This design comes from an exercise in tuning for small area on the open sky130 flow, not from production work. RTL that was checked went through simulation tests only; none was proved equivalent to the original. Not every run is shown, and edits may drop behaviour that the tests do not exercise. No functional check of the RTL was part of runs 2 to 4 and 14.

`design/flow/config.mk`:
```
export PLATFORM = sky130hd
export DESIGN_NAME = rv32ic_core
export DESIGN_NICKNAME = rv32ic_core
export VERILOG_FILES = /design/flow/design.v
export SDC_FILE = /design/flow/constraint.sdc
export NUM_CORES = 4
export LEC_CHECK = 0
export CAP_MARGIN = 20
export CORE_MARGIN = 2
export CORE_UTILIZATION = 35
export PLACE_DENSITY = 0.55
export SLEW_MARGIN = 20
```
`design/flow/run.sh`:
```
#!/bin/bash
# synth_recipe.tcl (not shown) runs the flow's synth.tcl, then flattens the netlist and writes it again
# the make line also repeats each setting of config.mk as NAME=value (left out here)
make -C /OpenROAD-flow-scripts/flow DESIGN_CONFIG=/design/flow/config.mk WORK_HOME=/design/flow/orfs CLKGATE_MAP_FILE= SYNTH_SCRIPT=/design/flow/synth_recipe.tcl finish
```
`design/flow/design.v`:
```
module regFile(
	input clk, rst,
	input we,
	input [4:0] wa,
	input [31:0] wd,
	input [4:0] ra,
	output reg [31:0] rd
);
	reg [31:0] RF [1:31];
	reg [31:1] V;
	genvar g;
	generate
		for (g = 1; g < 32; g = g + 1) begin : R
			always @(posedge clk)
				if (we && wa == g) RF[g] <= wd;
		end
	endgenerate
	always @(posedge clk or posedge rst)
		if (rst) V <= 31'd0;
		else if (we && wa != 5'd0) V[wa] <= 1'b1;
	integer i;
	always @(*) begin
		rd = 32'd0;
		for (i = 1; i < 32; i = i + 1)
			if (ra == i && V[i]) rd = rd | RF[i];
	end
endmodule
`timescale 1ns/1ns
module IntCtrl( 
	input clk, rst,
	input[15:0] INT, IRQen,
	output IRQ,
	output reg [3:0] IRQnum
);
	wire [15:0] IRQenINT = (INT & IRQen);
	assign IRQ = | IRQenINT;
	integer i;
	always @(*) begin
		IRQnum = 4'd0;
		for(i=1; i<16; i=i+1)
			if(IRQenINT[i] == 1'b1) IRQnum = i;
	end
endmodule
module rv32Counters(
	input clk, cyc, rst,
	output reg [31:0] Cycle, Timer, Instret, UIE, 
	output reg [3:0] UCause,
	input[31:0] wdata,
	input[4:0] uimm,
	input[3:0] IRQnum,
	input ld_cycle, ld_timer, ld_uie, inc_ret, 
	input c_cycle, c_timer, c_uie,
	output gie, tie, eie,
	output tif
);
	always @ (posedge clk or posedge rst)
		if(rst) Timer <= 32'd0;
		else if(ld_timer && cyc) Timer <= wdata;
		else if (c_timer && cyc) Timer <= Timer & {27'h7ffffff, ~uimm};
		else if(Timer!=32'b0) Timer <= Timer - 32'b1;
	always @ (posedge clk or posedge rst)
		if(rst) Cycle <= 32'd0;
		else if(ld_cycle && cyc) Cycle <= wdata;
		else if (c_cycle && cyc) Cycle <= Cycle & {27'h7ffffff, ~uimm};
		else Cycle <= Cycle + 32'b1;
	always @ (posedge clk or posedge rst)
		if(rst) Instret <= 32'd0;
		else if (inc_ret) Instret <= Instret + 32'b1;
	always @ (posedge clk or posedge rst)
		if(rst) UIE <= 32'd0;  
		else if(ld_uie && cyc) UIE <= wdata;
		else if (c_uie && cyc) UIE <= UIE & {27'h7ffffff, ~uimm};
	always @ (posedge clk or posedge rst)
		if(rst) UCause <= 32'd0;
		else UCause <= IRQnum;
	assign {eie, tie, gie} = UIE[2:0];
	assign tif = (Timer == 32'b1);
endmodule
module rv32dec(
	input[31:0] IR,
	output cu_br_inst,
	cu_jal_inst,
	cu_jalr_inst,
	cu_alu_i_inst,
	cu_alu_r_inst,
	cu_load_inst,
	cu_store_inst,
	cu_lui_inst,
	cu_auipc_inst,
	cu_custom_inst,
	cu_system_inst
);
	assign cu_br_inst = (IR[6:2]==5'b11_000);
	assign cu_jal_inst = (IR[6:2]==5'b11_011);
	assign cu_jalr_inst = (IR[6:2]==5'b11_001);
	assign cu_alu_i_inst = (IR[6:2]==5'b00_100);
	assign cu_alu_r_inst = (IR[6:2]==5'b01_100);
	assign cu_load_inst = (IR[6:2]==5'b00_000);
	assign cu_store_inst = (IR[6:2]==5'b01_000);
	assign cu_lui_inst = (IR[6:2]==5'b01_101);
	assign cu_auipc_inst = (IR[6:2]==5'b00_101);
	assign cu_custom_inst = (IR[6:2]==5'b10_001);
	assign cu_system_inst = (IR[6:2]==5'b11_100);
endmodule
module rv32i_alu(
	input [31:0]    a, b,
	input [4:0]     shamt,
	output [31:0]   r,
	output          cf, zf, vf, sf,
	input [4:0]     opcode,
	input [2:0]     func3,
	input [6:0]     func7
);
	wire I = (opcode == 5'b00_100);
	wire R = (opcode == 5'b01_100);
	wire IorR =  I || R;
	wire instr_logic = ((IorR==1'b1) && ((func3==3'b100) || (func3==3'b111) || (func3==3'b110)));
	wire instr_shift = ((IorR==1'b1) && ((func3==3'b001) || (func3==3'b101) ));
	wire instr_slt = ((IorR==1'b1) && (func3==3'b010));
	wire instr_sltu = ((IorR==1'b1) && (func3==3'b011));
	wire instr_store = (opcode == 5'b01_000);
	wire instr_load = (opcode == 5'b00_000);
	wire instr_add = R & (func3 == 3'b000) & (~func7[5]);
	wire instr_sub = R & (func3 == 3'b000) & (func7[5]);
	wire instr_addi = I & (func3 == 3'b000);
	wire instr_lui = (opcode == 5'b01_101);
	wire instr_auipc = (opcode == 5'b00_101);
	wire instr_branch = (opcode == 5'b11_000);
	wire [31:0] add_sub, op_b;
	wire sub = (instr_branch | instr_sub | instr_slt | instr_sltu);
	assign op_b = ({32{sub}} ^ b) ;
	assign {cf, add_sub} = a + op_b + {31'b0,sub};
	wire[31:0] and_or_xor;
	assign and_or_xor = (IorR & (func3==3'b111)) ? (a & b) :
					 ((IorR & (func3==3'b110))) ? (a | b) : (a ^ b);
	wire[31:0] shift;
	wire[4:0] sha = (opcode==5'b00_100) ? shamt : b[4:0];
	assign shift = func3[2]? (func7[5]? $signed($signed(a) >>> sha) : (a >> sha) ):
						  (a << sha);
	wire[31:0] slt;
	assign slt = (instr_slt) ? {31'b0,(sf != vf)} : {31'b0,(~cf)} ;
	assign r =  (instr_slt | instr_sltu) ? slt :
				(instr_logic) ?     and_or_xor :
				(instr_shift) ?          shift : add_sub;
	assign zf = (add_sub == 32'b0);
	assign sf = (add_sub[31]);
	assign vf = (a[31] ^ op_b[31] ^ add_sub[31] ^ cf);
endmodule
module rv32i_branch_unit (
	input cf, zf, vf, sf,
	input[2:0] func3,
	output reg taken
);
	always @ * begin
		taken = 1'b0;
		(* full_case *)
		(* parallel_case *)
		case(func3)
			3'b000: taken = zf;           
			3'b001: taken = ~zf;          
			3'b100: taken = (sf != vf);   
			3'b101: taken = (sf == vf);   
			3'b110: taken = (~cf);       
			3'b111: taken = (cf);        
			default: taken = 1'b0;
		endcase
	end
endmodule
module rv32i_imm_gen (
input [31:0] inst,
output reg [31:0] imm
);
always @(*) begin
	case (inst[6:2])
		5'b00_100   : 	imm = { {21{inst[31]}}, inst[30:25], inst[24:21], inst[20] };
		5'b01_000     :     imm = { {21{inst[31]}}, inst[30:25], inst[11:8], inst[7] };
		5'b01_101       :     imm = { inst[31], inst[30:20], inst[19:12], 12'b0 };
		5'b00_101     :     imm = { inst[31], inst[30:20], inst[19:12], 12'b0 };
		5'b11_011       : 	imm = { {12{inst[31]}}, inst[19:12], inst[20], inst[30:25], inst[24:21], 1'b0 };
		5'b11_001      : 	imm = { {21{inst[31]}}, inst[30:25], inst[24:21], inst[20] };
		5'b11_000    : 	imm = { {20{inst[31]}}, inst[7], inst[30:25], inst[11:8], 1'b0};
		default           : 	imm = { {21{inst[31]}}, inst[30:25], inst[24:21], inst[20] };  
	endcase  
end
endmodule
module rv32i_extender (
	input [1:0] bsel,
	input [31:0] di,
	output reg [31:0] dout,
	input [1:0] sz,
	input utype
);
reg [31:0] disi;
always @ (*) begin
    (* full_case *)
        (* parallel_case *)
        case (bsel)
            2'b00: disi = di;
            2'b01: disi = di >> 8;
            2'b10: disi = di >> 16;
            2'b11: disi = di >> 24;
        endcase
end
always @ * begin
	if(utype)  
		case(sz)
			2'b00: dout = {{24{1'b0}},disi[7:0]};
			2'b01: dout = {{16{1'b0}},disi[15:0]};
			default: dout = disi;
		endcase
	else
		case(sz)
			2'b00: dout = {{24{disi[7]}},disi[7:0]};
			2'b01: dout = {{16{disi[15]}},disi[15:0]};
			default: dout = disi;
		endcase
end
endmodule
module rv32_core (
	input clk, rst,
	output [31:0] bdi, baddr,
	output bwr,
	output [1:0] bsz,
	input [31:0] bdo,
	input brdy,
	input [15:0] INT,
	output rf_we,
	output [4:0] rf_wa,
	output [31:0] rf_wd,
	output [4:0] rf_ra,
	input [31:0] rf_rd
);
reg cyc, cu_rst_state, TMRIF, ISRMode;
reg [31:0] IR, IR1, PC, PC1, R1, R2, ePC;
reg keep2, ir2nn;
wire [15:0] IRQen;
wire IRQ;
wire [3:0] IRQnum;
IntCtrl INTCU(.clk(clk), .rst(rst), .INT(INT), .IRQen(IRQen), .IRQ(IRQ), .IRQnum(IRQnum));
wire br_0, jal_0, jalr_0, alui_0, alur_0, load_0, store_0, lui_0, auipc_0, custom_0, system_0;
wire br_1, jal_1, jalr_1, alui_1, alur_1, load_1, store_1, lui_1, auipc_1, custom_1, system_1;
rv32dec IDEC0(.IR(IR), .cu_br_inst(br_0), .cu_jal_inst(jal_0), .cu_jalr_inst(jalr_0),
	.cu_alu_i_inst(alui_0), .cu_alu_r_inst(alur_0), .cu_load_inst(load_0), .cu_store_inst(store_0),
	.cu_lui_inst(lui_0), .cu_auipc_inst(auipc_0), .cu_custom_inst(custom_0), .cu_system_inst(system_0));
rv32dec IDEC1(.IR(IR1), .cu_br_inst(br_1), .cu_jal_inst(jal_1), .cu_jalr_inst(jalr_1),
	.cu_alu_i_inst(alui_1), .cu_alu_r_inst(alur_1), .cu_load_inst(load_1), .cu_store_inst(store_1),
	.cu_lui_inst(lui_1), .cu_auipc_inst(auipc_1), .cu_custom_inst(custom_1), .cu_system_inst(system_1));
wire alu_0 = alui_0 | alur_0;
wire alu_1 = alui_1 | alur_1;
wire [2:0] func3_1 = IR1[14:12];
wire [4:0] rd_1 = IR1[11:7];
wire [4:0] rs1_0 = IR[19:15];
wire [4:0] rs2_0 = IR[24:20];
wire [4:0] rs2_1 = IR1[24:20];
wire [31:0] I1;
rv32i_imm_gen IMMGen(.inst(IR1), .imm(I1));
wire [31:0] alu_r;
wire alu_cf, alu_zf, alu_vf, alu_sf;
wire [31:0] alu_a = auipc_1 ? PC1 : R1;
wire alu_b_src = alui_1 | load_1 | store_1 | jalr_1 | auipc_1 | lui_1;
wire [31:0] alu_b = alu_b_src ? I1 : R2;
rv32i_alu ALU(.a(alu_a), .b(alu_b), .shamt(IR1[24:20]), .r(alu_r),
	.cf(alu_cf), .zf(alu_zf), .vf(alu_vf), .sf(alu_sf),
	.opcode(IR1[6:2]), .func3(func3_1), .func7(IR1[31:25]));
wire br_taken;
rv32i_branch_unit BR(.cf(alu_cf), .zf(alu_zf), .vf(alu_vf), .sf(alu_sf), .func3(func3_1), .taken(br_taken));
wire [31:0] Cycle, Timer, Instret, UIE;
wire [3:0] UCause;
wire gie, tie, eie, tov;
wire sys_rw = system_1 & (func3_1 == 3'b001);
wire sys_rci = system_1 & (func3_1 == 3'b111);
wire csr_cycle = (IR1[31:20] == 12'hc00);
wire csr_time = (IR1[31:20] == 12'hc01);
wire csr_uie = (IR1[31:20] == 12'h004);
wire cu_ld_time = sys_rw & csr_time;
rv32Counters CNTR(.clk(clk), .cyc(cyc), .rst(rst),
	.Cycle(Cycle), .Timer(Timer), .Instret(Instret), .UIE(UIE), .UCause(UCause),
	.wdata(R1), .uimm(IR1[19:15]), .IRQnum(IRQnum),
	.ld_cycle(sys_rw & csr_cycle), .ld_timer(cu_ld_time), .ld_uie(sys_rw & csr_uie), .inc_ret(ir2nn & ~cyc),
	.c_cycle(sys_rci & csr_cycle), .c_timer(sys_rci & csr_time), .c_uie(sys_rci & csr_uie),
	.gie(gie), .tie(tie), .eie(eie), .tif(tov));
assign IRQen = UIE[18:3];
wire pc_s1 = jalr_1;
wire pc_s2 = (br_1 & br_taken) | jal_1;
wire pc_s4 = (IR == 32'h00200073);
wire reliable = ~(pc_s1 | pc_s2);
wire int_ecall = (IR == 32'h00000073);
wire int_ebreak = (IR == 32'h00100073);
wire intf = ~ISRMode & ((reliable & (int_ecall | int_ebreak)) | (IRQ & eie) | (TMRIF & tie)) & gie;
wire wfi_1 = (IR1 == 32'h10500073);
wire hold = (~intf & wfi_1) | ~brdy;
wire compressed = ~(IR[0] & IR[1]);
wire [4:0] vec = IRQ ? {1'b1, IRQnum} : TMRIF ? 5'd12 : int_ebreak ? 5'd8 : 5'd4;
wire [31:0] pc_adder = (pc_s2 ? I1 : (compressed ? 32'd2 : 32'd4)) + (pc_s2 ? PC1 : PC);
wire [31:0] nPC = pc_s1 ? alu_r : pc_adder;
wire [31:0] PC_w = cu_rst_state ? 32'd0 : (pc_s4 & reliable) ? ePC : (intf ? {25'd0, vec, 2'd0} : nPC);
wire [31:0] ext_bdo;
rv32i_extender EXT(.bsel(alu_r[1:0]), .di(bdo), .dout(ext_bdo), .sz(func3_1[1:0]), .utype(func3_1[2]));
wire [31:0] cntr = IR1[21] ? (IR1[26] ? {28'd0, UCause} : Instret) : (IR1[22] ? UIE : (IR1[20] ? Timer : Cycle));
wire [31:0] RESMux = load_1 ? ext_bdo : lui_1 ? I1 : (jal_1 | jalr_1) ? PC : system_1 ? cntr : alu_r;
wire rfw_cls = alu_1 | jal_1 | jalr_1 | lui_1 | load_1 | auipc_1 | system_1;
assign rf_we = cyc & ~hold & (rd_1 != 5'd0) & rfw_cls;
assign rf_wa = rd_1;
assign rf_wd = RESMux;
assign rf_ra = cyc ? rs1_0 : rs2_1;
wire byp_cls = alu_1 | load_1 | lui_1 | auipc_1 | custom_1 | system_1;
wire r1_src = (rd_1 == rs1_0) & byp_cls & (rs1_0 != 5'd0);
wire r2_src = (rd_1 == rs2_0) & byp_cls & (rs2_0 != 5'd0);
wire r1_ld = alu_0 | br_0 | load_0 | store_0 | jalr_0 | custom_0 | system_0;
wire r2_ld = alu_0 | br_0 | store_0 | custom_0;
wire memrd = load_1 | store_1;
assign baddr = cyc ? PC_w : (memrd ? alu_r : 32'h40404040);
assign bsz = cyc ? 2'b10 : func3_1[1:0];
assign bwr = ~cyc & store_1;
assign bdi = (baddr[1:0] == 2'b01) ? {R2[23:0], 8'd0} :
	     (baddr[1:0] == 2'b10) ? {R2[15:0], 16'd0} :
	     (baddr[1:0] == 2'b11) ? {R2[7:0], 24'd0} : R2;
wire [31:0] d16ic_32;
wire is16;
D16Inst d16ic(.Inst(bdo[15:0]), .Instout(d16ic_32), .Is16inst(is16));
always @(posedge clk or posedge rst)
	if (rst) IR <= 32'h13;
	else if (~cyc) IR <= hold ? 32'h13 : (is16 ? d16ic_32 : bdo);
always @(posedge clk or posedge rst)
	if (rst) IR1 <= 32'h13;
	else if (cyc) begin
		if (~reliable | intf) IR1 <= 32'h13;
		else if (~hold) IR1 <= IR;
	end
always @(posedge clk or posedge rst)
	if (rst) ir2nn <= 1'b0;
	else if (cyc) ir2nn <= (IR1 != 32'h13);
always @(posedge clk or posedge rst)
	if (rst) PC <= 32'd0;
	else if (cyc & ~hold) PC <= PC_w;
always @(posedge clk)
	if (cyc & ~hold) PC1 <= PC;
always @(posedge clk or posedge rst)
	if (rst) ePC <= 32'd0;
	else if (intf & cyc & ~hold) ePC <= ((int_ecall | int_ebreak) | ~reliable) ? nPC : PC;
always @(posedge clk)
	if (cyc & ~hold & r1_ld) R1 <= r1_src ? RESMux : rf_rd;
always @(posedge clk)
	if (cyc) begin
		if (~hold & r2_ld & r2_src) R2 <= RESMux;
	end else if (~keep2) R2 <= rf_rd;
always @(posedge clk)
	if (cyc) keep2 <= ~hold & r2_ld & r2_src;
always @(posedge clk or posedge rst)
	if (rst) cyc <= 1'b1;
	else if (~hold) cyc <= ~cyc;
always @(posedge clk or posedge rst)
	if (rst) cu_rst_state <= 1'b1;
	else cu_rst_state <= 1'b0;
always @(posedge clk or posedge rst)
	if (rst) TMRIF <= 1'b0;
	else if (tov) TMRIF <= 1'b1;
	else if (cu_ld_time & cyc) TMRIF <= 1'b0;
always @(posedge clk or posedge rst)
	if (rst) ISRMode <= 1'b0;
	else if (intf & cyc) ISRMode <= 1'b1;
	else if (pc_s4) ISRMode <= 1'b0;
endmodule
module D16Inst(Inst,Instout, Is16inst);
input[15:0] Inst;                            
output reg[31:0] Instout;                    
output Is16inst;                             
assign Is16inst = !Inst[1] | !Inst[0];      
wire [1:0] op = Inst[1:0];
wire [2:0] fun3 = Inst[15:13];
wire [1:0] fun2 = Inst[11:10];
wire [1:0] fun = Inst[6:5];
wire [4:0] Brs1 = Inst[11:7];
wire [4:0] Brs2 = Inst[6:2];
always @(Inst) begin
    Instout = 32'b0;
    case(op)
        2'b00:begin                  
            case(fun3)
                3'b000:begin              
                    Instout = {2'b00,Inst[12:11],Inst[10:7],Inst[5],Inst[6],2'b00,5'b00010,3'b000,2'b01,Inst[4:2],7'b0010001};
                end
                3'b010:begin              
                    Instout = {5'd0,Inst[5],Inst[12:10],Inst[6],2'b00,2'b01,Inst[9:7],3'b010,2'b01,Inst[4:2],7'b0000001};
                end
                3'b110:begin          
                    Instout = {5'd0,Inst[5],Inst[12],2'b01,Inst[4:2],2'b01,Inst[9:7],3'b010,Inst[11:10],Inst[6],2'b00,7'b0100001};
                end
                	default:
	Instout = 32'b0;
            endcase
        end
        2'b01:begin                  
            case(fun3)
                3'b000:begin             
                    Instout = {{6{Inst[12]}},Inst[12],Inst[6:2],Inst[11:7],3'b000,Inst[11:7],7'b0010001};
                end
                3'b001:begin          
                    Instout = {Inst[12],Inst[8],Inst[10:9],Inst[6],Inst[7],Inst[2],Inst[11],Inst[5:3],Inst[12],{8{Inst[12]}},5'b00001,7'b1101101};
                end
                3'b010:begin             
                    Instout = {{6{Inst[12]}},Inst[12],Inst[6:2],5'b00000,3'b000,Inst[11:7],7'b0010001};
                end
                3'b011:begin             
                    case(Brs1)
                    5'b00010: begin      
                        Instout = {{3{Inst[12]}},Inst[12],Inst[6],Inst[5],Inst[4:3],Inst[2],3'd0,Brs1,3'b000,Brs1,7'b0010001};
                    end
                    default: begin       
                        Instout = {{14{Inst[12]}},Inst[12],Inst[6:2],Brs1,7'b0110101};
                    end
                    endcase
                end
                3'b100:begin          
                    case(fun2)
                    2'b00:begin      
                        Instout = {7'b0000000,Inst[6:2],2'b01,Inst[9:7],3'b101,2'b01,Inst[9:7],7'b0010001};
                    end  
                    2'b01:begin      
                        Instout = {7'b0100000,Inst[6:2],2'b01,Inst[9:7],3'b101,2'b01,Inst[9:7],7'b0010001};
                    end
                    2'b10:begin      
                        Instout = {{6{Inst[12]}},Inst[12],Inst[6:2],2'b01,Inst[9:7],3'b111,2'b01,Inst[9:7],7'b0010001};
                    end
                    2'b11:
                        if(!Inst[12])begin
                            case(fun)
                                2'b00: begin     
                                    Instout = {7'b0000000,2'b01, Inst[4:2],2'b01,Inst[9:7],3'b111,2'b01,Inst[9:7],7'b0110001};
                                end
                                2'b01: begin     
                                    Instout = {7'b0000000,2'b01, Inst[4:2],2'b01,Inst[9:7],3'b110,2'b01,Inst[9:7],7'b0110001};
                                end
                                2'b10: begin     
                                    Instout = {7'b0000000,2'b01, Inst[4:2],2'b01,Inst[9:7],3'b100,2'b01,Inst[9:7],7'b0110001};
                                end
                                2'b11: begin     
                                    Instout = {7'b0100000,2'b01, Inst[4:2],2'b01,Inst[9:7],3'b000,2'b01,Inst[9:7],7'b0110001};
                                end
                            endcase
                        end
                    endcase
                end
                3'b101:begin          
                    Instout = {Inst[12],Inst[8],Inst[10:9],Inst[6],Inst[7],Inst[2],Inst[11],Inst[5:3],Inst[12],{8{Inst[12]}},5'b00000,7'b1101101};
                end
                3'b110:begin          
                    Instout = {Inst[12],{2{Inst[12]}},Inst[12],Inst[6:5],Inst[2],5'b00000,2'b01,Inst[9:7],3'b000,Inst[11:10],Inst[4:3],Inst[12],7'b1100001};
                end
                3'b111:begin          
                    Instout = {Inst[12],{2{Inst[12]}},Inst[12],Inst[6:5],Inst[2],5'b00000,2'b01,Inst[9:7],3'b001,Inst[11:10],Inst[4:3],Inst[12],7'b1100001};
                end
            endcase
        end
        2'b10:begin                  
            case(fun3)
                3'b000:begin             
                    Instout = {7'b0000000,Inst[6:2],Inst[11:7],3'b001,Inst[11:7],7'b0010001};
                end
                3'b010:begin             
                    Instout = {4'd0,Inst[3:2],Inst[12],Inst[6:4],2'b00,5'b00010,3'b010,Inst[11:7],7'b0000001};
                end
                3'b100:begin             
                    case(Inst[12])
                        1'b0: begin
                            if(!Brs2) begin              
                                Instout = {12'd0,Brs1,3'b000,5'b00000,7'b1100101};
                            end
                            else begin                   
                                Instout = {7'b0000000,Brs2,5'b00000,3'b000,Brs1,7'b0110001};
                            end
                        end
                        1'b1: begin
                            if(!Brs2&&!Brs1) begin       
                                Instout = {12'd1,5'd0,3'b000,5'd0,7'b1110001};
                            end
                            else if(!Brs2) begin         
                                Instout = {12'd0,Brs1,3'b000,5'b00001,7'b1100101};
                            end
                            else begin                   
                                Instout = {7'b0000000,Brs2,Brs1,3'b000,Brs1,7'b0110001};
                            end
                        end
                    endcase
                end
                3'b110:begin          
                    Instout = {4'd0,Inst[8:7],Inst[12],Inst[6:2],5'b00010,3'b010,Inst[11:9],2'b00,7'b0100001};
                end
	default:
	Instout = 32'b0;
            endcase
        end
	default:
	Instout = 32'b0;
    endcase
end
endmodule
module rv32ic_core(
	input         clk,
	input         rst,
	output [31:0] bdi,
	output [31:0] baddr,
	output        bwr,
	output [1:0]  bsz,
	input  [31:0] bdo,
	input         brdy,
	input  [15:0] INT
);
	wire        rf_we;
	wire [4:0]  rf_wa, rf_ra;
	wire [31:0] rf_wd, rf_rd;
	rv32_core CPU(
		.clk(clk), .rst(rst),
		.bdi(bdi), .baddr(baddr), .bwr(bwr), .bsz(bsz),
		.bdo(bdo), .brdy(brdy), .INT(INT),
		.rf_we(rf_we), .rf_wa(rf_wa), .rf_wd(rf_wd), .rf_ra(rf_ra), .rf_rd(rf_rd)
	);
	regFile RF(
		.clk(clk), .rst(rst),
		.we(rf_we), .wa(rf_wa), .wd(rf_wd), .ra(rf_ra), .rd(rf_rd)
	);
endmodule
```
`design/flow/constraint.sdc`:
```
create_clock -name core_clock -period 15.0 [get_ports {clk}]
set_input_delay 3.0000 -clock core_clock [delete_from_list [all_inputs] [get_ports {clk}]]
set_output_delay 3.0000 -clock core_clock [all_outputs]
set_load 0.01 [all_outputs]
```
run_1/class_map.png
(1 px per micron) Fill, decap, tap and diode cells in grey.
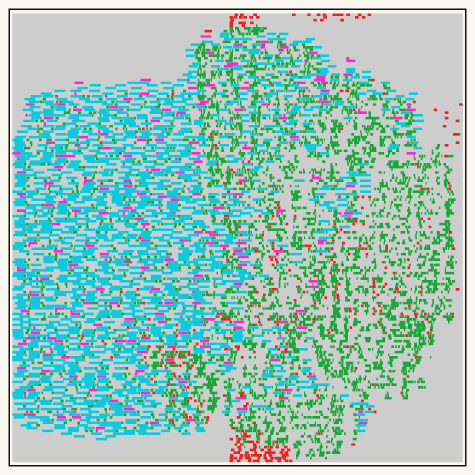
Key: red = remaining buffers and delay cells [cells 386, share of their area 4.1%]; green = remaining logic cells [cells 4504, share of their area 38%]; magenta = clock drivers and dummy loads [cells 275, share of their area 6.3%]; cyan = sequential cells [cells 1385, share of their area 51%]
flip-flop and latch share of the layout cell area: 49.2%
number of rows created at floorplan: 165
final instance area: 0.0815 sq mm
post-layout util: 40.3%

run_1/clock_wires.png
(1 px per micron)
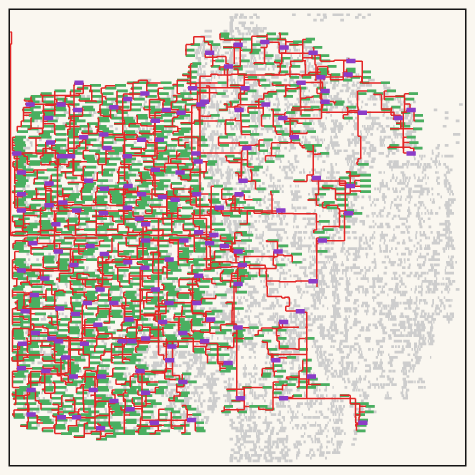
Key: red = clock wires [length 17700 microns]; green = flip-flops [count 1385]; purple = clock-net drivers [count 152]
There are 153 routed clock nets.
worst clock skew: 0.0670 ns
latest clock arrival within the worst-skew pair: 0.83 ns

run_1/congestion_map.png
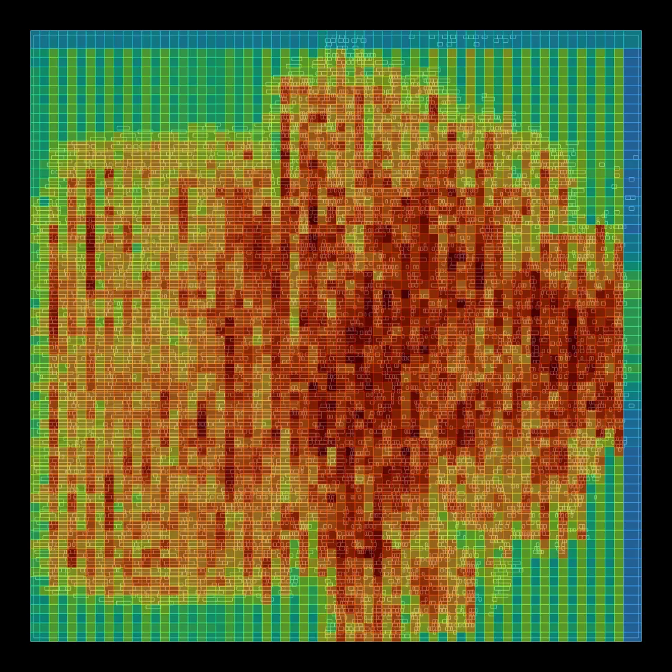
GR Util met3: 5.86%
GRT Util Overall: 32.2%
Most Used Layer, Global Route: met2
global-route track usage on met2: 51.3%
global routing usage on met1: 39.9%

==> results.yml, run 1 <==
logic_synthesis:
  arithmetic_cell_share_of_the_synthesized_area_counting_full_adders_half_adders_and_majority_gates_pct: 2.55
  post_synthesis_instance_area_sq_mm: 0.0712
  synth_largest_type_area_fraction_pct: 46.0
  synth.most_common_cell: "sky130_fd_sc_hd__edfxtp_1"
  synth_compound_area_share_pct: 19.8
  number_of_flops_mapped_to_enable_cells_by_yosys: 1089
setup_path:
  critical_path_depth: 37
  cp_slowest_cell: "sky130_fd_sc_hd__dfstp_4"
  rr_endpoint: "CPU.ePC[31]$_DFFE_PP0P_"
  setup.worst_path.start_class: "register"
  max_stage_delay_ns: 0.74
timing:
  max_freq_ghz: 0.0684
  finalMaxSlewViolations: 0
  final_min_period_over_clock_period_pct: 97.4
detailed_routing:
  detailedRoute.firstIterationViolations: 8629
global_routing:
  grt_max_degree: 158
  number_of_global_route_vias_before_repair: 56800
layout:
  num-fill-cells: 19400
  sequential_cell_area_sq_mm: 0.0401
  most_common_library_cell_in_the_layout_ignoring_fill_and_taps: "sky130_fd_sc_hd__edfxtp_1"
floorplanning:
  initial_core_util_pct: 35.2
cts:
  cts_resized: 5
  cts_max_path_buffers: 3
outcome:
  outcome: "finished clean"
min_path:
  min-delay-start: "RF.V[10]$_DFFE_PP0P_"
==> inputs of run 2 (changes only) <==
--- a/design/flow/design.v
+++ b/design/flow/design.v
@@ -114,36 +114,35 @@
 	wire I = (opcode == 5'b00_100);
 	wire R = (opcode == 5'b01_100);
-	wire IorR =  I || R;
-	wire instr_logic = ((IorR==1'b1) && ((func3==3'b100) || (func3==3'b111) || (func3==3'b110)));
-	wire instr_shift = ((IorR==1'b1) && ((func3==3'b001) || (func3==3'b101) ));
-	wire instr_slt = ((IorR==1'b1) && (func3==3'b010));
-	wire instr_sltu = ((IorR==1'b1) && (func3==3'b011));
-	wire instr_store = (opcode == 5'b01_000);
-	wire instr_load = (opcode == 5'b00_000);
-	wire instr_add = R & (func3 == 3'b000) & (~func7[5]);
-	wire instr_sub = R & (func3 == 3'b000) & (func7[5]);
-	wire instr_addi = I & (func3 == 3'b000);
-	wire instr_lui = (opcode == 5'b01_101);
-	wire instr_auipc = (opcode == 5'b00_101);
+	wire IorR =  I | R;
+	wire instr_logic = IorR & ((func3==3'b100) | (func3==3'b111) | (func3==3'b110));
+	wire instr_shift = IorR & ((func3==3'b001) | (func3==3'b101));
+	wire instr_slt = IorR & (func3==3'b010);
+	wire instr_sltu = IorR & (func3==3'b011);
+	wire instr_sub = R & (func3 == 3'b000) & func7[5];
 	wire instr_branch = (opcode == 5'b11_000);
-	wire [31:0] add_sub, op_b;
-	wire sub = (instr_branch | instr_sub | instr_slt | instr_sltu);
-	assign op_b = ({32{sub}} ^ b) ;
+	wire sub = instr_branch | instr_sub | instr_slt | instr_sltu;
+	wire [31:0] op_b = {32{sub}} ^ b;
+	wire [31:0] add_sub;
 	assign {cf, add_sub} = a + op_b + {31'b0,sub};
-	wire[31:0] and_or_xor;
-	assign and_or_xor = (IorR & (func3==3'b111)) ? (a & b) :
-					 ((IorR & (func3==3'b110))) ? (a | b) : (a ^ b);
-	wire[31:0] shift;
-	wire[4:0] sha = (opcode==5'b00_100) ? shamt : b[4:0];
-	assign shift = func3[2]? (func7[5]? $signed($signed(a) >>> sha) : (a >> sha) ):
-						  (a << sha);
-	wire[31:0] slt;
-	assign slt = (instr_slt) ? {31'b0,(sf != vf)} : {31'b0,(~cf)} ;
-	assign r =  (instr_slt | instr_sltu) ? slt :
-				(instr_logic) ?     and_or_xor :
-				(instr_shift) ?          shift : add_sub;
+	wire [31:0] and_or_xor = (IorR & (func3==3'b111)) ? (a & b) :
+					 (IorR & (func3==3'b110)) ? (a | b) : (a ^ b);
+	wire [4:0] sha = I ? shamt : b[4:0];
+	wire left = ~func3[2];
+	wire [31:0] ar, sr, srr;
+	genvar k;
+	generate for (k = 0; k < 32; k = k + 1) begin : REV
+		assign ar[k] = a[31-k];
+		assign srr[k] = sr[31-k];
+	end endgenerate
+	wire [31:0] sin = left ? ar : a;
+	wire fill = func3[2] & func7[5] & a[31];
+	wire [63:0] sx = {{32{fill}}, sin} >> sha;
+	assign sr = sx[31:0];
+	wire [31:0] shift = left ? srr : sr;
+	wire [31:0] slt = instr_slt ? {31'b0,(sf != vf)} : {31'b0,(~cf)};
+	assign r = (instr_slt | instr_sltu) ? slt : instr_logic ? and_or_xor : instr_shift ? shift : add_sub;
 	assign zf = (add_sub == 32'b0);
-	assign sf = (add_sub[31]);
-	assign vf = (a[31] ^ op_b[31] ^ add_sub[31] ^ cf);
+	assign sf = add_sub[31];
+	assign vf = a[31] ^ op_b[31] ^ add_sub[31] ^ cf;
 endmodule
 module rv32i_branch_unit (
@@ -232,5 +231,6 @@
 );
 reg cyc, cu_rst_state, TMRIF, ISRMode;
-reg [31:0] IR, IR1, PC, PC1, R1, R2, ePC;
+reg [31:0] IR, IR1, PC, R1, R2, ePC;
+wire [31:0] PC1 = PC - ((IR1[0] & IR1[1]) ? 32'd4 : 32'd2);
 reg keep2, ir2nn;
 wire [15:0] IRQen;
@@ -334,6 +334,4 @@
 	if (rst) PC <= 32'd0;
 	else if (cyc & ~hold) PC <= PC_w;
-always @(posedge clk)
-	if (cyc & ~hold) PC1 <= PC;
 always @(posedge clk or posedge rst)
 	if (rst) ePC <= 32'd0;
--- a/design/flow/config.mk
+++ b/design/flow/config.mk
@@ -9,4 +9,5 @@
 export CORE_MARGIN = 2
 export CORE_UTILIZATION = 35
+export CTS_BUF_LIST = sky130_fd_sc_hd__clkbuf_4 sky130_fd_sc_hd__clkbuf_8
 export PLACE_DENSITY = 0.55
 export SLEW_MARGIN = 20
run_2/congestion_map.png
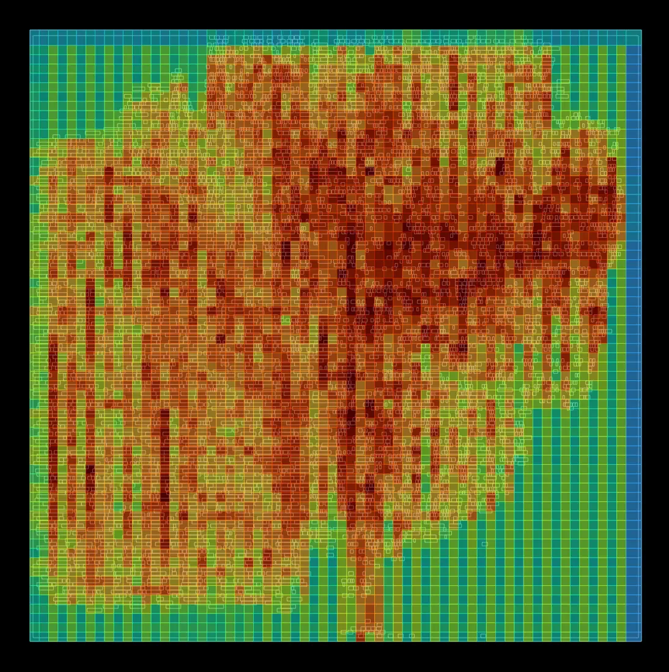
global-route track usage on met2: 49.9%
GR Util met3: 5.25%
GRT Util Overall: 30.9%
global routing usage on met1: 38.0%

run_2/layers.png
(1 px per micron) Two of the layers only.
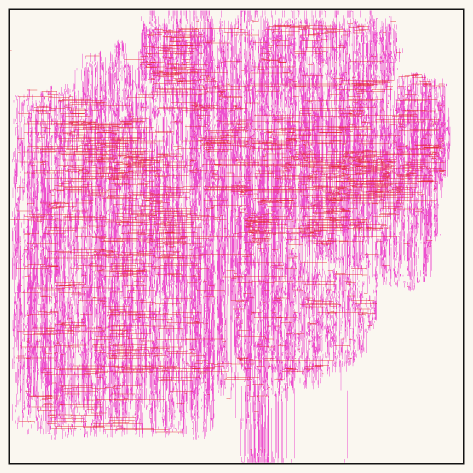
Key: magenta = M2 [wire length 152 mm]; red = M3 [wire length 27.1 mm]
Final Routed Wirelength: 326000 microns
via count of the routed design: 59300
WL per Instance: 34.9 microns

run_2/class_map.png
(1 px per micron) Fill, decap, tap and diode cells in grey.
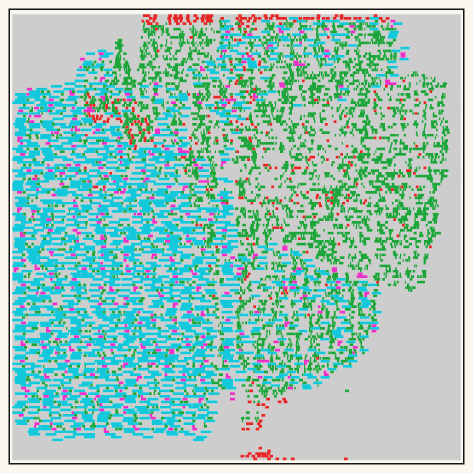
Key: red = remaining buffers and delay cells [cells 371, share of their area 4.1%]; cyan = sequential cells [cells 1353, share of their area 51%]; green = remaining logic cells [cells 4560, share of their area 39%]; magenta = clock drivers and dummy loads [cells 392, share of their area 5.9%]
flip-flop and latch share of the layout cell area: 48.8%
area of the core: 0.200 sq mm
final instance area: 0.0803 sq mm
number of rows created at floorplan: 164

==> results.yml, run 2 <==
logic_synthesis:
  synth.most_common_cell: "sky130_fd_sc_hd__edfxtp_1"
  number_of_flops_mapped_to_enable_cells_by_yosys: 1057
  arithmetic_cell_share_of_the_synthesized_area_counting_full_adders_half_adders_and_majority_gates_pct: 2.67
  synth_largest_type_area_fraction_pct: 45.0
  post_synthesis_instance_area_sq_mm: 0.0706
  synth_compound_area_share_pct: 19.7
setup_path:
  setup.worst_path.start_class: "register"
  critical_path_depth: 40
  cp_slowest_cell: "sky130_fd_sc_hd__dfstp_2"
  timing_worst_setup_path_type: "register to output pin"
  max_stage_delay_ns: 0.77
  rr_endpoint: "CPU.ePC[31]$_DFFE_PP0P_"
placed_design:
  routabilityCongestion: 1.07
cts:
  cts_resized: 15
  cts_max_path_buffers: 3
  clkLatencyLatePin_ns: 1.03
layout:
  utilization_pct: 40.1
  layout.comb_gates.multi_input: 4396
  most_common_library_cell_in_the_layout_ignoring_fill_and_taps: "sky130_fd_sc_hd__edfxtp_1"
  num-fill-cells: 19300
global_routing:
  number_of_global_route_vias_before_repair: 56000
  gr-max-usage-layer: "met2"
detailed_routing:
  detailedRoute.firstIterationViolations: 8097
timing:
  finalMaxSlewViolations: 0
  final_min_period_over_clock_period_pct: 96.9
min_path:
  min-delay-start: "RF.V[3]$_DFFE_PP0P_"
floorplanning:
  initial_core_util_pct: 35.3
outcome:
  outcome: "finished clean"
==> inputs of run 3 (changes only) <==
--- a/design/flow/design.v
+++ b/design/flow/design.v
@@ -103,4 +103,46 @@
 	assign cu_system_inst = (IR[6:2]==5'b11_100);
 endmodule
+module bk_add32(
+	input [31:0] a, b,
+	input cin,
+	output [31:0] s,
+	output cout, c31,
+	output [31:0] p, g
+);
+	assign p = a ^ b;
+	assign g = a & b;
+	wire [31:0] G [0:9];
+	wire [31:0] P [0:9];
+	assign G[0] = {g[31:1], g[0] | (p[0] & cin)};
+	assign P[0] = p;
+	genvar l, i;
+	generate
+		for (l = 1; l <= 5; l = l + 1) begin : UP
+			for (i = 0; i < 32; i = i + 1) begin : B
+				if (((i + 1) % (1 << l)) == 0) begin : C
+					assign G[l][i] = G[l-1][i] | (P[l-1][i] & G[l-1][i - (1 << (l-1))]);
+					assign P[l][i] = P[l-1][i] & P[l-1][i - (1 << (l-1))];
+				end else begin : T
+					assign G[l][i] = G[l-1][i];
+					assign P[l][i] = P[l-1][i];
+				end
+			end
+		end
+		for (l = 6; l <= 9; l = l + 1) begin : DN
+			for (i = 0; i < 32; i = i + 1) begin : B
+				if (((i + 1) % (2 << (9-l))) == (1 << (9-l)) && i > (1 << (9-l))) begin : C
+					assign G[l][i] = G[l-1][i] | (P[l-1][i] & G[l-1][i - (1 << (9-l))]);
+					assign P[l][i] = P[l-1][i] & P[l-1][i - (1 << (9-l))];
+				end else begin : T
+					assign G[l][i] = G[l-1][i];
+					assign P[l][i] = P[l-1][i];
+				end
+			end
+		end
+	endgenerate
+	assign s = p ^ {G[9][30:0], cin};
+	assign cout = G[9][31];
+	assign c31 = G[9][30];
+endmodule
 module rv32i_alu(
 	input [31:0]    a, b,
@@ -110,5 +152,6 @@
 	input [4:0]     opcode,
 	input [2:0]     func3,
-	input [6:0]     func7
+	input [6:0]     func7,
+	input           br_cmp
 );
 	wire I = (opcode == 5'b00_100);
@@ -121,10 +164,11 @@
 	wire instr_sub = R & (func3 == 3'b000) & func7[5];
 	wire instr_branch = (opcode == 5'b11_000);
-	wire sub = instr_branch | instr_sub | instr_slt | instr_sltu;
+	wire sub = (instr_branch & br_cmp) | instr_sub | instr_slt | instr_sltu;
 	wire [31:0] op_b = {32{sub}} ^ b;
-	wire [31:0] add_sub;
-	assign {cf, add_sub} = a + op_b + {31'b0,sub};
-	wire [31:0] and_or_xor = (IorR & (func3==3'b111)) ? (a & b) :
-					 (IorR & (func3==3'b110)) ? (a | b) : (a ^ b);
+	wire [31:0] add_sub, p, g;
+	wire c31;
+	bk_add32 ADD(.a(a), .b(op_b), .cin(sub), .s(add_sub), .cout(cf), .c31(c31), .p(p), .g(g));
+	wire [31:0] and_or_xor = (IorR & (func3==3'b111)) ? g :
+				 (IorR & (func3==3'b110)) ? (p | g) : p;
 	wire [4:0] sha = I ? shamt : b[4:0];
 	wire left = ~func3[2];
@@ -144,5 +188,5 @@
 	assign zf = (add_sub == 32'b0);
 	assign sf = add_sub[31];
-	assign vf = a[31] ^ op_b[31] ^ add_sub[31] ^ cf;
+	assign vf = c31 ^ cf;
 endmodule
 module rv32i_branch_unit (
@@ -233,5 +277,5 @@
 reg [31:0] IR, IR1, PC, R1, R2, ePC;
 wire [31:0] PC1 = PC - ((IR1[0] & IR1[1]) ? 32'd4 : 32'd2);
-reg keep2, ir2nn;
+reg keep2, ir2nn, taken_r;
 wire [15:0] IRQen;
 wire IRQ;
@@ -257,10 +301,11 @@
 wire [31:0] alu_r;
 wire alu_cf, alu_zf, alu_vf, alu_sf;
-wire [31:0] alu_a = auipc_1 ? PC1 : R1;
-wire alu_b_src = alui_1 | load_1 | store_1 | jalr_1 | auipc_1 | lui_1;
-wire [31:0] alu_b = alu_b_src ? I1 : R2;
+wire tgt_1 = cyc & (br_1 | jal_1);
+wire [31:0] alu_a = (auipc_1 | tgt_1) ? PC1 : R1;
+wire alu_b_src = alui_1 | load_1 | store_1 | jalr_1 | auipc_1 | lui_1 | tgt_1;
+wire [31:0] alu_b = alu_b_src ? I1 : ((cyc | keep2) ? R2 : rf_rd);
 rv32i_alu ALU(.a(alu_a), .b(alu_b), .shamt(IR1[24:20]), .r(alu_r),
 	.cf(alu_cf), .zf(alu_zf), .vf(alu_vf), .sf(alu_sf),
-	.opcode(IR1[6:2]), .func3(func3_1), .func7(IR1[31:25]));
+	.opcode(IR1[6:2]), .func3(func3_1), .func7(IR1[31:25]), .br_cmp(~cyc));
 wire br_taken;
 rv32i_branch_unit BR(.cf(alu_cf), .zf(alu_zf), .vf(alu_vf), .sf(alu_sf), .func3(func3_1), .taken(br_taken));
@@ -282,5 +327,5 @@
 assign IRQen = UIE[18:3];
 wire pc_s1 = jalr_1;
-wire pc_s2 = (br_1 & br_taken) | jal_1;
+wire pc_s2 = (br_1 & taken_r) | jal_1;
 wire pc_s4 = (IR == 32'h00200073);
 wire reliable = ~(pc_s1 | pc_s2);
@@ -292,7 +337,13 @@
 wire compressed = ~(IR[0] & IR[1]);
 wire [4:0] vec = IRQ ? {1'b1, IRQnum} : TMRIF ? 5'd12 : int_ebreak ? 5'd8 : 5'd4;
-wire [31:0] pc_adder = (pc_s2 ? I1 : (compressed ? 32'd2 : 32'd4)) + (pc_s2 ? PC1 : PC);
-wire [31:0] nPC = pc_s1 ? alu_r : pc_adder;
-wire [31:0] PC_w = cu_rst_state ? 32'd0 : (pc_s4 & reliable) ? ePC : (intf ? {25'd0, vec, 2'd0} : nPC);
+wire [31:0] pc_seq = PC + (compressed ? 32'd2 : 32'd4);
+wire [31:0] nPC = (pc_s1 | pc_s2) ? alu_r : pc_seq;
+wire irq_t = (IRQ & eie) | (TMRIF & tie);
+wire intf_r = ~ISRMode & gie & (int_ecall | int_ebreak | irq_t);
+wire intf_n = ~ISRMode & gie & irq_t;
+wire [31:0] int_vec = {25'd0, vec, 2'd0};
+wire [31:0] PC_w = cu_rst_state ? 32'd0 :
+	reliable ? (pc_s4 ? ePC : intf_r ? int_vec : pc_seq) :
+	           (intf_n ? int_vec : alu_r);
 wire [31:0] ext_bdo;
 rv32i_extender EXT(.bsel(alu_r[1:0]), .di(bdo), .dout(ext_bdo), .sz(func3_1[1:0]), .utype(func3_1[2]));
@@ -344,4 +395,6 @@
 	end else if (~keep2) R2 <= rf_rd;
 always @(posedge clk)
+	if (~cyc) taken_r <= br_taken;
+always @(posedge clk)
 	if (cyc) keep2 <= ~hold & r2_ld & r2_src;
 always @(posedge clk or posedge rst)
--- a/design/flow/config.mk
+++ b/design/flow/config.mk
@@ -9,5 +9,7 @@
 export CORE_MARGIN = 2
 export CORE_UTILIZATION = 35
-export CTS_BUF_LIST = sky130_fd_sc_hd__clkbuf_4 sky130_fd_sc_hd__clkbuf_8
+export CTS_BUF_LIST = sky130_fd_sc_hd__clkbuf_8 sky130_fd_sc_hd__clkbuf_16
+export CTS_CLUSTER_DIAMETER = 60
+export CTS_CLUSTER_SIZE = 24
 export PLACE_DENSITY = 0.55
 export SLEW_MARGIN = 20
run_3/floorplan.png
(1 px per micron) Pins as bars on the die edge.
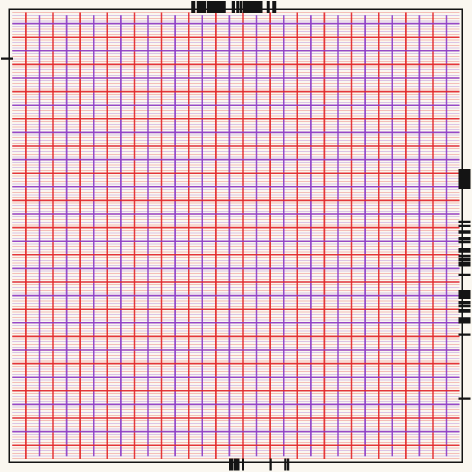
Key: purple = VDD; red = VSS
32 straps on met4. 165 met1 rails follow the rows.
Die W: 452 microns
area of the core: 0.199 sq mm
vertical extent of the die: 452 microns

run_3/clock_wires.png
(1 px per micron)
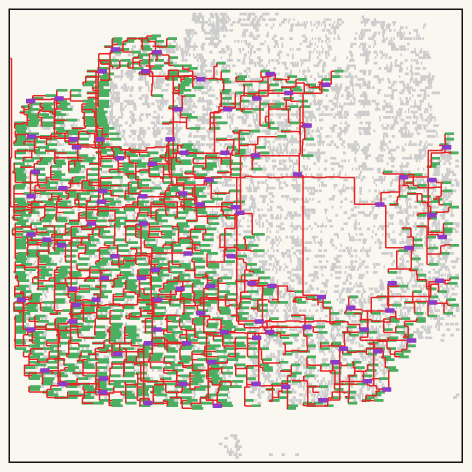
Key: purple = clock-net drivers [count 99]; green = flip-flops [count 1354]; red = clock wires [length 16400 microns]
There are 100 routed clock nets.

run_3/layers.png
(1 px per micron) Two of the layers only.
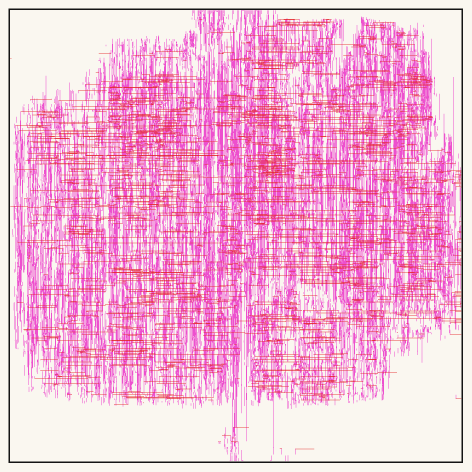
Key: red = M3 [wire length 32.4 mm]; magenta = M2 [wire length 151 mm]

==> results.yml, run 3 <==
layout:
  most_common_library_cell_in_the_layout_ignoring_fill_and_taps: "sky130_fd_sc_hd__edfxtp_1"
  flip_flop_and_latch_share_of_the_layout_cell_area_pct: 49.9
  utilization_pct: 39.4
  layout.comb_gates.multi_input: 4376
  num-fill-cells: 19400
  num-nonclk-buffers: 353
  clock_area_share_pct: 4.37
  postLayoutCellArea_sq_mm: 0.0786
placed_design:
  routabilityCongestion: 1.01
  post_dp_cell_area_sq_mm: 0.0751
  dp_hpwl_microns: 229000
global_routing:
  number_of_global_route_vias_before_repair: 55600
  sum_of_overflow_across_all_layers_after_global_routing: 0
  grt.met1_usage_pct: 42.1
  met2_usage_pct: 49.5
  global_route.usage.total_pct: 32.0
  grt_pass1_wl_microns: 462000
  gr-max-usage-layer: "met2"
  met3_usage_pct: 6.04
min_path:
  min-delay-start: "CPU.CNTR.Instret[31]$_DFFE_PP0P_"
  worstHoldPathType: "register to register"
detailed_routing:
  wl_per_cell_microns: 37.3
  postRouteWirelength_microns: 338000
  route.vias.total: 59700
  detailroute.wirelength.met2_microns: 151000
  route.detailed.drc: 0
  detailedRoute.firstIterationViolations: 8941
logic_synthesis:
  arithmetic_cell_share_of_the_synthesized_area_counting_full_adders_half_adders_and_majority_gates_pct: 2.05
  yosys.area.top_type: "sky130_fd_sc_hd__edfxtp_1"
  synth.most_common_cell: "sky130_fd_sc_hd__edfxtp_1"
  number_of_flops_mapped_to_enable_cells_by_yosys: 1058
  post_synthesis_instance_area_sq_mm: 0.0701
  synth_compound_area_share_pct: 20.3
  synth_largest_type_area_fraction_pct: 45.3
  yosys.area_share.xor_xnor_pct: 2.12
cts:
  clk_pin_slew_ns: 0.08
  cts_resized: 0
  cts_max_path_buffers: 3
  clkLatencyLatePin_ns: 0.79
timing:
  worst_hold_margin_ns: 0.473
  final_min_period_over_clock_period_pct: 93.4
  finalMaxSlewViolations: 0
  max_freq_ghz: 0.0714
outcome:
  outcome: "finished clean"
setup_path:
  rr_endpoint: "RF.RF[26][31]$_DFFE_PP_"
  timing_worst_setup_path_type: "register to output pin"
  cp.buffers_inverters: 4
  critical_path_depth: 28
  max_stage_delay_ns: 1.14
  cp_slowest_cell: "sky130_fd_sc_hd__dfstp_4"
  setup.worst_path.start_class: "register"
floorplanning:
  initial_core_util_pct: 35.1
  placement_rows: 164
==> inputs of run 4 (changes only) <==
--- a/design/flow/config.mk
+++ b/design/flow/config.mk
@@ -9,7 +9,7 @@
 export CORE_MARGIN = 2
 export CORE_UTILIZATION = 35
-export CTS_BUF_LIST = sky130_fd_sc_hd__clkbuf_8 sky130_fd_sc_hd__clkbuf_16
+export CTS_BUF_LIST = sky130_fd_sc_hd__clkbuf_8
 export CTS_CLUSTER_DIAMETER = 60
-export CTS_CLUSTER_SIZE = 24
+export CTS_CLUSTER_SIZE = 16
 export PLACE_DENSITY = 0.55
 export SLEW_MARGIN = 20
run_4/congestion_map.png
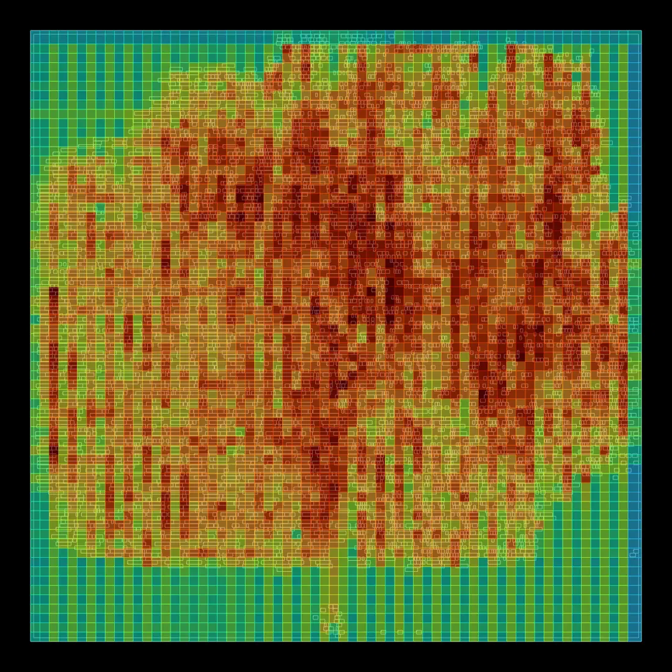
GRT Util Overall: 32.0%
WL per Instance: 37.3 microns

run_4/layers.png
(1 px per micron) Two of the layers only.
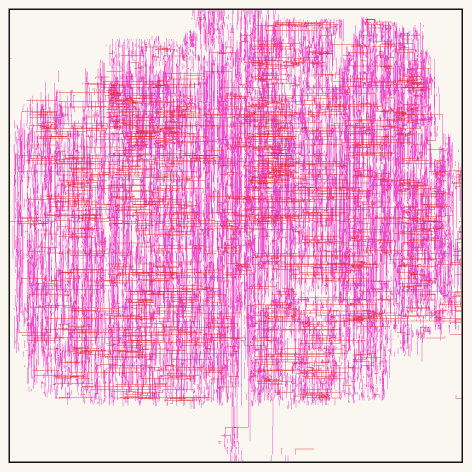
Key: red = M3 [wire length 33.1 mm]; magenta = M2 [wire length 149 mm]
Final Routed Wirelength: 337000 microns
via count of the routed design: 59600

run_4/class_map.png
(1 px per micron) Fill, decap, tap and diode cells in grey.
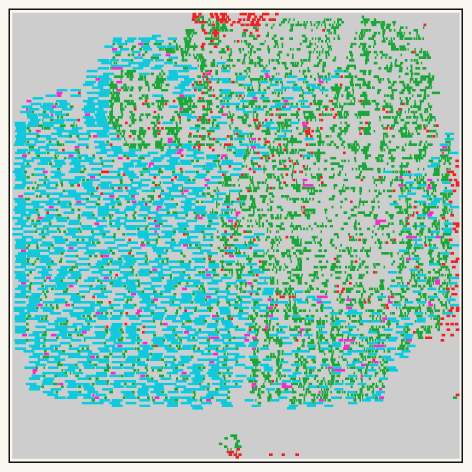
Key: green = remaining logic cells [cells 4510, share of their area 40%]; cyan = sequential cells [cells 1354, share of their area 53%]; magenta = clock drivers and dummy loads [cells 172, share of their area 3.0%]; red = remaining buffers and delay cells [cells 353, share of their area 4.0%]
post-layout util: 38.8%
flip-flop and latch share of the layout cell area: 50.6%
final instance area: 0.0774 sq mm

==> results.yml, run 4 <==
logic_synthesis:
  arithmetic_cell_share_of_the_synthesized_area_counting_full_adders_half_adders_and_majority_gates_pct: 2.05
  yosys.area_share.xor_xnor_pct: 2.12
  synth.most_common_cell: "sky130_fd_sc_hd__edfxtp_1"
  synth_largest_type_area_fraction_pct: 45.3
  yosys.area.top_type: "sky130_fd_sc_hd__edfxtp_1"
layout:
  num-fill-cells: 19600
  most_common_library_cell_in_the_layout_ignoring_fill_and_taps: "sky130_fd_sc_hd__edfxtp_1"
  clock_area_share_pct: 2.92
global_routing:
  met2_usage_pct: 49.0
  number_of_global_route_vias_before_repair: 55700
  gr-max-usage-layer: "met2"
  sum_of_overflow_across_all_layers_after_global_routing: 0
timing:
  worst_hold_margin_ns: 0.478
  finalMaxSlewViolations: 0
  final_min_period_over_clock_period_pct: 95.1
setup_path:
  cp_slowest_cell: "sky130_fd_sc_hd__dfstp_4"
  rr_endpoint: "RF.RF[10][2]$_DFFE_PP_"
  critical_path_depth: 28
  max_stage_delay_ns: 1.15
  setup.worst_path.start_class: "register"
min_path:
  min-delay-start: "CPU.CNTR.Instret[31]$_DFFE_PP0P_"
  worstHoldPathType: "register to register"
detailed_routing:
  detailedRoute.firstIterationViolations: 9081
  route.detailed.drc: 0
floorplanning:
  vertical_extent_of_the_die_microns: 452
  placement_rows: 164
  die_x_microns: 452
  core_area_sq_mm: 0.199
cts:
  cts_resized: 0
  clkLatencyLatePin_ns: 0.98
  clk_pin_slew_ns: 0.09
outcome:
  outcome: "finished clean"
==> inputs of run 5 (changes only) <==
--- a/design/flow/design.v
+++ b/design/flow/design.v
@@ -5,8 +5,10 @@
 	input [31:0] wd,
 	input [4:0] ra,
-	output reg [31:0] rd
+	output [31:0] rd
 );
 	reg [31:0] RF [1:31];
 	reg [31:1] V;
+	wire [30:0] sel;
+	wire [991:0] d;
 	genvar g;
 	generate
@@ -14,4 +16,6 @@
 			always @(posedge clk)
 				if (we && wa == g) RF[g] <= wd;
+			assign sel[g-1] = (ra == g) & V[g];
+			assign d[(g-1)*32 +: 32] = RF[g];
 		end
 	endgenerate
@@ -19,9 +23,16 @@
 		if (rst) V <= 31'd0;
 		else if (we && wa != 5'd0) V[wa] <= 1'b1;
+	rf_rdmux MUX(.sel(sel), .d(d), .rd(rd));
+endmodule
+module rf_rdmux(
+	input [30:0] sel,
+	input [991:0] d,
+	output reg [31:0] rd
+);
 	integer i;
 	always @(*) begin
 		rd = 32'd0;
-		for (i = 1; i < 32; i = i + 1)
-			if (ra == i && V[i]) rd = rd | RF[i];
+		for (i = 0; i < 31; i = i + 1)
+			rd = rd | ({32{sel[i]}} & d[i*32 +: 32]);
 	end
 endmodule
--- a/design/flow/config.mk
+++ b/design/flow/config.mk
@@ -14,2 +14,4 @@
 export PLACE_DENSITY = 0.55
 export SLEW_MARGIN = 20
+export SYNTH_HIERARCHICAL = 1
+export SYNTH_MINIMUM_KEEP_SIZE = 0
run_5/class_map.png
(1 px per micron) Fill, decap, tap and diode cells in grey.
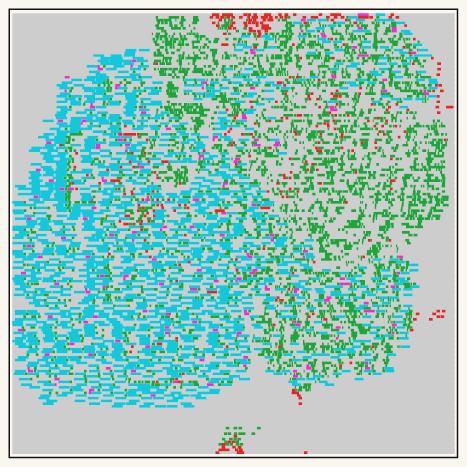
Key: magenta = clock drivers and dummy loads [cells 174, share of their area 2.9%]; red = remaining buffers and delay cells [cells 345, share of their area 4.1%]; green = remaining logic cells [cells 4081, share of their area 39%]; cyan = sequential cells [cells 1354, share of their area 54%]

run_5/floorplan.png
(1 px per micron) Pins as bars on the die edge.
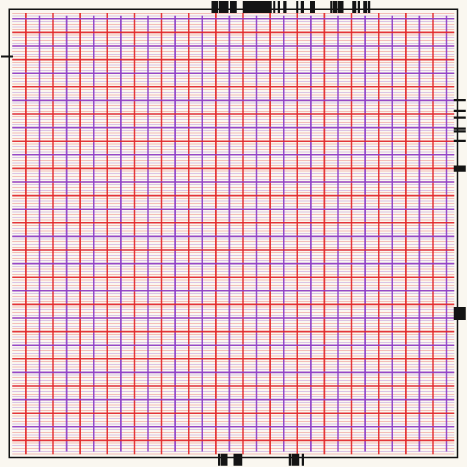
Key: purple = VDD; red = VSS
163 met1 rails follow the rows. The core has 162 rows.
area of the core: 0.195 sq mm
Die W: 447 microns
vertical extent of the die: 447 microns

run_5/congestion_map.png
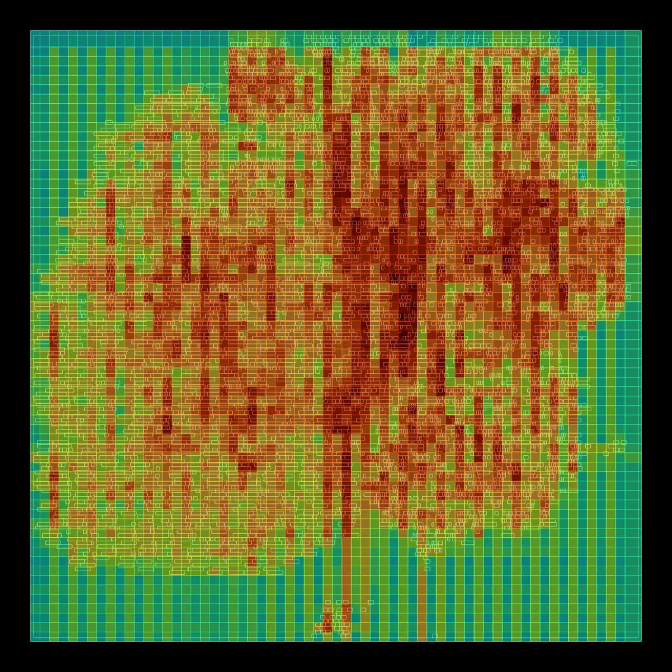
global routing usage on met1: 36.8%
GR Util met3: 3.99%
post-layout util: 38.9%
WL per Instance: 33.3 microns
GRT Util Overall: 27.9%

==> results.yml, run 5 <==
cts:
  cts.root.buffer_cell: "sky130_fd_sc_hd__clkbuf_8"
  cts_resized: 0
  clkLatencyLatePin_ns: 0.96
layout:
  inverters_excl_clock: 99
  share_of_cell_area_taken_by_multi_input_logic_gates_pct: 36.8
  num-fill-cells: 18700
  flip_flop_and_latch_share_of_the_layout_cell_area_pct: 51.7
  most_common_library_cell_in_the_layout_ignoring_fill_and_taps: "sky130_fd_sc_hd__edfxtp_1"
  postLayoutCellArea_sq_mm: 0.0759
  clock_area_share_pct: 2.74
global_routing:
  number_of_global_route_vias_before_repair: 50500
  gr-max-usage-layer: "met2"
  sum_of_overflow_across_all_layers_after_global_routing: 0
detailed_routing:
  detailedRoute.firstIterationViolations: 7683
  count_of_antenna_violating_nets_left_after_detailed_routing: 0
  route.detailed.drc: 0
  route.vias.total: 53600
  met3_routed_wirelength_microns: 22600
setup_path:
  r2r_setup_slack_ns: 3.40
  worstSetupStartpoint: "CPU.cyc$_DFFE_PP1P_"
  setup.worst_path.start_class: "register"
  critical_path_depth: 31
  rr_endpoint: "CPU.R1[22]$_DFFE_PP_"
  cp_slowest_cell: "sky130_fd_sc_hd__dfstp_4"
  max_stage_delay_ns: 1.03
timing:
  finalMaxSlewViolations: 0
  worst_hold_margin_ns: 0.471
  finalHoldViolations: 0
  max_freq_ghz: 0.0693
  finalWorstPathRequiredPeriod_ns: 14.43
floorplanning:
  placement_rows: 162
min_path:
  min-delay-start: "CPU.IR1[1]$_DFFE_PP1P_"
  worstHoldPathType: "register to register"
outcome:
  outcome: "finished clean"
placed_design:
  dp_hpwl_microns: 201000
==> inputs of run 6 (changes only) <==
==> design/flow/flow/run.sh (new file) <==
#!/bin/bash
# The standard layout, with the port buffers that global placement inserts
# made from the smallest buffer cell instead of the resizer's default pick.
set -euo pipefail
export BUFFER_PORTS_ARGS="-buffer_cell sky130_fd_sc_hd__buf_1"
bash standard.sh > standard.log 2>&1
==> design/flow/standard.sh (new file) <==
#!/bin/bash
# synth_recipe.tcl (not shown) runs the flow's synth.tcl, then flattens the netlist and writes it again
# the make line also repeats each setting of config.mk as NAME=value (left out here)
make -C /OpenROAD-flow-scripts/flow DESIGN_CONFIG=/design/flow/config.mk WORK_HOME=/design/flow/orfs CLKGATE_MAP_FILE= SYNTH_SCRIPT=/design/flow/synth_recipe.tcl "${@:-finish}"
removed: design/flow/run.sh
run_6/layers.png
(1 px per micron) Two of the layers only.
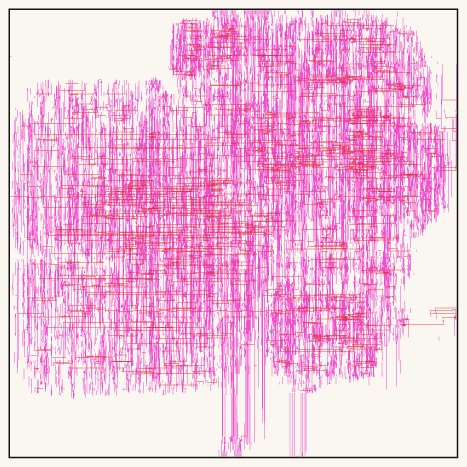
Key: magenta = M2 [wire length 130 mm]; red = M3 [wire length 21.9 mm]
WL per Instance: 32.9 microns
via count of the routed design: 53300

run_6/congestion_map.png
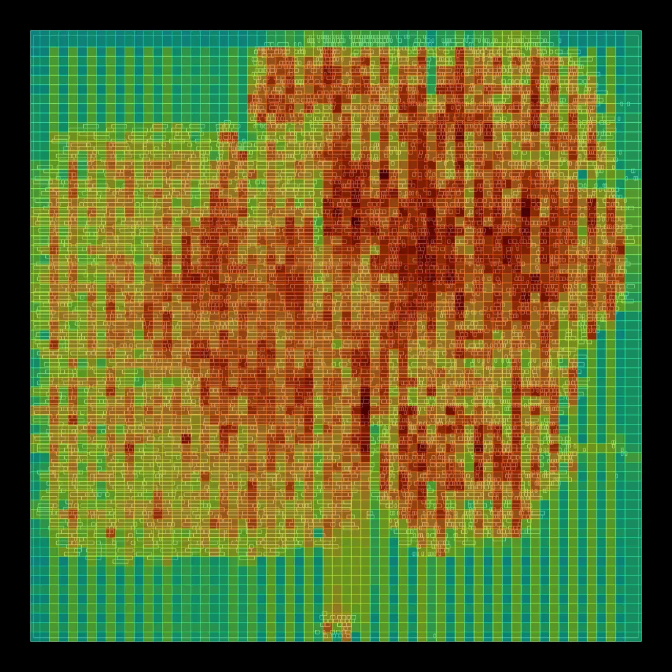
post-layout util: 38.6%
GRT Util Overall: 27.5%
global routing usage on met1: 36.1%
GR Util met3: 4.13%
global-route track usage on met2: 43.5%

run_6/clock_wires.png
(1 px per micron)
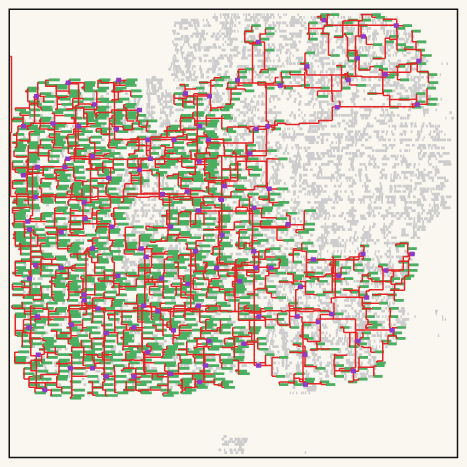
Key: green = flip-flops [count 1354]; red = clock wires [length 16300 microns]; purple = clock-net drivers [count 113]
There are 114 routed clock nets.
worst clock skew: 0.0793 ns

==> results.yml, run 6 <==
floorplanning:
  floorplan.io_pins: 118
  tapcell.inserted: 2624
  placement_rows: 162
  vertical_extent_of_the_die_microns: 447
  die_x_microns: 447
layout:
  share_of_cell_area_taken_by_multi_input_logic_gates_pct: 37.0
  inverters_excl_clock: 99
  clock_area_share_pct: 2.89
  multiInputGateArea_sq_mm: 0.0279
  flip_flop_and_latch_share_of_the_layout_cell_area_pct: 52.1
  most_common_library_cell_in_the_layout_ignoring_fill_and_taps: "sky130_fd_sc_hd__edfxtp_1"
  num-fill-cells: 18700
  postLayoutCellArea_sq_mm: 0.0752
  antenna_cell_count: 11
setup_path:
  critical_path_depth: 37
  worst-path-max-fanout: 37
  max_stage_delay_ns: 0.74
  r2r_setup_slack_ns: 3.41
  cpMostUsedCell: "sky130_fd_sc_hd__xnor2_1"
  cp_slowest_cell: "sky130_fd_sc_hd__o21ai_1"
  arrival_time_at_the_worst_endpoint_ns: 11.35
  setup.worst_path.start_class: "register"
  worstSetupStartpoint: "CPU.IR1[21]$_DFFE_PP0P_"
  rr_endpoint: "CPU.R2[17]$_DFFE_PP_"
detailed_routing:
  count_of_antenna_violating_nets_left_after_detailed_routing: 0
  route.detailed.drc: 0
  detailedRoute.firstIterationViolations: 7456
  met3_routed_wirelength_microns: 21900
timing:
  finalWorstPathRequiredPeriod_ns: 14.35
  finalHoldViolations: 0
  finalMaxSlewViolations: 0
  max_freq_ghz: 0.0697
  worst_hold_margin_ns: 0.466
  final.setup.tns_ns: 0
min_path:
  min-delay-start: "CPU.IR1[0]$_DFFE_PP1P_"
  hold-path-endpoint: "CPU.IR1[0]$_DFFE_PP1P_"
  worstHoldPathType: "register to register"
global_routing:
  number_of_global_route_vias_before_repair: 49900
  gr-max-usage-layer: "met2"
  sum_of_overflow_across_all_layers_after_global_routing: 0
outcome:
  outcome: "finished clean"
placed_design:
  dp_hpwl_microns: 196000
cts:
  cts_made_buffers: 113
  clkLatencyLatePin_ns: 0.93
  cts.root.buffer_cell: "sky130_fd_sc_hd__clkbuf_8"
  cts_resized: 0
logic_synthesis:
  post_synthesis_instance_area_sq_mm: 0.0686
  postSynthAreaPerCell_sq_um: 11.7
==> inputs of run 7 (changes only) <==
--- a/design/flow/config.mk
+++ b/design/flow/config.mk
@@ -6,5 +6,5 @@
 export NUM_CORES = 4
 export LEC_CHECK = 0
-export CAP_MARGIN = 20
+export CAP_MARGIN = 5
 export CORE_MARGIN = 2
 export CORE_UTILIZATION = 35
@@ -13,5 +13,5 @@
 export CTS_CLUSTER_SIZE = 16
 export PLACE_DENSITY = 0.55
-export SLEW_MARGIN = 20
+export SLEW_MARGIN = 5
 export SYNTH_HIERARCHICAL = 1
 export SYNTH_MINIMUM_KEEP_SIZE = 0
run_7/layers.png
(1 px per micron) Two of the layers only.
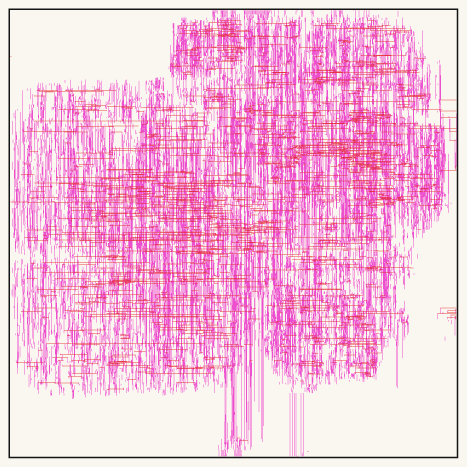
Key: red = M3 [wire length 23.0 mm]; magenta = M2 [wire length 127 mm]

run_7/clock_wires.png
(1 px per micron)
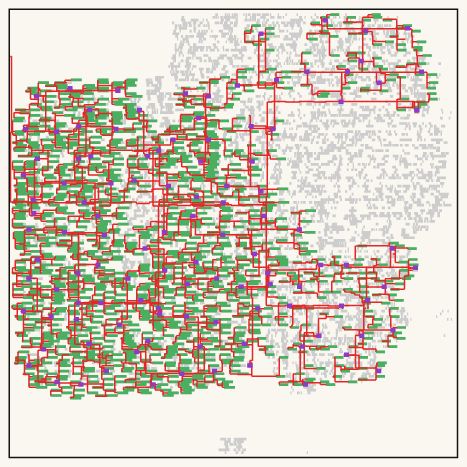
Key: green = flip-flops [count 1354]; purple = clock-net drivers [count 114]; red = clock wires [length 16500 microns]
There are 115 routed clock nets.
latest clock arrival within the worst-skew pair: 0.95 ns

run_7/class_map.png
(1 px per micron) Fill, decap, tap and diode cells in grey.
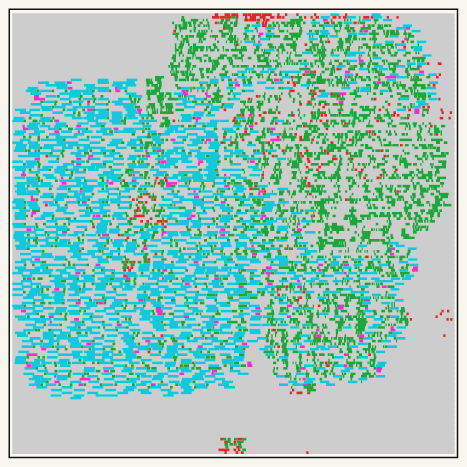
Key: red = remaining buffers and delay cells [cells 307, share of their area 2.7%]; green = remaining logic cells [cells 4081, share of their area 39%]; magenta = clock drivers and dummy loads [cells 193, share of their area 3.2%]; cyan = sequential cells [cells 1354, share of their area 55%]
flip-flop and latch share of the layout cell area: 52.3%
number of rows created at floorplan: 162
post-layout util: 38.5%
final instance area: 0.0750 sq mm

==> results.yml, run 7 <==
timing:
  finalMaxSlewViolations: 0
  worst_hold_margin_ns: 0.466
  fin_worst_skew_ns: 0.108
  max_freq_ghz: 0.0689
global_routing:
  met2_usage_pct: 42.5
  grt.met1_usage_pct: 35.7
  gr-max-usage-layer: "met2"
  number_of_global_route_vias_before_repair: 49900
  sum_of_overflow_across_all_layers_after_global_routing: 0
detailed_routing:
  count_of_antenna_violating_nets_left_after_detailed_routing: 0
  route.detailed.drc: 0
  met3_routed_wirelength_microns: 23000
  route.vias.total: 53300
logic_synthesis:
  postSynthAreaPerCell_sq_um: 11.7
  post_synthesis_instance_area_sq_mm: 0.0686
setup_path:
  rr_endpoint: "CPU.R1[18]$_DFFE_PP_"
  r2r_setup_slack_ns: 3.28
  cpMostUsedCell: "sky130_fd_sc_hd__xnor2_1"
  setup.worst_path.start_class: "register"
  critical_path_depth: 36
  max_stage_delay_ns: 1.02
  worst-path-max-fanout: 33
layout:
  num-fill-cells: 18600
  inverters_excl_clock: 99
  multiInputGateArea_sq_mm: 0.0278
  antenna_cell_count: 10
floorplanning:
  tapcell.inserted: 2624
  floorplan.io_pins: 118
  die_x_microns: 447
cts:
  cts_resized: 0
  cts.root.buffer_cell: "sky130_fd_sc_hd__clkbuf_8"
  cts_made_buffers: 114
min_path:
  min-delay-start: "CPU.IR1[0]$_DFFE_PP1P_"
  hold-path-endpoint: "CPU.IR1[0]$_DFFE_PP1P_"
  worstHoldPathType: "register to register"
outcome:
  outcome: "finished clean"
==> inputs of run 8 (changes only) <==
==> design/flow/config.mk (replaced) <==
export PLATFORM = sky130hd
export DESIGN_NAME = rv32ic_core
export DESIGN_NICKNAME = rv32ic_core
export VERILOG_FILES = /design/flow/design.v
export SDC_FILE = /design/flow/constraint.sdc
export NUM_CORES = 4
export LEC_CHECK = 0
export CAP_MARGIN = 20
export CORE_MARGIN = 2
export CORE_UTILIZATION = 50
export CTS_BUF_LIST = sky130_fd_sc_hd__clkbuf_8
export CTS_CLUSTER_DIAMETER = 60
export CTS_CLUSTER_SIZE = 16
export PLACE_DENSITY = 0.65
export SLEW_MARGIN = 20
export SYNTH_HIERARCHICAL = 1
export SYNTH_MINIMUM_KEEP_SIZE = 0
run_8/class_map.png
(1 px per micron) Fill, decap, tap and diode cells in grey.
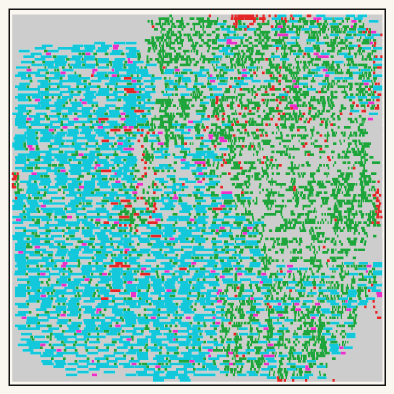
Key: green = remaining logic cells [cells 4081, share of their area 39%]; red = remaining buffers and delay cells [cells 303, share of their area 3.1%]; cyan = sequential cells [cells 1354, share of their area 54%]; magenta = clock drivers and dummy loads [cells 171, share of their area 3.1%]
area of the core: 0.136 sq mm
final instance area: 0.0742 sq mm
number of rows created at floorplan: 135
post-layout util: 54.6%
flip-flop and latch share of the layout cell area: 52.8%

run_8/layers.png
(1.5 px per micron) Two of the layers only.
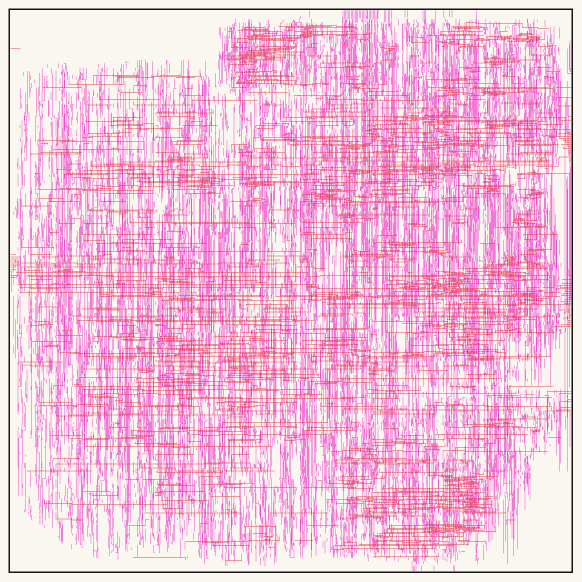
Key: red = M3 [wire length 28.7 mm]; magenta = M2 [wire length 117 mm]
WL per Instance: 34.9 microns
Final Routed Wirelength: 269000 microns
via count of the routed design: 54000
GRT Util Overall: 37.4%

run_8/floorplan.png
(1 px per micron) Pins as bars on the die edge.
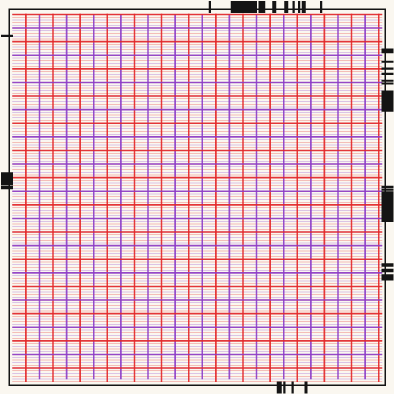
Key: red = VSS; purple = VDD
118 signal pins sit on the boundary. 27 straps on met5. 136 met1 rails follow the rows.
vertical extent of the die: 374 microns
Die W: 374 microns

==> results.yml, run 8 <==
cts:
  cts.root.buffer_cell: "sky130_fd_sc_hd__clkbuf_8"
  cts_made_buffers: 113
  cts_resized: 0
  clkLatencyLatePin_ns: 0.91
outcome:
  outcome: "finished clean"
setup_path:
  r2r_setup_slack_ns: 3.67
  max_stage_delay_ns: 1.08
  worst-path-max-fanout: 65
  critical_path_depth: 22
  setup.worst_path.start_class: "register"
  cpMostUsedCell: "sky130_fd_sc_hd__mux2i_1"
  rr_endpoint: "CPU.R2[16]$_DFFE_PP_"
floorplanning:
  tapcell.inserted: 1781
layout:
  antenna_cell_count: 12
  inverters_excl_clock: 99
min_path:
  worstHoldPathType: "register to register"
  min-delay-start: "CPU.IR1[0]$_DFFE_PP1P_"
  hold-path-endpoint: "CPU.IR1[0]$_DFFE_PP1P_"
detailed_routing:
  route.detailed.drc: 0
  count_of_antenna_violating_nets_left_after_detailed_routing: 0
global_routing:
  met2_usage_pct: 55.5
  grt.met1_usage_pct: 51.0
  gr-max-usage-layer: "met2"
  number_of_global_route_vias_before_repair: 49200
timing:
  worst_hold_margin_ns: 0.464
  fin_worst_skew_ns: 0.0606
  finalMaxSlewViolations: 0
logic_synthesis:
  post_synthesis_instance_area_sq_mm: 0.0686
==> inputs of run 9 (changes only) <==
==> design/flow/flow/run.sh (replaced) <==
#!/bin/bash
# The standard layout, with:
#  - port buffers from the smallest buffer cell,
#  - clock tree without dummy loads,
#  - power recovery (downsizing off the critical paths) after global routing.
set -euo pipefail
export BUFFER_PORTS_ARGS="-buffer_cell sky130_fd_sc_hd__buf_1"
export CTS_ARGS="-sink_clustering_enable -repair_clock_nets -sink_clustering_size 16 -sink_clustering_max_diameter 60 -buf_list sky130_fd_sc_hd__clkbuf_8 -dont_use_dummy_load"
export RECOVER_POWER=100
bash standard.sh > standard.log 2>&1
==> design/flow/config.mk (replaced) <==
export PLATFORM = sky130hd
export DESIGN_NAME = rv32ic_core
export DESIGN_NICKNAME = rv32ic_core
export VERILOG_FILES = /design/flow/design.v
export SDC_FILE = /design/flow/constraint.sdc
export NUM_CORES = 4
export LEC_CHECK = 0
export CAP_MARGIN = 5
export CORE_MARGIN = 2
export CORE_UTILIZATION = 35
export CTS_BUF_LIST = sky130_fd_sc_hd__clkbuf_8
export CTS_CLUSTER_DIAMETER = 60
export CTS_CLUSTER_SIZE = 16
export PLACE_DENSITY = 0.55
export SLEW_MARGIN = 5
export SYNTH_HIERARCHICAL = 1
export SYNTH_MINIMUM_KEEP_SIZE = 0
run_9/class_map.png
(1 px per micron) Fill, decap, tap and diode cells in grey.
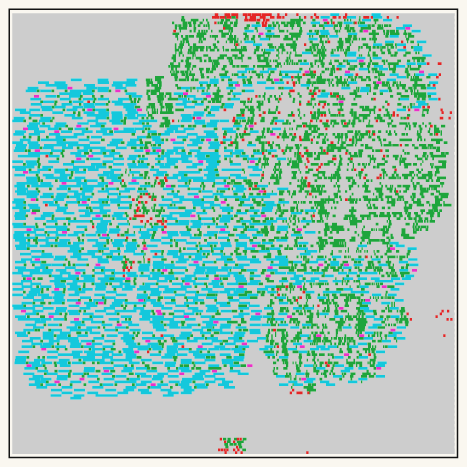
Key: magenta = clock-net drivers [cells 114, share of their area 2.2%]; green = remaining logic cells [cells 4081, share of their area 40%]; cyan = sequential cells [cells 1354, share of their area 56%]; red = remaining buffers and delay cells [cells 307, share of their area 2.3%]

run_9/congestion_map.png
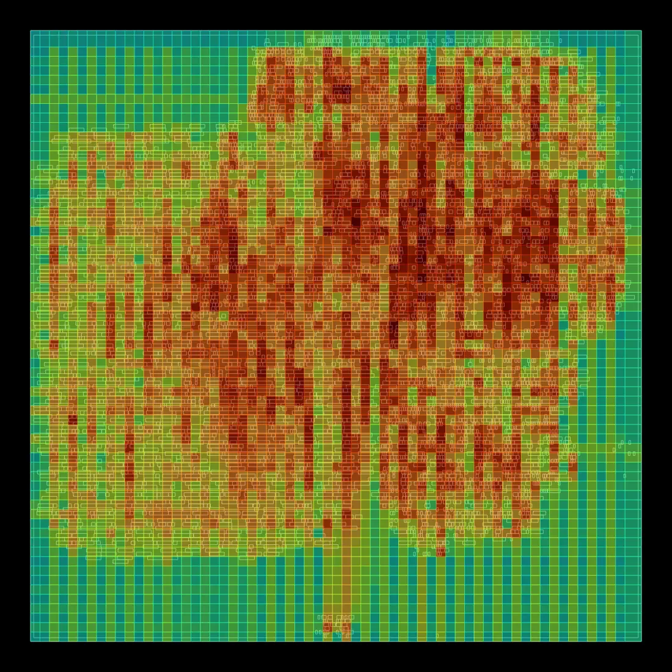
global-route track usage on met2: 42.7%
GR Util met3: 4.39%
global routing usage on met1: 35.7%
GRT Util Overall: 27.3%

run_9/clock_wires.png
(1 px per micron)
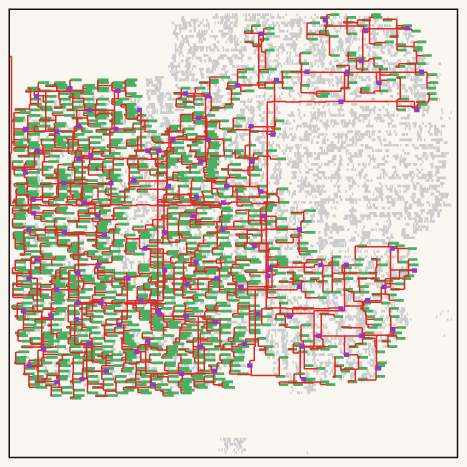
Key: purple = clock-net drivers [count 114]; red = clock wires [length 16300 microns]; green = flip-flops [count 1354]
There are 115 routed clock nets.

==> results.yml, run 9 <==
outcome:
  outcome: "failed layout checks"
  check-failures: "capacitance limit, slew limit"
global_routing:
  gr-max-usage-layer: "met2"
  number_of_global_route_vias_before_repair: 49700
floorplanning:
  tapcell.inserted: 2624
  core_area_sq_mm: 0.195
  vertical_extent_of_the_die_microns: 447
  die_x_microns: 447
detailed_routing:
  wl_per_cell_microns: 33.1
  postRouteWirelength_microns: 281000
  route.detailed.drc: 0
  count_of_antenna_violating_nets_left_after_detailed_routing: 0
min_path:
  hold-path-endpoint: "CPU.IR1[0]$_DFFE_PP1P_"
  worstHoldPathType: "register to register"
  min-delay-start: "CPU.IR1[0]$_DFFE_PP1P_"
timing:
  worst_hold_margin_ns: 0.464
  fin_worst_skew_ns: 0.187
  finalMaxSlewViolations: 2265
  final_min_period_over_clock_period_pct: 97.1
setup_path:
  r2r_setup_slack_ns: 0.57
  setup.worst_path.start_class: "register"
  rr_endpoint: "CPU.R1[20]$_DFFE_PP_"
  cpMostUsedCell: "sky130_fd_sc_hd__xnor2_1"
  cp.buffers_inverters: 7
  worst-path-max-fanout: 37
  critical_path_depth: 37
layout:
  utilization_pct: 37.8
  antenna_cell_count: 7
  postLayoutCellArea_sq_mm: 0.0736
  max_flop_register: "RF.RF"
  inverters_excl_clock: 99
cts:
  cts_made_buffers: 114
  clkLatencyLatePin_ns: 0.95
  cts.root.buffer_cell: "sky130_fd_sc_hd__clkbuf_8"
  cts_resized: 0
logic_synthesis:
  synthesized_instance_count: 5852
placed_design:
  placed_instances: 8366
flow_run:
  maxCapViolations: 62
==> inputs of run 10 (changes only) <==
==> design/flow/flow/run.sh (replaced) <==
#!/bin/bash
# The standard layout, with:
#  - port buffers from the smallest buffer cell,
#  - clock tree without dummy loads.
set -euo pipefail
export BUFFER_PORTS_ARGS="-buffer_cell sky130_fd_sc_hd__buf_1"
export CTS_ARGS="-sink_clustering_enable -repair_clock_nets -sink_clustering_size 16 -sink_clustering_max_diameter 60 -buf_list sky130_fd_sc_hd__clkbuf_8 -dont_use_dummy_load"
bash standard.sh > standard.log 2>&1
run_10/class_map.png
(1 px per micron) Fill, decap, tap and diode cells in grey.
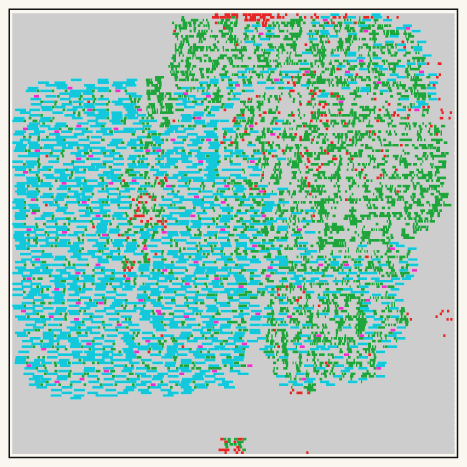
Key: cyan = sequential cells [cells 1354, share of their area 55%]; magenta = clock-net drivers [cells 114, share of their area 2.2%]; red = remaining buffers and delay cells [cells 307, share of their area 2.7%]; green = remaining logic cells [cells 4081, share of their area 40%]

run_10/congestion_map.png
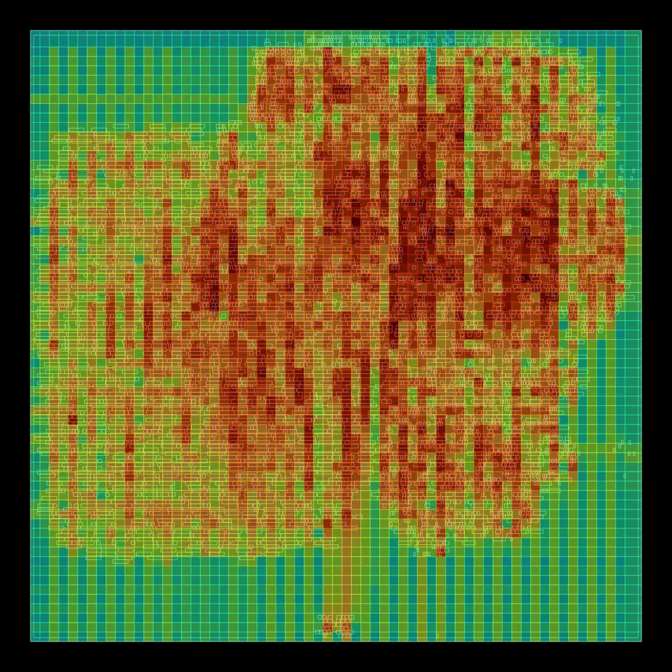
post-layout util: 38.1%
WL per Instance: 33.1 microns

run_10/layers.png
(1 px per micron) Two of the layers only.
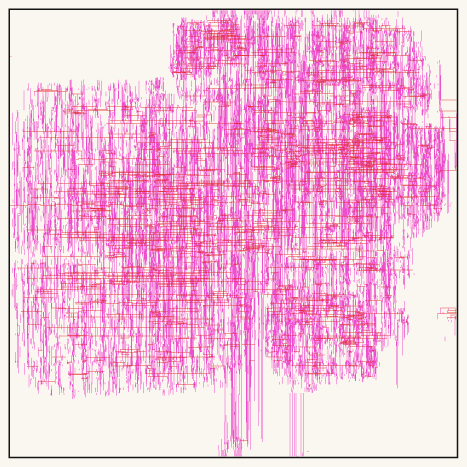
Key: red = M3 [wire length 22.1 mm]; magenta = M2 [wire length 127 mm]

==> results.yml, run 10 <==
layout:
  max_flop_register: "RF.RF"
  area_share_nonclk_buffers_pct: 2.59
  antenna_cell_count: 5
  inverters_excl_clock: 99
  postLayoutCellArea_sq_mm: 0.0742
timing:
  finalMaxSlewViolations: 0
  final_min_period_over_clock_period_pct: 96.4
  worst_hold_margin_ns: 0.464
  fin_worst_skew_ns: 0.187
  max_freq_ghz: 0.0692
global_routing:
  grt_pass1_wl_microns: 390000
  gr-max-usage-layer: "met2"
  antenna_violations_before_repair: 22
  grt.met1_usage_pct: 35.7
  met2_usage_pct: 42.7
  grt_max_degree: 79
  number_of_global_route_vias_before_repair: 49700
  met3_usage_pct: 4.39
floorplanning:
  core_area_sq_mm: 0.195
  vertical_extent_of_the_die_microns: 447
  tapcell.inserted: 2624
  die_x_microns: 447
placed_design:
  post_dp_cell_area_sq_mm: 0.0726
  placed_instances: 8366
setup_path:
  rr_worst_depth: 39
  rr_endpoint: "CPU.R1[18]$_DFFE_PP_"
  max_stage_delay_ns: 0.83
  worst-path-max-fanout: 37
  r2r_setup_slack_ns: 3.31
  setup.worst_path.start_class: "register"
  cp.buffers_inverters: 7
  cpMostUsedCell: "sky130_fd_sc_hd__xnor2_1"
  critical_path_depth: 37
cts:
  cts_resized: 0
  clock_tree.htree_level_count: 3
  clkLatencyLatePin_ns: 0.94
  cts_made_buffers: 114
  cts.root.buffer_cell: "sky130_fd_sc_hd__clkbuf_8"
outcome:
  outcome: "finished clean"
logic_synthesis:
  synthesized_instance_count: 5852
flow_run:
  maxCapViolations: 0
min_path:
  hold-path-endpoint: "CPU.IR1[0]$_DFFE_PP1P_"
  worstHoldPathType: "register to register"
  min-delay-start: "CPU.IR1[0]$_DFFE_PP1P_"
detailed_routing:
  postRouteWirelength_microns: 281000
  firstDrtPassIters: 9
  route.detailed.drc: 0
  count_of_antenna_violating_nets_left_after_detailed_routing: 0
==> inputs of run 11 (changes only) <==
==> design/flow/flow/run.sh (replaced) <==
#!/bin/bash
# The standard layout, with:
#  - port buffers from the smallest buffer cell,
#  - clock tree without dummy loads.
set -euo pipefail
export BUFFER_PORTS_ARGS="-buffer_cell sky130_fd_sc_hd__buf_1"
export CTS_ARGS="-sink_clustering_enable -repair_clock_nets -sink_clustering_size 20 -sink_clustering_max_diameter 50 -buf_list sky130_fd_sc_hd__clkbuf_8 -dont_use_dummy_load"
bash standard.sh > standard.log 2>&1
run_11/class_map.png
(1 px per micron) Fill, decap, tap and diode cells in grey.
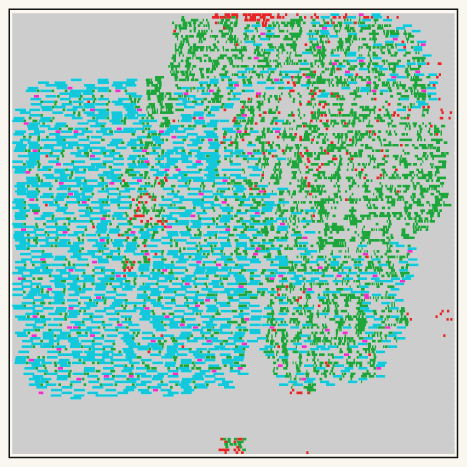
Key: cyan = sequential cells [cells 1354, share of their area 55%]; red = remaining buffers and delay cells [cells 307, share of their area 2.7%]; magenta = clock-net drivers [cells 134, share of their area 2.6%]; green = remaining logic cells [cells 4081, share of their area 40%]
number of rows created at floorplan: 162
post-layout util: 38.2%
final instance area: 0.0745 sq mm
area of the core: 0.195 sq mm
flip-flop and latch share of the layout cell area: 52.6%

run_11/congestion_map.png
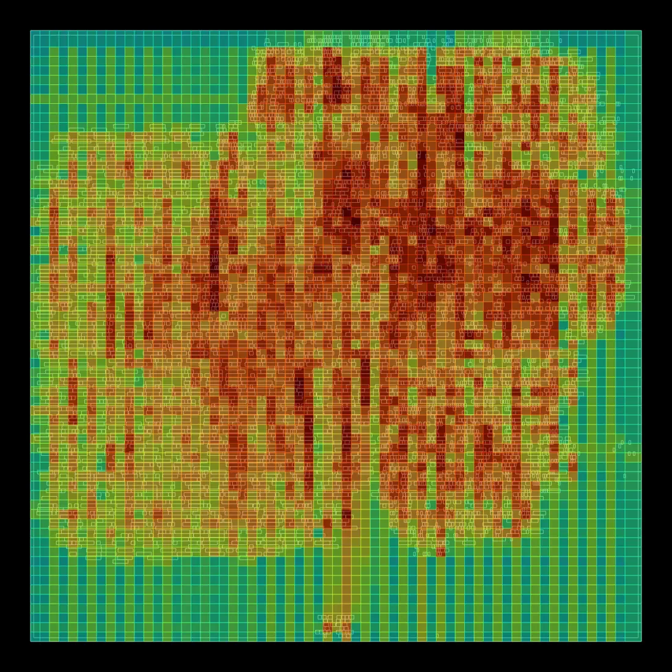
global-route track usage on met2: 42.8%
global routing usage on met1: 35.8%
WL per Instance: 33.1 microns
GR Util met3: 4.63%
GRT Util Overall: 27.4%

run_11/layers.png
(1 px per micron) Two of the layers only.
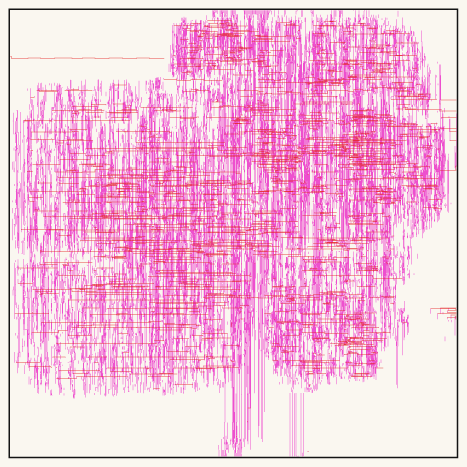
Key: red = M3 [wire length 22.5 mm]; magenta = M2 [wire length 128 mm]

==> results.yml, run 11 <==
outcome:
  outcome: "finished clean"
logic_synthesis:
  synthesized_instance_count: 5852
timing:
  fin_worst_skew_ns: 0.162
  max_freq_ghz: 0.0694
  worst_hold_margin_ns: 0.463
  finalMaxSlewViolations: 0
  final_min_period_over_clock_period_pct: 96.1
detailed_routing:
  postRouteWirelength_microns: 281000
  count_of_antenna_violating_nets_left_after_detailed_routing: 0
  route.detailed.drc: 0
  firstDrtPassIters: 9
  dr.max_layer_used: "met5"
layout:
  antenna_cell_count: 9
  area_share_nonclk_buffers_pct: 2.58
  inverters_excl_clock: 99
placed_design:
  post_dp_cell_area_sq_mm: 0.0726
  placed_instances: 8366
cts:
  clock_tree.htree_level_count: 4
  clkLatencyLatePin_ns: 0.95
  cts_made_buffers: 134
setup_path:
  rr_endpoint: "CPU.R1[18]$_DFFE_PP_"
  cpMostUsedCell: "sky130_fd_sc_hd__xnor2_1"
  rr_worst_depth: 37
  worst-path-max-fanout: 33
  r2r_setup_slack_ns: 3.40
  setup.worst_path.start_class: "register"
  max_stage_delay_ns: 1.02
  cp.buffers_inverters: 6
  critical_path_depth: 35
global_routing:
  grt_max_degree: 79
  gr-max-usage-layer: "met2"
  antenna_violations_before_repair: 24
  grt_pass1_wl_microns: 390000
min_path:
  min-delay-start: "CPU.IR1[0]$_DFFE_PP1P_"
floorplanning:
  die_x_microns: 447
  vertical_extent_of_the_die_microns: 447
==> inputs of run 12 (changes only) <==
==> design/flow/flow/run.sh (replaced) <==
#!/bin/bash
# The standard layout, with:
#  - port buffers from the smallest buffer cell,
#  - clock tree without dummy loads,
#  - after the standard synthesis, the larger plain buffers kept out of
#    the resizer's choice, so that repairs use small buffers.
set -euo pipefail
bash standard.sh synth > standard_synth.log 2>&1
export BUFFER_PORTS_ARGS="-buffer_cell sky130_fd_sc_hd__buf_1"
export CTS_ARGS="-sink_clustering_enable -repair_clock_nets -sink_clustering_size 16 -sink_clustering_max_diameter 60 -buf_list sky130_fd_sc_hd__clkbuf_8 -dont_use_dummy_load"
export DONT_USE_CELLS="sky130_fd_sc_hd__buf_4 sky130_fd_sc_hd__buf_6 sky130_fd_sc_hd__buf_8 sky130_fd_sc_hd__buf_12 sky130_fd_sc_hd__buf_16 sky130_fd_sc_hd__clkbuf_4 sky130_fd_sc_hd__clkbuf_16 sky130_fd_sc_hd__bufbuf_8 sky130_fd_sc_hd__bufbuf_16"
bash standard.sh > standard.log 2>&1
run_12/clock_wires.png
(1 px per micron)
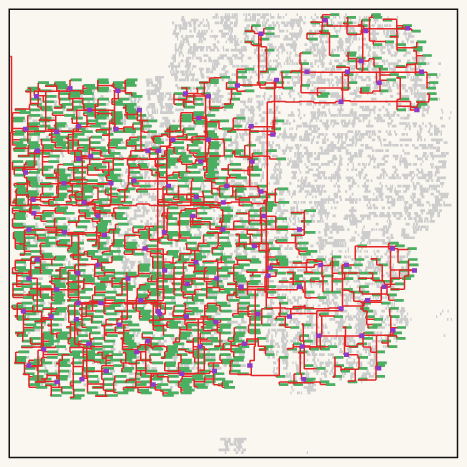
Key: purple = clock-net drivers [count 114]; green = flip-flops [count 1354]; red = clock wires [length 16400 microns]
There are 115 routed clock nets.
latest clock arrival within the worst-skew pair: 0.94 ns
worst clock skew: 0.187 ns

==> results.yml, run 12 <==
global_routing:
  gr-max-usage-layer: "met2"
  grt_pass1_wl_microns: 390000
  grt.met1_usage_pct: 35.7
  met2_usage_pct: 42.7
  global_route.usage.total_pct: 27.3
cts:
  clock_tree.htree_level_count: 3
  cts_made_buffers: 114
outcome:
  outcome: "finished clean"
timing:
  worst_hold_margin_ns: 0.464
  final_min_period_over_clock_period_pct: 96.4
  max_freq_ghz: 0.0692
  finalMaxSlewViolations: 0
layout:
  postLayoutCellArea_sq_mm: 0.0742
  utilization_pct: 38.1
  inverters_excl_clock: 99
  flip_flop_and_latch_share_of_the_layout_cell_area_pct: 52.8
setup_path:
  worst-path-max-fanout: 37
  setup.worst_path.start_class: "register"
  cpMostUsedCell: "sky130_fd_sc_hd__xnor2_1"
  critical_path_depth: 37
  rr_endpoint: "CPU.R1[18]$_DFFE_PP_"
  max_stage_delay_ns: 0.83
  r2r_setup_slack_ns: 3.31
  cp.buffers_inverters: 7
placed_design:
  placed_instances: 8366
  post_dp_cell_area_sq_mm: 0.0726
detailed_routing:
  dr.max_layer_used: "met5"
  route.detailed.drc: 0
min_path:
  min-delay-start: "CPU.IR1[0]$_DFFE_PP1P_"
logic_synthesis:
  synthesized_instance_count: 5852
floorplanning:
  placement_rows: 162
  core_area_sq_mm: 0.195
==> inputs of run 13 (changes only) <==
==> design/flow/flow/run.sh (replaced) <==
#!/bin/bash
# The standard layout, with:
#  - port buffers from the smallest buffer cell,
#  - clock tree without dummy loads,
#  - power recovery (downsizing off the critical paths) after global routing,
#    followed by a design repair of the slew and capacitance it broke
#    (flow/post_grt.tcl, run at the end of the global route step).
set -euo pipefail
export BUFFER_PORTS_ARGS="-buffer_cell sky130_fd_sc_hd__buf_1"
export CTS_ARGS="-sink_clustering_enable -repair_clock_nets -sink_clustering_size 16 -sink_clustering_max_diameter 60 -buf_list sky130_fd_sc_hd__clkbuf_8 -dont_use_dummy_load"
export RECOVER_POWER=100
export POST_GLOBAL_ROUTE_TCL="$PWD/flow/post_grt.tcl"
bash standard.sh > standard.log 2>&1
==> design/flow/flow/post_grt.tcl (new file) <==
# After power recovery at the end of global routing: repair the slew and
# capacitance violations that downsizing left, route the changed nets
# incrementally, and write the route guides again for detailed routing.
estimate_parasitics -global_routing
global_route -start_incremental
repair_design -slew_margin 5 -cap_margin 5
detailed_placement
global_route -end_incremental
estimate_parasitics -global_routing
report_check_types -max_slew -max_capacitance -violators
write_guides $::env(RESULTS_DIR)/route.guide
run_13/clock_wires.png
(1 px per micron)
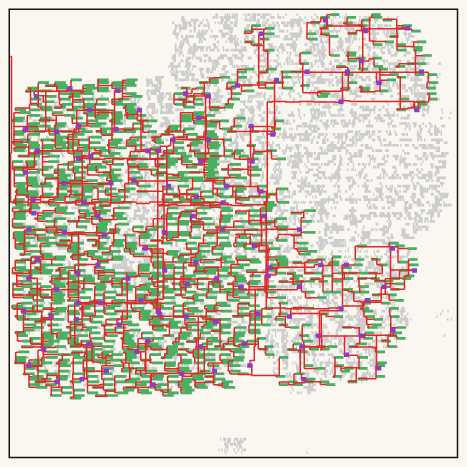
Key: purple = clock-net drivers [count 114]; green = flip-flops [count 1354]; red = clock wires [length 16300 microns]
There are 115 routed clock nets.
worst clock skew: 0.188 ns

run_13/class_map.png
(1 px per micron) Fill, decap, tap and diode cells in grey.
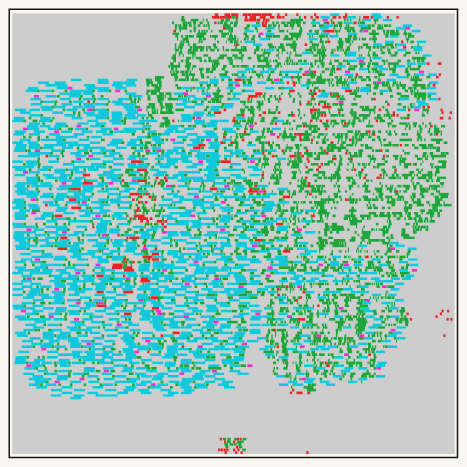
Key: red = remaining buffers and delay cells [cells 357, share of their area 3.9%]; green = remaining logic cells [cells 4081, share of their area 39%]; cyan = sequential cells [cells 1354, share of their area 55%]; magenta = clock-net drivers [cells 114, share of their area 2.2%]

run_13/layers.png
(1 px per micron) Two of the layers only.
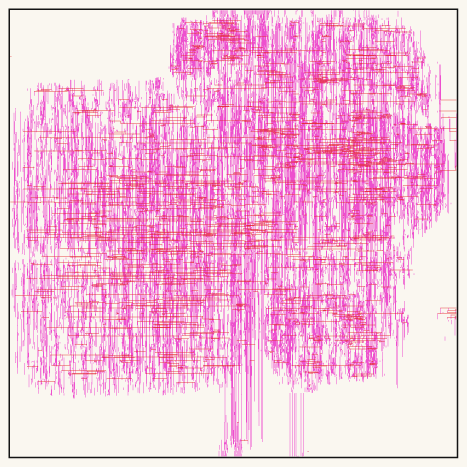
Key: magenta = M2 [wire length 127 mm]; red = M3 [wire length 22.3 mm]
Final Routed Wirelength: 282000 microns
WL per Instance: 33.0 microns
via count of the routed design: 53200
GRT Util Overall: 27.3%

==> results.yml, run 13 <==
setup_path:
  max_stage_delay_ns: 0.82
  worst-path-max-fanout: 37
  cpMostUsedCell: "sky130_fd_sc_hd__xnor2_1"
  setup.worst_path.start_class: "register"
  r2r_setup_slack_ns: 2.43
  cp.buffers_inverters: 7
  critical_path_depth: 37
  rr_endpoint: "CPU.R1[29]$_DFFE_PP_"
global_routing:
  grt.met1_usage_pct: 35.7
  gr-max-usage-layer: "met2"
  met2_usage_pct: 42.7
  antenna_violations_before_repair: 22
  grt_pass1_wl_microns: 390000
logic_synthesis:
  ys.warnings.count: 17
  synthesized_instance_count: 5852
detailed_routing:
  route.detailed.drc: 0
  dr.max_layer_used: "met5"
cts:
  cts.root.buffer_cell: "sky130_fd_sc_hd__clkbuf_8"
  clkLatencyLatePin_ns: 0.94
  cts_made_buffers: 114
  clock_tree.htree_level_count: 3
  post_cts_hold_buffer_count: 0
  cts_max_path_buffers: 3
outcome:
  outcome: "finished clean"
timing:
  finalMaxSlewViolations: 0
  max_freq_ghz: 0.0687
  fin_ws_ns: 0.444
  relSlewSlack_pct: 5.01
  final_min_period_over_clock_period_pct: 97.0
  worst_hold_margin_ns: 0.464
min_path:
  hold-path-endpoint: "CPU.IR1[0]$_DFFE_PP1P_"
  min-delay-start: "CPU.IR1[0]$_DFFE_PP1P_"
placed_design:
  placed_instances: 8366
  dp_slack_ns: 1.40
  post_dp_cell_area_sq_mm: 0.0726
layout:
  postLayoutCellArea_sq_mm: 0.0750
  share_of_cell_area_taken_by_multi_input_logic_gates_pct: 37.0
  antenna_cell_count: 8
  flip_flop_and_latch_share_of_the_layout_cell_area_pct: 52.3
  utilization_pct: 38.5
  layout.comb_gates.multi_input: 3982
  inverters_excl_clock: 99
  post_route_cells_drive_above_1_share_pct: 11.3
floorplanning:
  placement_rows: 162
  core_area_sq_mm: 0.195
==> inputs of run 14 (changes only) <==
--- a/design/flow/design.v
+++ b/design/flow/design.v
@@ -28,12 +28,38 @@
 	input [30:0] sel,
 	input [991:0] d,
-	output reg [31:0] rd
+	output [31:0] rd
 );
-	integer i;
-	always @(*) begin
-		rd = 32'd0;
-		for (i = 0; i < 31; i = i + 1)
-			rd = rd | ({32{sel[i]}} & d[i*32 +: 32]);
-	end
+	genvar b, i;
+	generate
+		for (b = 0; b < 32; b = b + 1) begin : BIT
+			wire [30:0] col;
+			for (i = 0; i < 31; i = i + 1) begin : C
+				assign col[i] = d[i*32 + b];
+			end
+			rf_rdbit S(.sel(sel), .d(col), .q(rd[b]));
+		end
+	endgenerate
+endmodule
+module rf_rdbit(
+	input [30:0] sel,
+	input [30:0] d,
+	output q
+);
+	wire [10:0] n;
+	genvar k;
+	generate
+		for (k = 0; k < 10; k = k + 1) begin : G
+			rf_aoi3 A(.s(sel[3*k +: 3]), .d(d[3*k +: 3]), .y(n[k]));
+		end
+	endgenerate
+	assign n[10] = ~(sel[30] & d[30]);
+	assign q = ~(n[0] & n[1] & n[2] & n[3]) | ~(n[4] & n[5] & n[6] & n[7]) | ~(n[8] & n[9] & n[10]);
+endmodule
+module rf_aoi3(
+	input [2:0] s,
+	input [2:0] d,
+	output y
+);
+	assign y = ~((s[0] & d[0]) | (s[1] & d[1]) | (s[2] & d[2]));
 endmodule
 `timescale 1ns/1ns
==> design/flow/flow/run.sh (replaced) <==
#!/bin/bash
# The standard layout, with:
#  - port buffers from the smallest buffer cell,
#  - clock tree without dummy loads.
set -euo pipefail
export BUFFER_PORTS_ARGS="-buffer_cell sky130_fd_sc_hd__buf_1"
export CTS_ARGS="-sink_clustering_enable -repair_clock_nets -sink_clustering_size 16 -sink_clustering_max_diameter 60 -buf_list sky130_fd_sc_hd__clkbuf_8 -dont_use_dummy_load"
bash standard.sh > standard.log 2>&1
removed: design/flow/flow/post_grt.tcl
run_14/class_map.png
(1 px per micron) Fill, decap, tap and diode cells in grey.
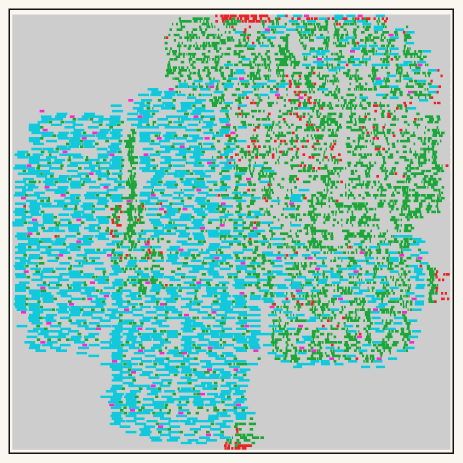
Key: magenta = clock-net drivers [cells 115, share of their area 2.3%]; cyan = sequential cells [cells 1354, share of their area 56%]; green = remaining logic cells [cells 3884, share of their area 39%]; red = remaining buffers and delay cells [cells 294, share of their area 2.6%]
area of the core: 0.191 sq mm
post-layout util: 38.3%
final instance area: 0.0730 sq mm

run_14/layers.png
(1 px per micron) Two of the layers only.
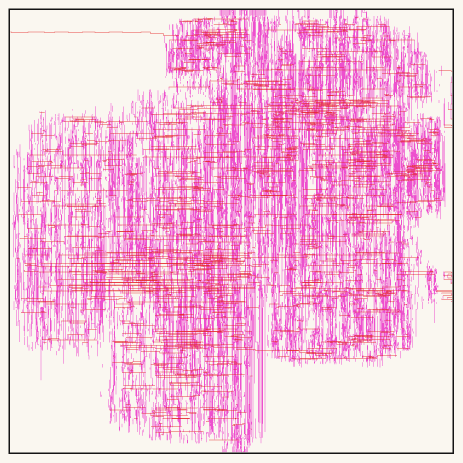
Key: red = M3 [wire length 23.7 mm]; magenta = M2 [wire length 122 mm]
via count of the routed design: 52100
GRT Util Overall: 26.7%
WL per Instance: 33.1 microns

run_14/clock_wires.png
(1 px per micron)
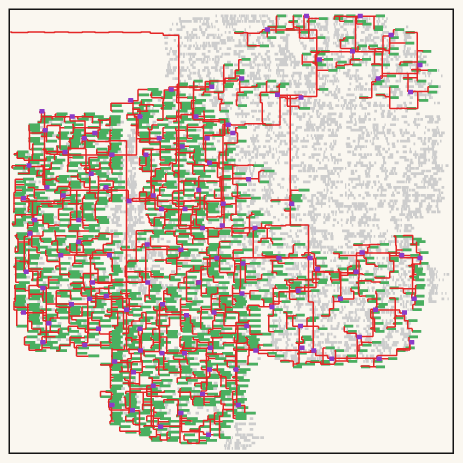
Key: purple = clock-net drivers [count 115]; green = flip-flops [count 1354]; red = clock wires [length 16100 microns]
There are 116 routed clock nets.

==> results.yml, run 14 <==
layout:
  flip_flop_and_latch_share_of_the_layout_cell_area_pct: 53.7
  inverters_excl_clock: 100
  layout.comb_gates.multi_input: 3784
  share_of_cell_area_taken_by_multi_input_logic_gates_pct: 36.8
  antenna_cell_count: 6
  post_route_cells_drive_above_1_share_pct: 11.6
cts:
  clock_tree.htree_level_count: 3
  cts_made_buffers: 115
  cts.root.buffer_cell: "sky130_fd_sc_hd__clkbuf_8"
  cts_max_path_buffers: 3
  clkLatencyLatePin_ns: 0.96
timing:
  fin_worst_skew_ns: 0.177
  max_freq_ghz: 0.0697
  fin_ws_ns: 0.651
  worst_hold_margin_ns: 0.456
  relSlewSlack_pct: 16.1
  finalMaxSlewViolations: 0
  final_min_period_over_clock_period_pct: 95.7
floorplanning:
  placement_rows: 160
setup_path:
  cp.buffers_inverters: 8
  r2r_setup_slack_ns: 3.37
  cpMostUsedCell: "sky130_fd_sc_hd__xnor2_1"
  rr_endpoint: "CPU.R1[22]$_DFFE_PP_"
  max_stage_delay_ns: 0.87
  setup.worst_path.start_class: "register"
logic_synthesis:
  synthesized_instance_count: 5567
  ys.warnings.count: 16
detailed_routing:
  route.detailed.drc: 0
  postRouteWirelength_microns: 270000
  firstDrtPassIters: 13
outcome:
  outcome: "finished clean"
global_routing:
  grt.met1_usage_pct: 35.4
  grt_pass1_wl_microns: 379000
  met2_usage_pct: 41.5
  antenna_violations_before_repair: 13
  gr-max-usage-layer: "met2"
placed_design:
  dp_slack_ns: 1.63
  placed_instances: 8043
  post_dp_cell_area_sq_mm: 0.0714
min_path:
  hold-path-endpoint: "RF.V[2]$_DFFE_PP0P_"
  min-delay-start: "RF.V[2]$_DFFE_PP0P_"
==> inputs of run 15 (changes only) <==
--- a/design/flow/design.v
+++ b/design/flow/design.v
@@ -9,20 +9,37 @@
 	reg [31:0] RF [1:31];
 	reg [31:1] V;
-	wire [30:0] sel;
+	wire [31:1] wen, sel;
 	wire [991:0] d;
+	wire [3:0] wl, rl;
+	wire [7:0] wh, rh;
 	genvar g;
 	generate
+		for (g = 0; g < 4; g = g + 1) begin : L
+			assign wl[g] = we & (wa[1:0] == g);
+			assign rl[g] = (ra[1:0] == g);
+		end
+		for (g = 0; g < 8; g = g + 1) begin : H
+			assign wh[g] = (wa[4:2] == g);
+			assign rh[g] = (ra[4:2] == g);
+		end
 		for (g = 1; g < 32; g = g + 1) begin : R
+			rf_and2 WE(.a(wh[g >> 2]), .b(wl[g & 3]), .y(wen[g]));
+			rf_and3 SE(.a(rh[g >> 2]), .b(rl[g & 3]), .c(V[g]), .y(sel[g]));
 			always @(posedge clk)
-				if (we && wa == g) RF[g] <= wd;
-			assign sel[g-1] = (ra == g) & V[g];
+				if (wen[g]) RF[g] <= wd;
+			always @(posedge clk or posedge rst)
+				if (rst) V[g] <= 1'b0;
+				else if (wen[g]) V[g] <= 1'b1;
 			assign d[(g-1)*32 +: 32] = RF[g];
 		end
 	endgenerate
-	always @(posedge clk or posedge rst)
-		if (rst) V <= 31'd0;
-		else if (we && wa != 5'd0) V[wa] <= 1'b1;
 	rf_rdmux MUX(.sel(sel), .d(d), .rd(rd));
 endmodule
+module rf_and2(input a, b, output y);
+	assign y = a & b;
+endmodule
+module rf_and3(input a, b, c, output y);
+	assign y = a & b & c;
+endmodule
 module rf_rdmux(
 	input [30:0] sel,
@@ -91,23 +108,38 @@
 	output tif
 );
+	wire [31:0] mask = {27'h7ffffff, ~uimm};
+	wire [32:0] cc, tb, ic;
+	assign cc[0] = 1'b1;
+	assign tb[0] = 1'b1;
+	assign ic[0] = inc_ret;
+	wire cy_ld = ld_cycle & cyc, cy_clr = ~cy_ld & c_cycle & cyc, cy_inc = ~cy_ld & ~(c_cycle & cyc);
+	wire tm_ld = ld_timer & cyc, tm_clr = ~tm_ld & c_timer & cyc;
+	wire tm_nz = ~tb[32];
+	wire tm_dec = ~tm_ld & ~(c_timer & cyc) & tm_nz;
+	wire ue_ld = ld_uie & cyc, ue_clr = ~ue_ld & c_uie & cyc, ue_hold = ~ue_ld & ~(c_uie & cyc);
+	wire [31:0] cy_n, tm_n, ue_n;
+	genvar k;
+	generate for (k = 0; k < 32; k = k + 1) begin : B
+		assign cc[k+1] = cc[k] & Cycle[k];
+		assign tb[k+1] = tb[k] & ~Timer[k];
+		assign ic[k+1] = ic[k] & Instret[k];
+		aoi222 CY(.a1(cy_ld), .a2(wdata[k]), .b1(cy_clr), .b2(Cycle[k] & mask[k]), .c1(cy_inc), .c2(Cycle[k] ^ cc[k]), .y(cy_n[k]));
+		aoi222 TM(.a1(tm_ld), .a2(wdata[k]), .b1(tm_clr), .b2(Timer[k] & mask[k]), .c1(tm_dec), .c2(Timer[k] ^ tb[k]), .y(tm_n[k]));
+		aoi222 UE(.a1(ue_ld), .a2(wdata[k]), .b1(ue_clr), .b2(UIE[k] & mask[k]), .c1(ue_hold), .c2(UIE[k]), .y(ue_n[k]));
+	end endgenerate
 	always @ (posedge clk or posedge rst)
 		if(rst) Timer <= 32'd0;
-		else if(ld_timer && cyc) Timer <= wdata;
-		else if (c_timer && cyc) Timer <= Timer & {27'h7ffffff, ~uimm};
-		else if(Timer!=32'b0) Timer <= Timer - 32'b1;
+		else Timer <= ~tm_n;
 	always @ (posedge clk or posedge rst)
 		if(rst) Cycle <= 32'd0;
-		else if(ld_cycle && cyc) Cycle <= wdata;
-		else if (c_cycle && cyc) Cycle <= Cycle & {27'h7ffffff, ~uimm};
-		else Cycle <= Cycle + 32'b1;
+		else Cycle <= ~cy_n;
 	always @ (posedge clk or posedge rst)
 		if(rst) Instret <= 32'd0;
-		else if (inc_ret) Instret <= Instret + 32'b1;
+		else Instret <= Instret ^ ic[31:0];
 	always @ (posedge clk or posedge rst)
-		if(rst) UIE <= 32'd0;  
-		else if(ld_uie && cyc) UIE <= wdata;
-		else if (c_uie && cyc) UIE <= UIE & {27'h7ffffff, ~uimm};
+		if(rst) UIE <= 32'd0;
+		else UIE <= ~ue_n;
 	always @ (posedge clk or posedge rst)
-		if(rst) UCause <= 32'd0;
+		if(rst) UCause <= 4'd0;
 		else UCause <= IRQnum;
 	assign {eie, tie, gie} = UIE[2:0];
@@ -206,6 +238,4 @@
 	wire c31;
 	bk_add32 ADD(.a(a), .b(op_b), .cin(sub), .s(add_sub), .cout(cf), .c31(c31), .p(p), .g(g));
-	wire [31:0] and_or_xor = (IorR & (func3==3'b111)) ? g :
-				 (IorR & (func3==3'b110)) ? (p | g) : p;
 	wire [4:0] sha = I ? shamt : b[4:0];
 	wire left = ~func3[2];
@@ -220,7 +250,22 @@
 	wire [63:0] sx = {{32{fill}}, sin} >> sha;
 	assign sr = sx[31:0];
-	wire [31:0] shift = left ? srr : sr;
-	wire [31:0] slt = instr_slt ? {31'b0,(sf != vf)} : {31'b0,(~cf)};
-	assign r = (instr_slt | instr_sltu) ? slt : instr_logic ? and_or_xor : instr_shift ? shift : add_sub;
+	wire slt_bit = instr_slt ? (sf != vf) : ~cf;
+	wire s_slt = instr_slt | instr_sltu;
+	wire s_p = IorR & ((func3 == 3'b110) | (func3 == 3'b100));
+	wire s_g = IorR & ((func3 == 3'b110) | (func3 == 3'b111));
+	wire s_sl = instr_shift & left;
+	wire s_sr = instr_shift & ~left;
+	wire s_add = ~(s_slt | instr_logic | instr_shift);
+	wire [31:0] rn1, rn2;
+	genvar q;
+	generate for (q = 0; q < 32; q = q + 1) begin : RES
+		aoi222 N1(.a1(s_p), .a2(p[q]), .b1(s_g), .b2(g[q]), .c1(s_sl), .c2(srr[q]), .y(rn1[q]));
+		if (q == 0) begin : B0
+			aoi222 N2(.a1(s_sr), .a2(sr[q]), .b1(s_add), .b2(add_sub[q]), .c1(s_slt), .c2(slt_bit), .y(rn2[q]));
+		end else begin : BN
+			aoi22 N2(.a1(s_sr), .a2(sr[q]), .b1(s_add), .b2(add_sub[q]), .y(rn2[q]));
+		end
+		assign r[q] = ~(rn1[q] & rn2[q]);
+	end endgenerate
 	assign zf = (add_sub == 32'b0);
 	assign sf = add_sub[31];
@@ -267,33 +312,28 @@
 	input [1:0] bsel,
 	input [31:0] di,
-	output reg [31:0] dout,
+	output [31:0] dout,
 	input [1:0] sz,
 	input utype
 );
-reg [31:0] disi;
-always @ (*) begin
-    (* full_case *)
-        (* parallel_case *)
-        case (bsel)
-            2'b00: disi = di;
-            2'b01: disi = di >> 8;
-            2'b10: disi = di >> 16;
-            2'b11: disi = di >> 24;
-        endcase
-end
-always @ * begin
-	if(utype)  
-		case(sz)
-			2'b00: dout = {{24{1'b0}},disi[7:0]};
-			2'b01: dout = {{16{1'b0}},disi[15:0]};
-			default: dout = disi;
-		endcase
-	else
-		case(sz)
-			2'b00: dout = {{24{disi[7]}},disi[7:0]};
-			2'b01: dout = {{16{disi[15]}},disi[15:0]};
-			default: dout = disi;
-		endcase
-end
+wire b0 = (bsel == 2'd0), b1 = (bsel == 2'd1), b2 = (bsel == 2'd2), b3 = (bsel == 2'd3);
+wire [7:0] y0 = di[7:0], y1 = di[15:8], y2 = di[23:16], y3 = di[31:24];
+wire s0 = (b0 & y0[7]) | (b1 & y1[7]) | (b2 & y2[7]) | (b3 & y3[7]);
+wire s1 = (b0 & y1[7]) | (b1 & y2[7]) | (b2 & y3[7]);
+wire fill = ~utype & ((sz == 2'b00) ? s0 : s1);
+wire w8 = (sz != 2'b00);		 
+wire w16 = sz[1];			 
+wire [31:0] n1, n2;
+genvar k;
+generate for (k = 0; k < 8; k = k + 1) begin : B
+	aoi22 A0(.a1(b0), .a2(y0[k]), .b1(b1), .b2(y1[k]), .y(n1[k]));
+	aoi22 B0(.a1(b2), .a2(y2[k]), .b1(b3), .b2(y3[k]), .y(n2[k]));
+	aoi22 A1(.a1(w8 & b0), .a2(y1[k]), .b1(w8 & b1), .b2(y2[k]), .y(n1[8+k]));
+	aoi22 B1(.a1(w8 & b2), .a2(y3[k]), .b1(~w8), .b2(fill), .y(n2[8+k]));
+	aoi222 A2(.a1(w16 & b0), .a2(y2[k]), .b1(w16 & b1), .b2(y3[k]), .c1(~w16), .c2(fill), .y(n1[16+k]));
+	assign n2[16+k] = 1'b1;
+	aoi22 A3(.a1(w16 & b0), .a2(y3[k]), .b1(~w16), .b2(fill), .y(n1[24+k]));
+	assign n2[24+k] = 1'b1;
+end endgenerate
+assign dout = ~(n1 & n2);
 endmodule
 module rv32_core (
@@ -337,9 +377,17 @@
 rv32i_imm_gen IMMGen(.inst(IR1), .imm(I1));
 wire [31:0] alu_r;
+wire memrd = load_1 | store_1;
 wire alu_cf, alu_zf, alu_vf, alu_sf;
 wire tgt_1 = cyc & (br_1 | jal_1);
 wire [31:0] alu_a = (auipc_1 | tgt_1) ? PC1 : R1;
 wire alu_b_src = alui_1 | load_1 | store_1 | jalr_1 | auipc_1 | lui_1 | tgt_1;
-wire [31:0] alu_b = alu_b_src ? I1 : ((cyc | keep2) ? R2 : rf_rd);
+wire ab_r2 = ~alu_b_src & (cyc | keep2);
+wire ab_rf = ~alu_b_src & ~(cyc | keep2);
+wire [31:0] alu_b, ab_n;
+genvar abk;
+generate for (abk = 0; abk < 32; abk = abk + 1) begin : AB
+	aoi222 M(.a1(alu_b_src), .a2(I1[abk]), .b1(ab_r2), .b2(R2[abk]), .c1(ab_rf), .c2(rf_rd[abk]), .y(ab_n[abk]));
+	assign alu_b[abk] = ~ab_n[abk];
+end endgenerate
 rv32i_alu ALU(.a(alu_a), .b(alu_b), .shamt(IR1[24:20]), .r(alu_r),
 	.cf(alu_cf), .zf(alu_zf), .vf(alu_vf), .sf(alu_sf),
@@ -375,16 +423,52 @@
 wire [4:0] vec = IRQ ? {1'b1, IRQnum} : TMRIF ? 5'd12 : int_ebreak ? 5'd8 : 5'd4;
 wire [31:0] pc_seq = PC + (compressed ? 32'd2 : 32'd4);
-wire [31:0] nPC = (pc_s1 | pc_s2) ? alu_r : pc_seq;
+wire ep_ecb = int_ecall | int_ebreak;
+wire [31:0] ep_m, ePC_d;
+genvar eb;
+generate
+	for (eb = 0; eb < 32; eb = eb + 1) begin : EP
+		aoi222 M(.a1(~reliable), .a2(alu_r[eb]), .b1(reliable & ep_ecb), .b2(pc_seq[eb]), .c1(reliable & ~ep_ecb), .c2(PC[eb]), .y(ep_m[eb]));
+		assign ePC_d[eb] = ~ep_m[eb];
+	end
+endgenerate
 wire irq_t = (IRQ & eie) | (TMRIF & tie);
 wire intf_r = ~ISRMode & gie & (int_ecall | int_ebreak | irq_t);
 wire intf_n = ~ISRMode & gie & irq_t;
 wire [31:0] int_vec = {25'd0, vec, 2'd0};
-wire [31:0] PC_w = cu_rst_state ? 32'd0 :
-	reliable ? (pc_s4 ? ePC : intf_r ? int_vec : pc_seq) :
-	           (intf_n ? int_vec : alu_r);
+wire ba_r0 = cyc & ~cu_rst_state;
+wire ba_e = ba_r0 & reliable & pc_s4;
+wire ba_v = ba_r0 & (reliable ? (~pc_s4 & intf_r) : intf_n);
+wire ba_s = ba_r0 & reliable & ~pc_s4 & ~intf_r;
+wire ba_a = cyc ? (ba_r0 & ~reliable & ~intf_n) : memrd;
+wire ba_n = ~cyc & ~memrd;
+wire [31:0] selnone = 32'h40404040;
+wire [31:0] ba_m;
+genvar bb;
+generate
+	for (bb = 0; bb < 32; bb = bb + 1) begin : BA
+		aoi222 M(.a1(ba_e), .a2(ePC[bb]), .b1(ba_s), .b2(pc_seq[bb]), .c1(ba_a), .c2(alu_r[bb]), .y(ba_m[bb]));
+		assign baddr[bb] = ~ba_m[bb] | (ba_v & int_vec[bb]) | (ba_n & selnone[bb]);
+	end
+endgenerate
 wire [31:0] ext_bdo;
 rv32i_extender EXT(.bsel(alu_r[1:0]), .di(bdo), .dout(ext_bdo), .sz(func3_1[1:0]), .utype(func3_1[2]));
-wire [31:0] cntr = IR1[21] ? (IR1[26] ? {28'd0, UCause} : Instret) : (IR1[22] ? UIE : (IR1[20] ? Timer : Cycle));
-wire [31:0] RESMux = load_1 ? ext_bdo : lui_1 ? I1 : (jal_1 | jalr_1) ? PC : system_1 ? cntr : alu_r;
+wire rs_l = load_1, rs_u = lui_1, rs_j = jal_1 | jalr_1, rs_sys = system_1;
+wire rs_a = ~(load_1 | lui_1 | jal_1 | jalr_1 | system_1);
+wire cs_uc = rs_sys & IR1[21] & IR1[26];
+wire cs_ir = rs_sys & IR1[21] & ~IR1[26];
+wire cs_uie = rs_sys & ~IR1[21] & IR1[22];
+wire cs_t = rs_sys & ~IR1[21] & ~IR1[22] & IR1[20];
+wire cs_c = rs_sys & ~IR1[21] & ~IR1[22] & ~IR1[20];
+wire [31:0] ucause32 = {28'd0, UCause};
+wire [31:0] rm_n1, rm_n2, rm_n3, RESMux;
+genvar rb;
+generate
+	for (rb = 0; rb < 32; rb = rb + 1) begin : RM
+		aoi222 N1(.a1(rs_l), .a2(ext_bdo[rb]), .b1(rs_u), .b2(I1[rb]), .c1(rs_j), .c2(PC[rb]), .y(rm_n1[rb]));
+		aoi222 N2(.a1(cs_ir), .a2(Instret[rb]), .b1(cs_uie), .b2(UIE[rb]), .c1(cs_t), .c2(Timer[rb]), .y(rm_n2[rb]));
+		aoi222 N3(.a1(cs_c), .a2(Cycle[rb]), .b1(rs_a), .b2(alu_r[rb]), .c1(cs_uc), .c2(ucause32[rb]), .y(rm_n3[rb]));
+		assign RESMux[rb] = ~(rm_n1[rb] & rm_n2[rb] & rm_n3[rb]);
+	end
+endgenerate
 wire rfw_cls = alu_1 | jal_1 | jalr_1 | lui_1 | load_1 | auipc_1 | system_1;
 assign rf_we = cyc & ~hold & (rd_1 != 5'd0) & rfw_cls;
@@ -397,6 +481,4 @@
 wire r1_ld = alu_0 | br_0 | load_0 | store_0 | jalr_0 | custom_0 | system_0;
 wire r2_ld = alu_0 | br_0 | store_0 | custom_0;
-wire memrd = load_1 | store_1;
-assign baddr = cyc ? PC_w : (memrd ? alu_r : 32'h40404040);
 assign bsz = cyc ? 2'b10 : func3_1[1:0];
 assign bwr = ~cyc & store_1;
@@ -421,8 +503,8 @@
 always @(posedge clk or posedge rst)
 	if (rst) PC <= 32'd0;
-	else if (cyc & ~hold) PC <= PC_w;
+	else if (cyc & ~hold) PC <= baddr;	 
 always @(posedge clk or posedge rst)
 	if (rst) ePC <= 32'd0;
-	else if (intf & cyc & ~hold) ePC <= ((int_ecall | int_ebreak) | ~reliable) ? nPC : PC;
+	else if (intf & cyc & ~hold) ePC <= ePC_d;
 always @(posedge clk)
 	if (cyc & ~hold & r1_ld) R1 <= r1_src ? RESMux : rf_rd;
@@ -584,4 +666,10 @@
 end
 endmodule
+module aoi222(input a1, a2, b1, b2, c1, c2, output y);
+	assign y = ~((a1 & a2) | (b1 & b2) | (c1 & c2));
+endmodule
+module aoi22(input a1, a2, b1, b2, output y);
+	assign y = ~((a1 & a2) | (b1 & b2));
+endmodule
 module rv32ic_core(
 	input         clk,
run_15/clock_wires.png
(1.5 px per micron)
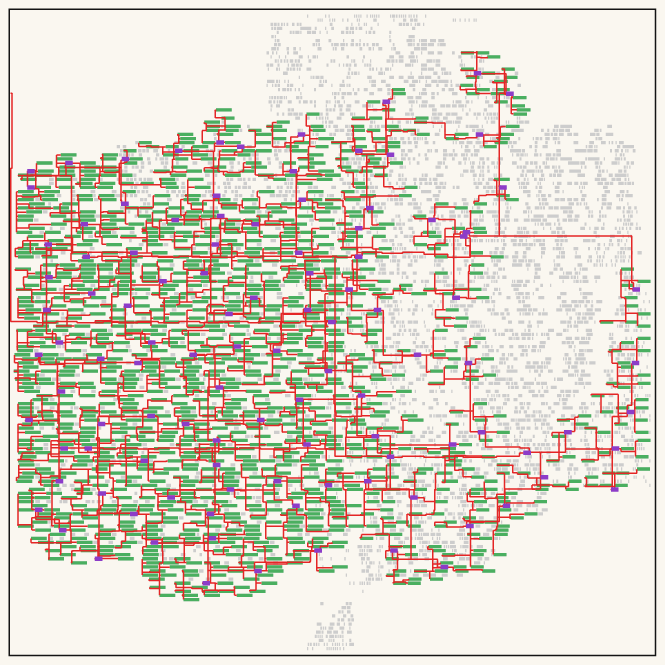
Key: red = clock wires [length 15900 microns]; green = flip-flops [count 1354]; purple = clock-net drivers [count 109]
There are 110 routed clock nets.

run_15/congestion_map.png
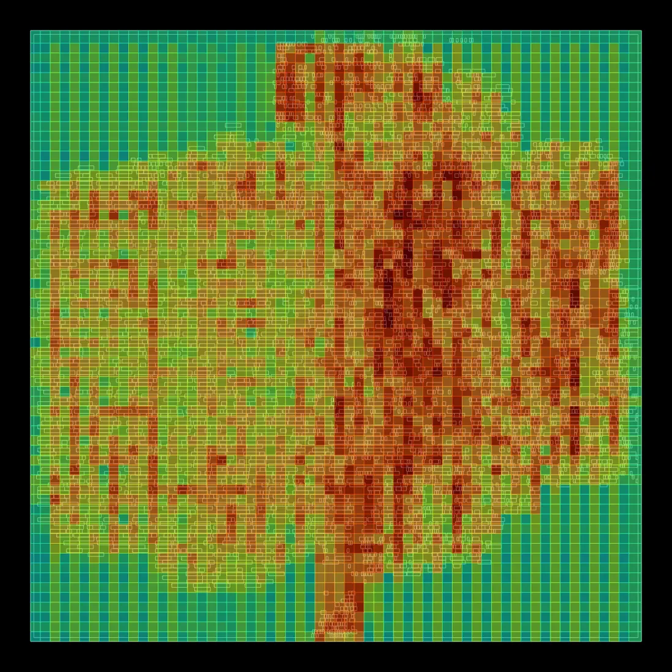
WL per Instance: 31.9 microns
global-route track usage on met2: 38.4%
GRT Util Overall: 24.5%

run_15/layers.png
(1.5 px per micron) Two of the layers only.
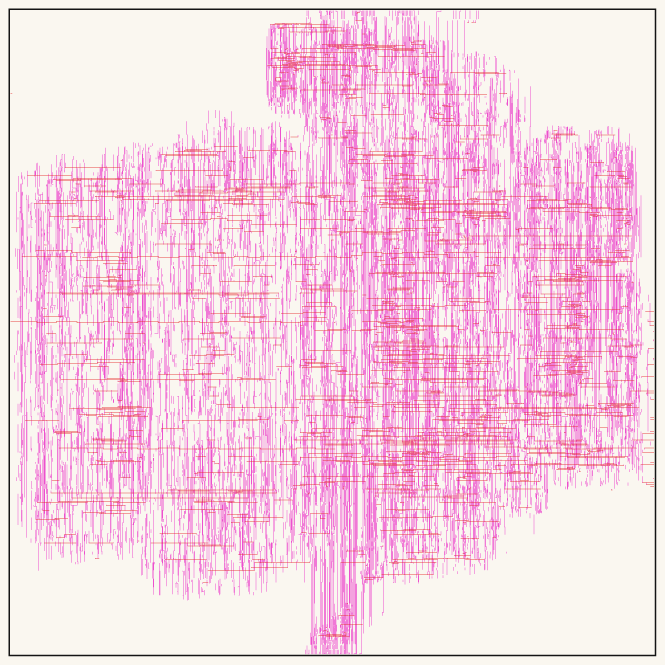
Key: red = M3 [wire length 17800 microns]; magenta = M2 [wire length 107 mm]
Final Routed Wirelength: 234000 microns
via count of the routed design: 46300

==> results.yml, run 15 <==
global_routing:
  gr-max-usage-layer: "met2"
  antenna_violations_before_repair: 4
  grt.met1_usage_pct: 33.0
logic_synthesis:
  synthesized_instance_count: 4756
setup_path:
  setup.worst_path.start_class: "register"
  rr_endpoint: "RF.RF[17][19]$_DFFE_PP_"
timing:
  max_freq_ghz: 0.0690
  fin_ws_ns: 0.501
  fin_worst_skew_ns: 0.132
layout:
  flip_flop_and_latch_share_of_the_layout_cell_area_pct: 56.9
  inverters_excl_clock: 333
  postLayoutCellArea_sq_mm: 0.0689
  layout.comb_gates.multi_input: 2938
min_path:
  min-delay-start: "RF.V[14]$_DFFE_PP0P_"
outcome:
  outcome: "finished clean"
placed_design:
  placed_instances: 7239
detailed_routing:
  route.detailed.drc: 0
  firstDrtPassIters: 15
floorplanning:
  placement_rows: 156
  core_area_sq_mm: 0.180
cts:
  clkLatencyLatePin_ns: 0.90

what the ideal ports hide:
In the flow no input, the clock included, has a driving cell. The finished layouts below were timed again as built, in two steps. Step 1 assumes that a clkbuf_16 drives the clock port and a buf_2 every other input. Step 2, shift: input delay + t, output delay - t, t = (earliest + latest rising clock arrival at the registers) / 2. This alone moves slack from input paths to output paths. a / b / c = no drivers / after step 1 / after step 2; a / b = the first two.
| run | t, ns | slack for setup (ns) | worst setup path after step 2 | slew at the worst register clock pin (ns) | worst slew at a driven data input, ns |
|---|---|---|---|---|---|
| run 1 | 0.875 | 0.387 / 0.308 / 1.184 | register to output | 0.07 / 0.07 | 0.08 |
| run 2 | 1.052 | 0.458 / 0.381 / 1.433 | register to output | 0.07 / 0.07 | 0.06 |
| run 3 | 0.822 | 0.992 / 0.913 / 1.735 | register to output | 0.10 / 0.10 | 0.05 |
| run 4 | 1.012 | 0.738 / 0.660 / 1.673 | register to output | 0.12 / 0.12 | 0.05 |
| run 5 | 0.991 | 0.567 / 0.491 / 1.482 | register to output | 0.12 / 0.12 | 0.06 |
| run 6 | 0.968 | 0.650 / 0.575 / 1.543 | register to output | 0.12 / 0.12 | 0.06 |
| run 7 | 0.974 | 0.486 / 0.412 / 1.386 | register to output | 0.11 / 0.11 | 0.06 |
| run 8 | 0.962 | 0.972 / 0.890 / 1.852 | register to output | 0.11 / 0.11 | 0.06 |
| run 9 | 0.929 | 0.435 / 0.360 / 0.567 | register to register | 0.11 / 0.11 | 0.06 |
| run 10 | 0.925 | 0.543 / 0.468 / 1.394 | register to output | 0.11 / 0.11 | 0.06 |
| run 11 | 0.949 | 0.589 / 0.512 / 1.461 | register to output | 0.12 / 0.12 | 0.07 |
| run 12 | 0.925 | 0.543 / 0.468 / 1.394 | register to output | 0.11 / 0.11 | 0.06 |
| run 13 | 0.924 | 0.444 / 0.369 / 1.293 | register to output | 0.11 / 0.11 | 0.06 |
| run 14 | 0.953 | 0.651 / 0.566 / 1.519 | register to output | 0.11 / 0.11 | 0.05 |
| run 15 | 0.907 | 0.501 / 0.428 / 1.335 | register to output | 0.11 / 0.11 | 0.09 |
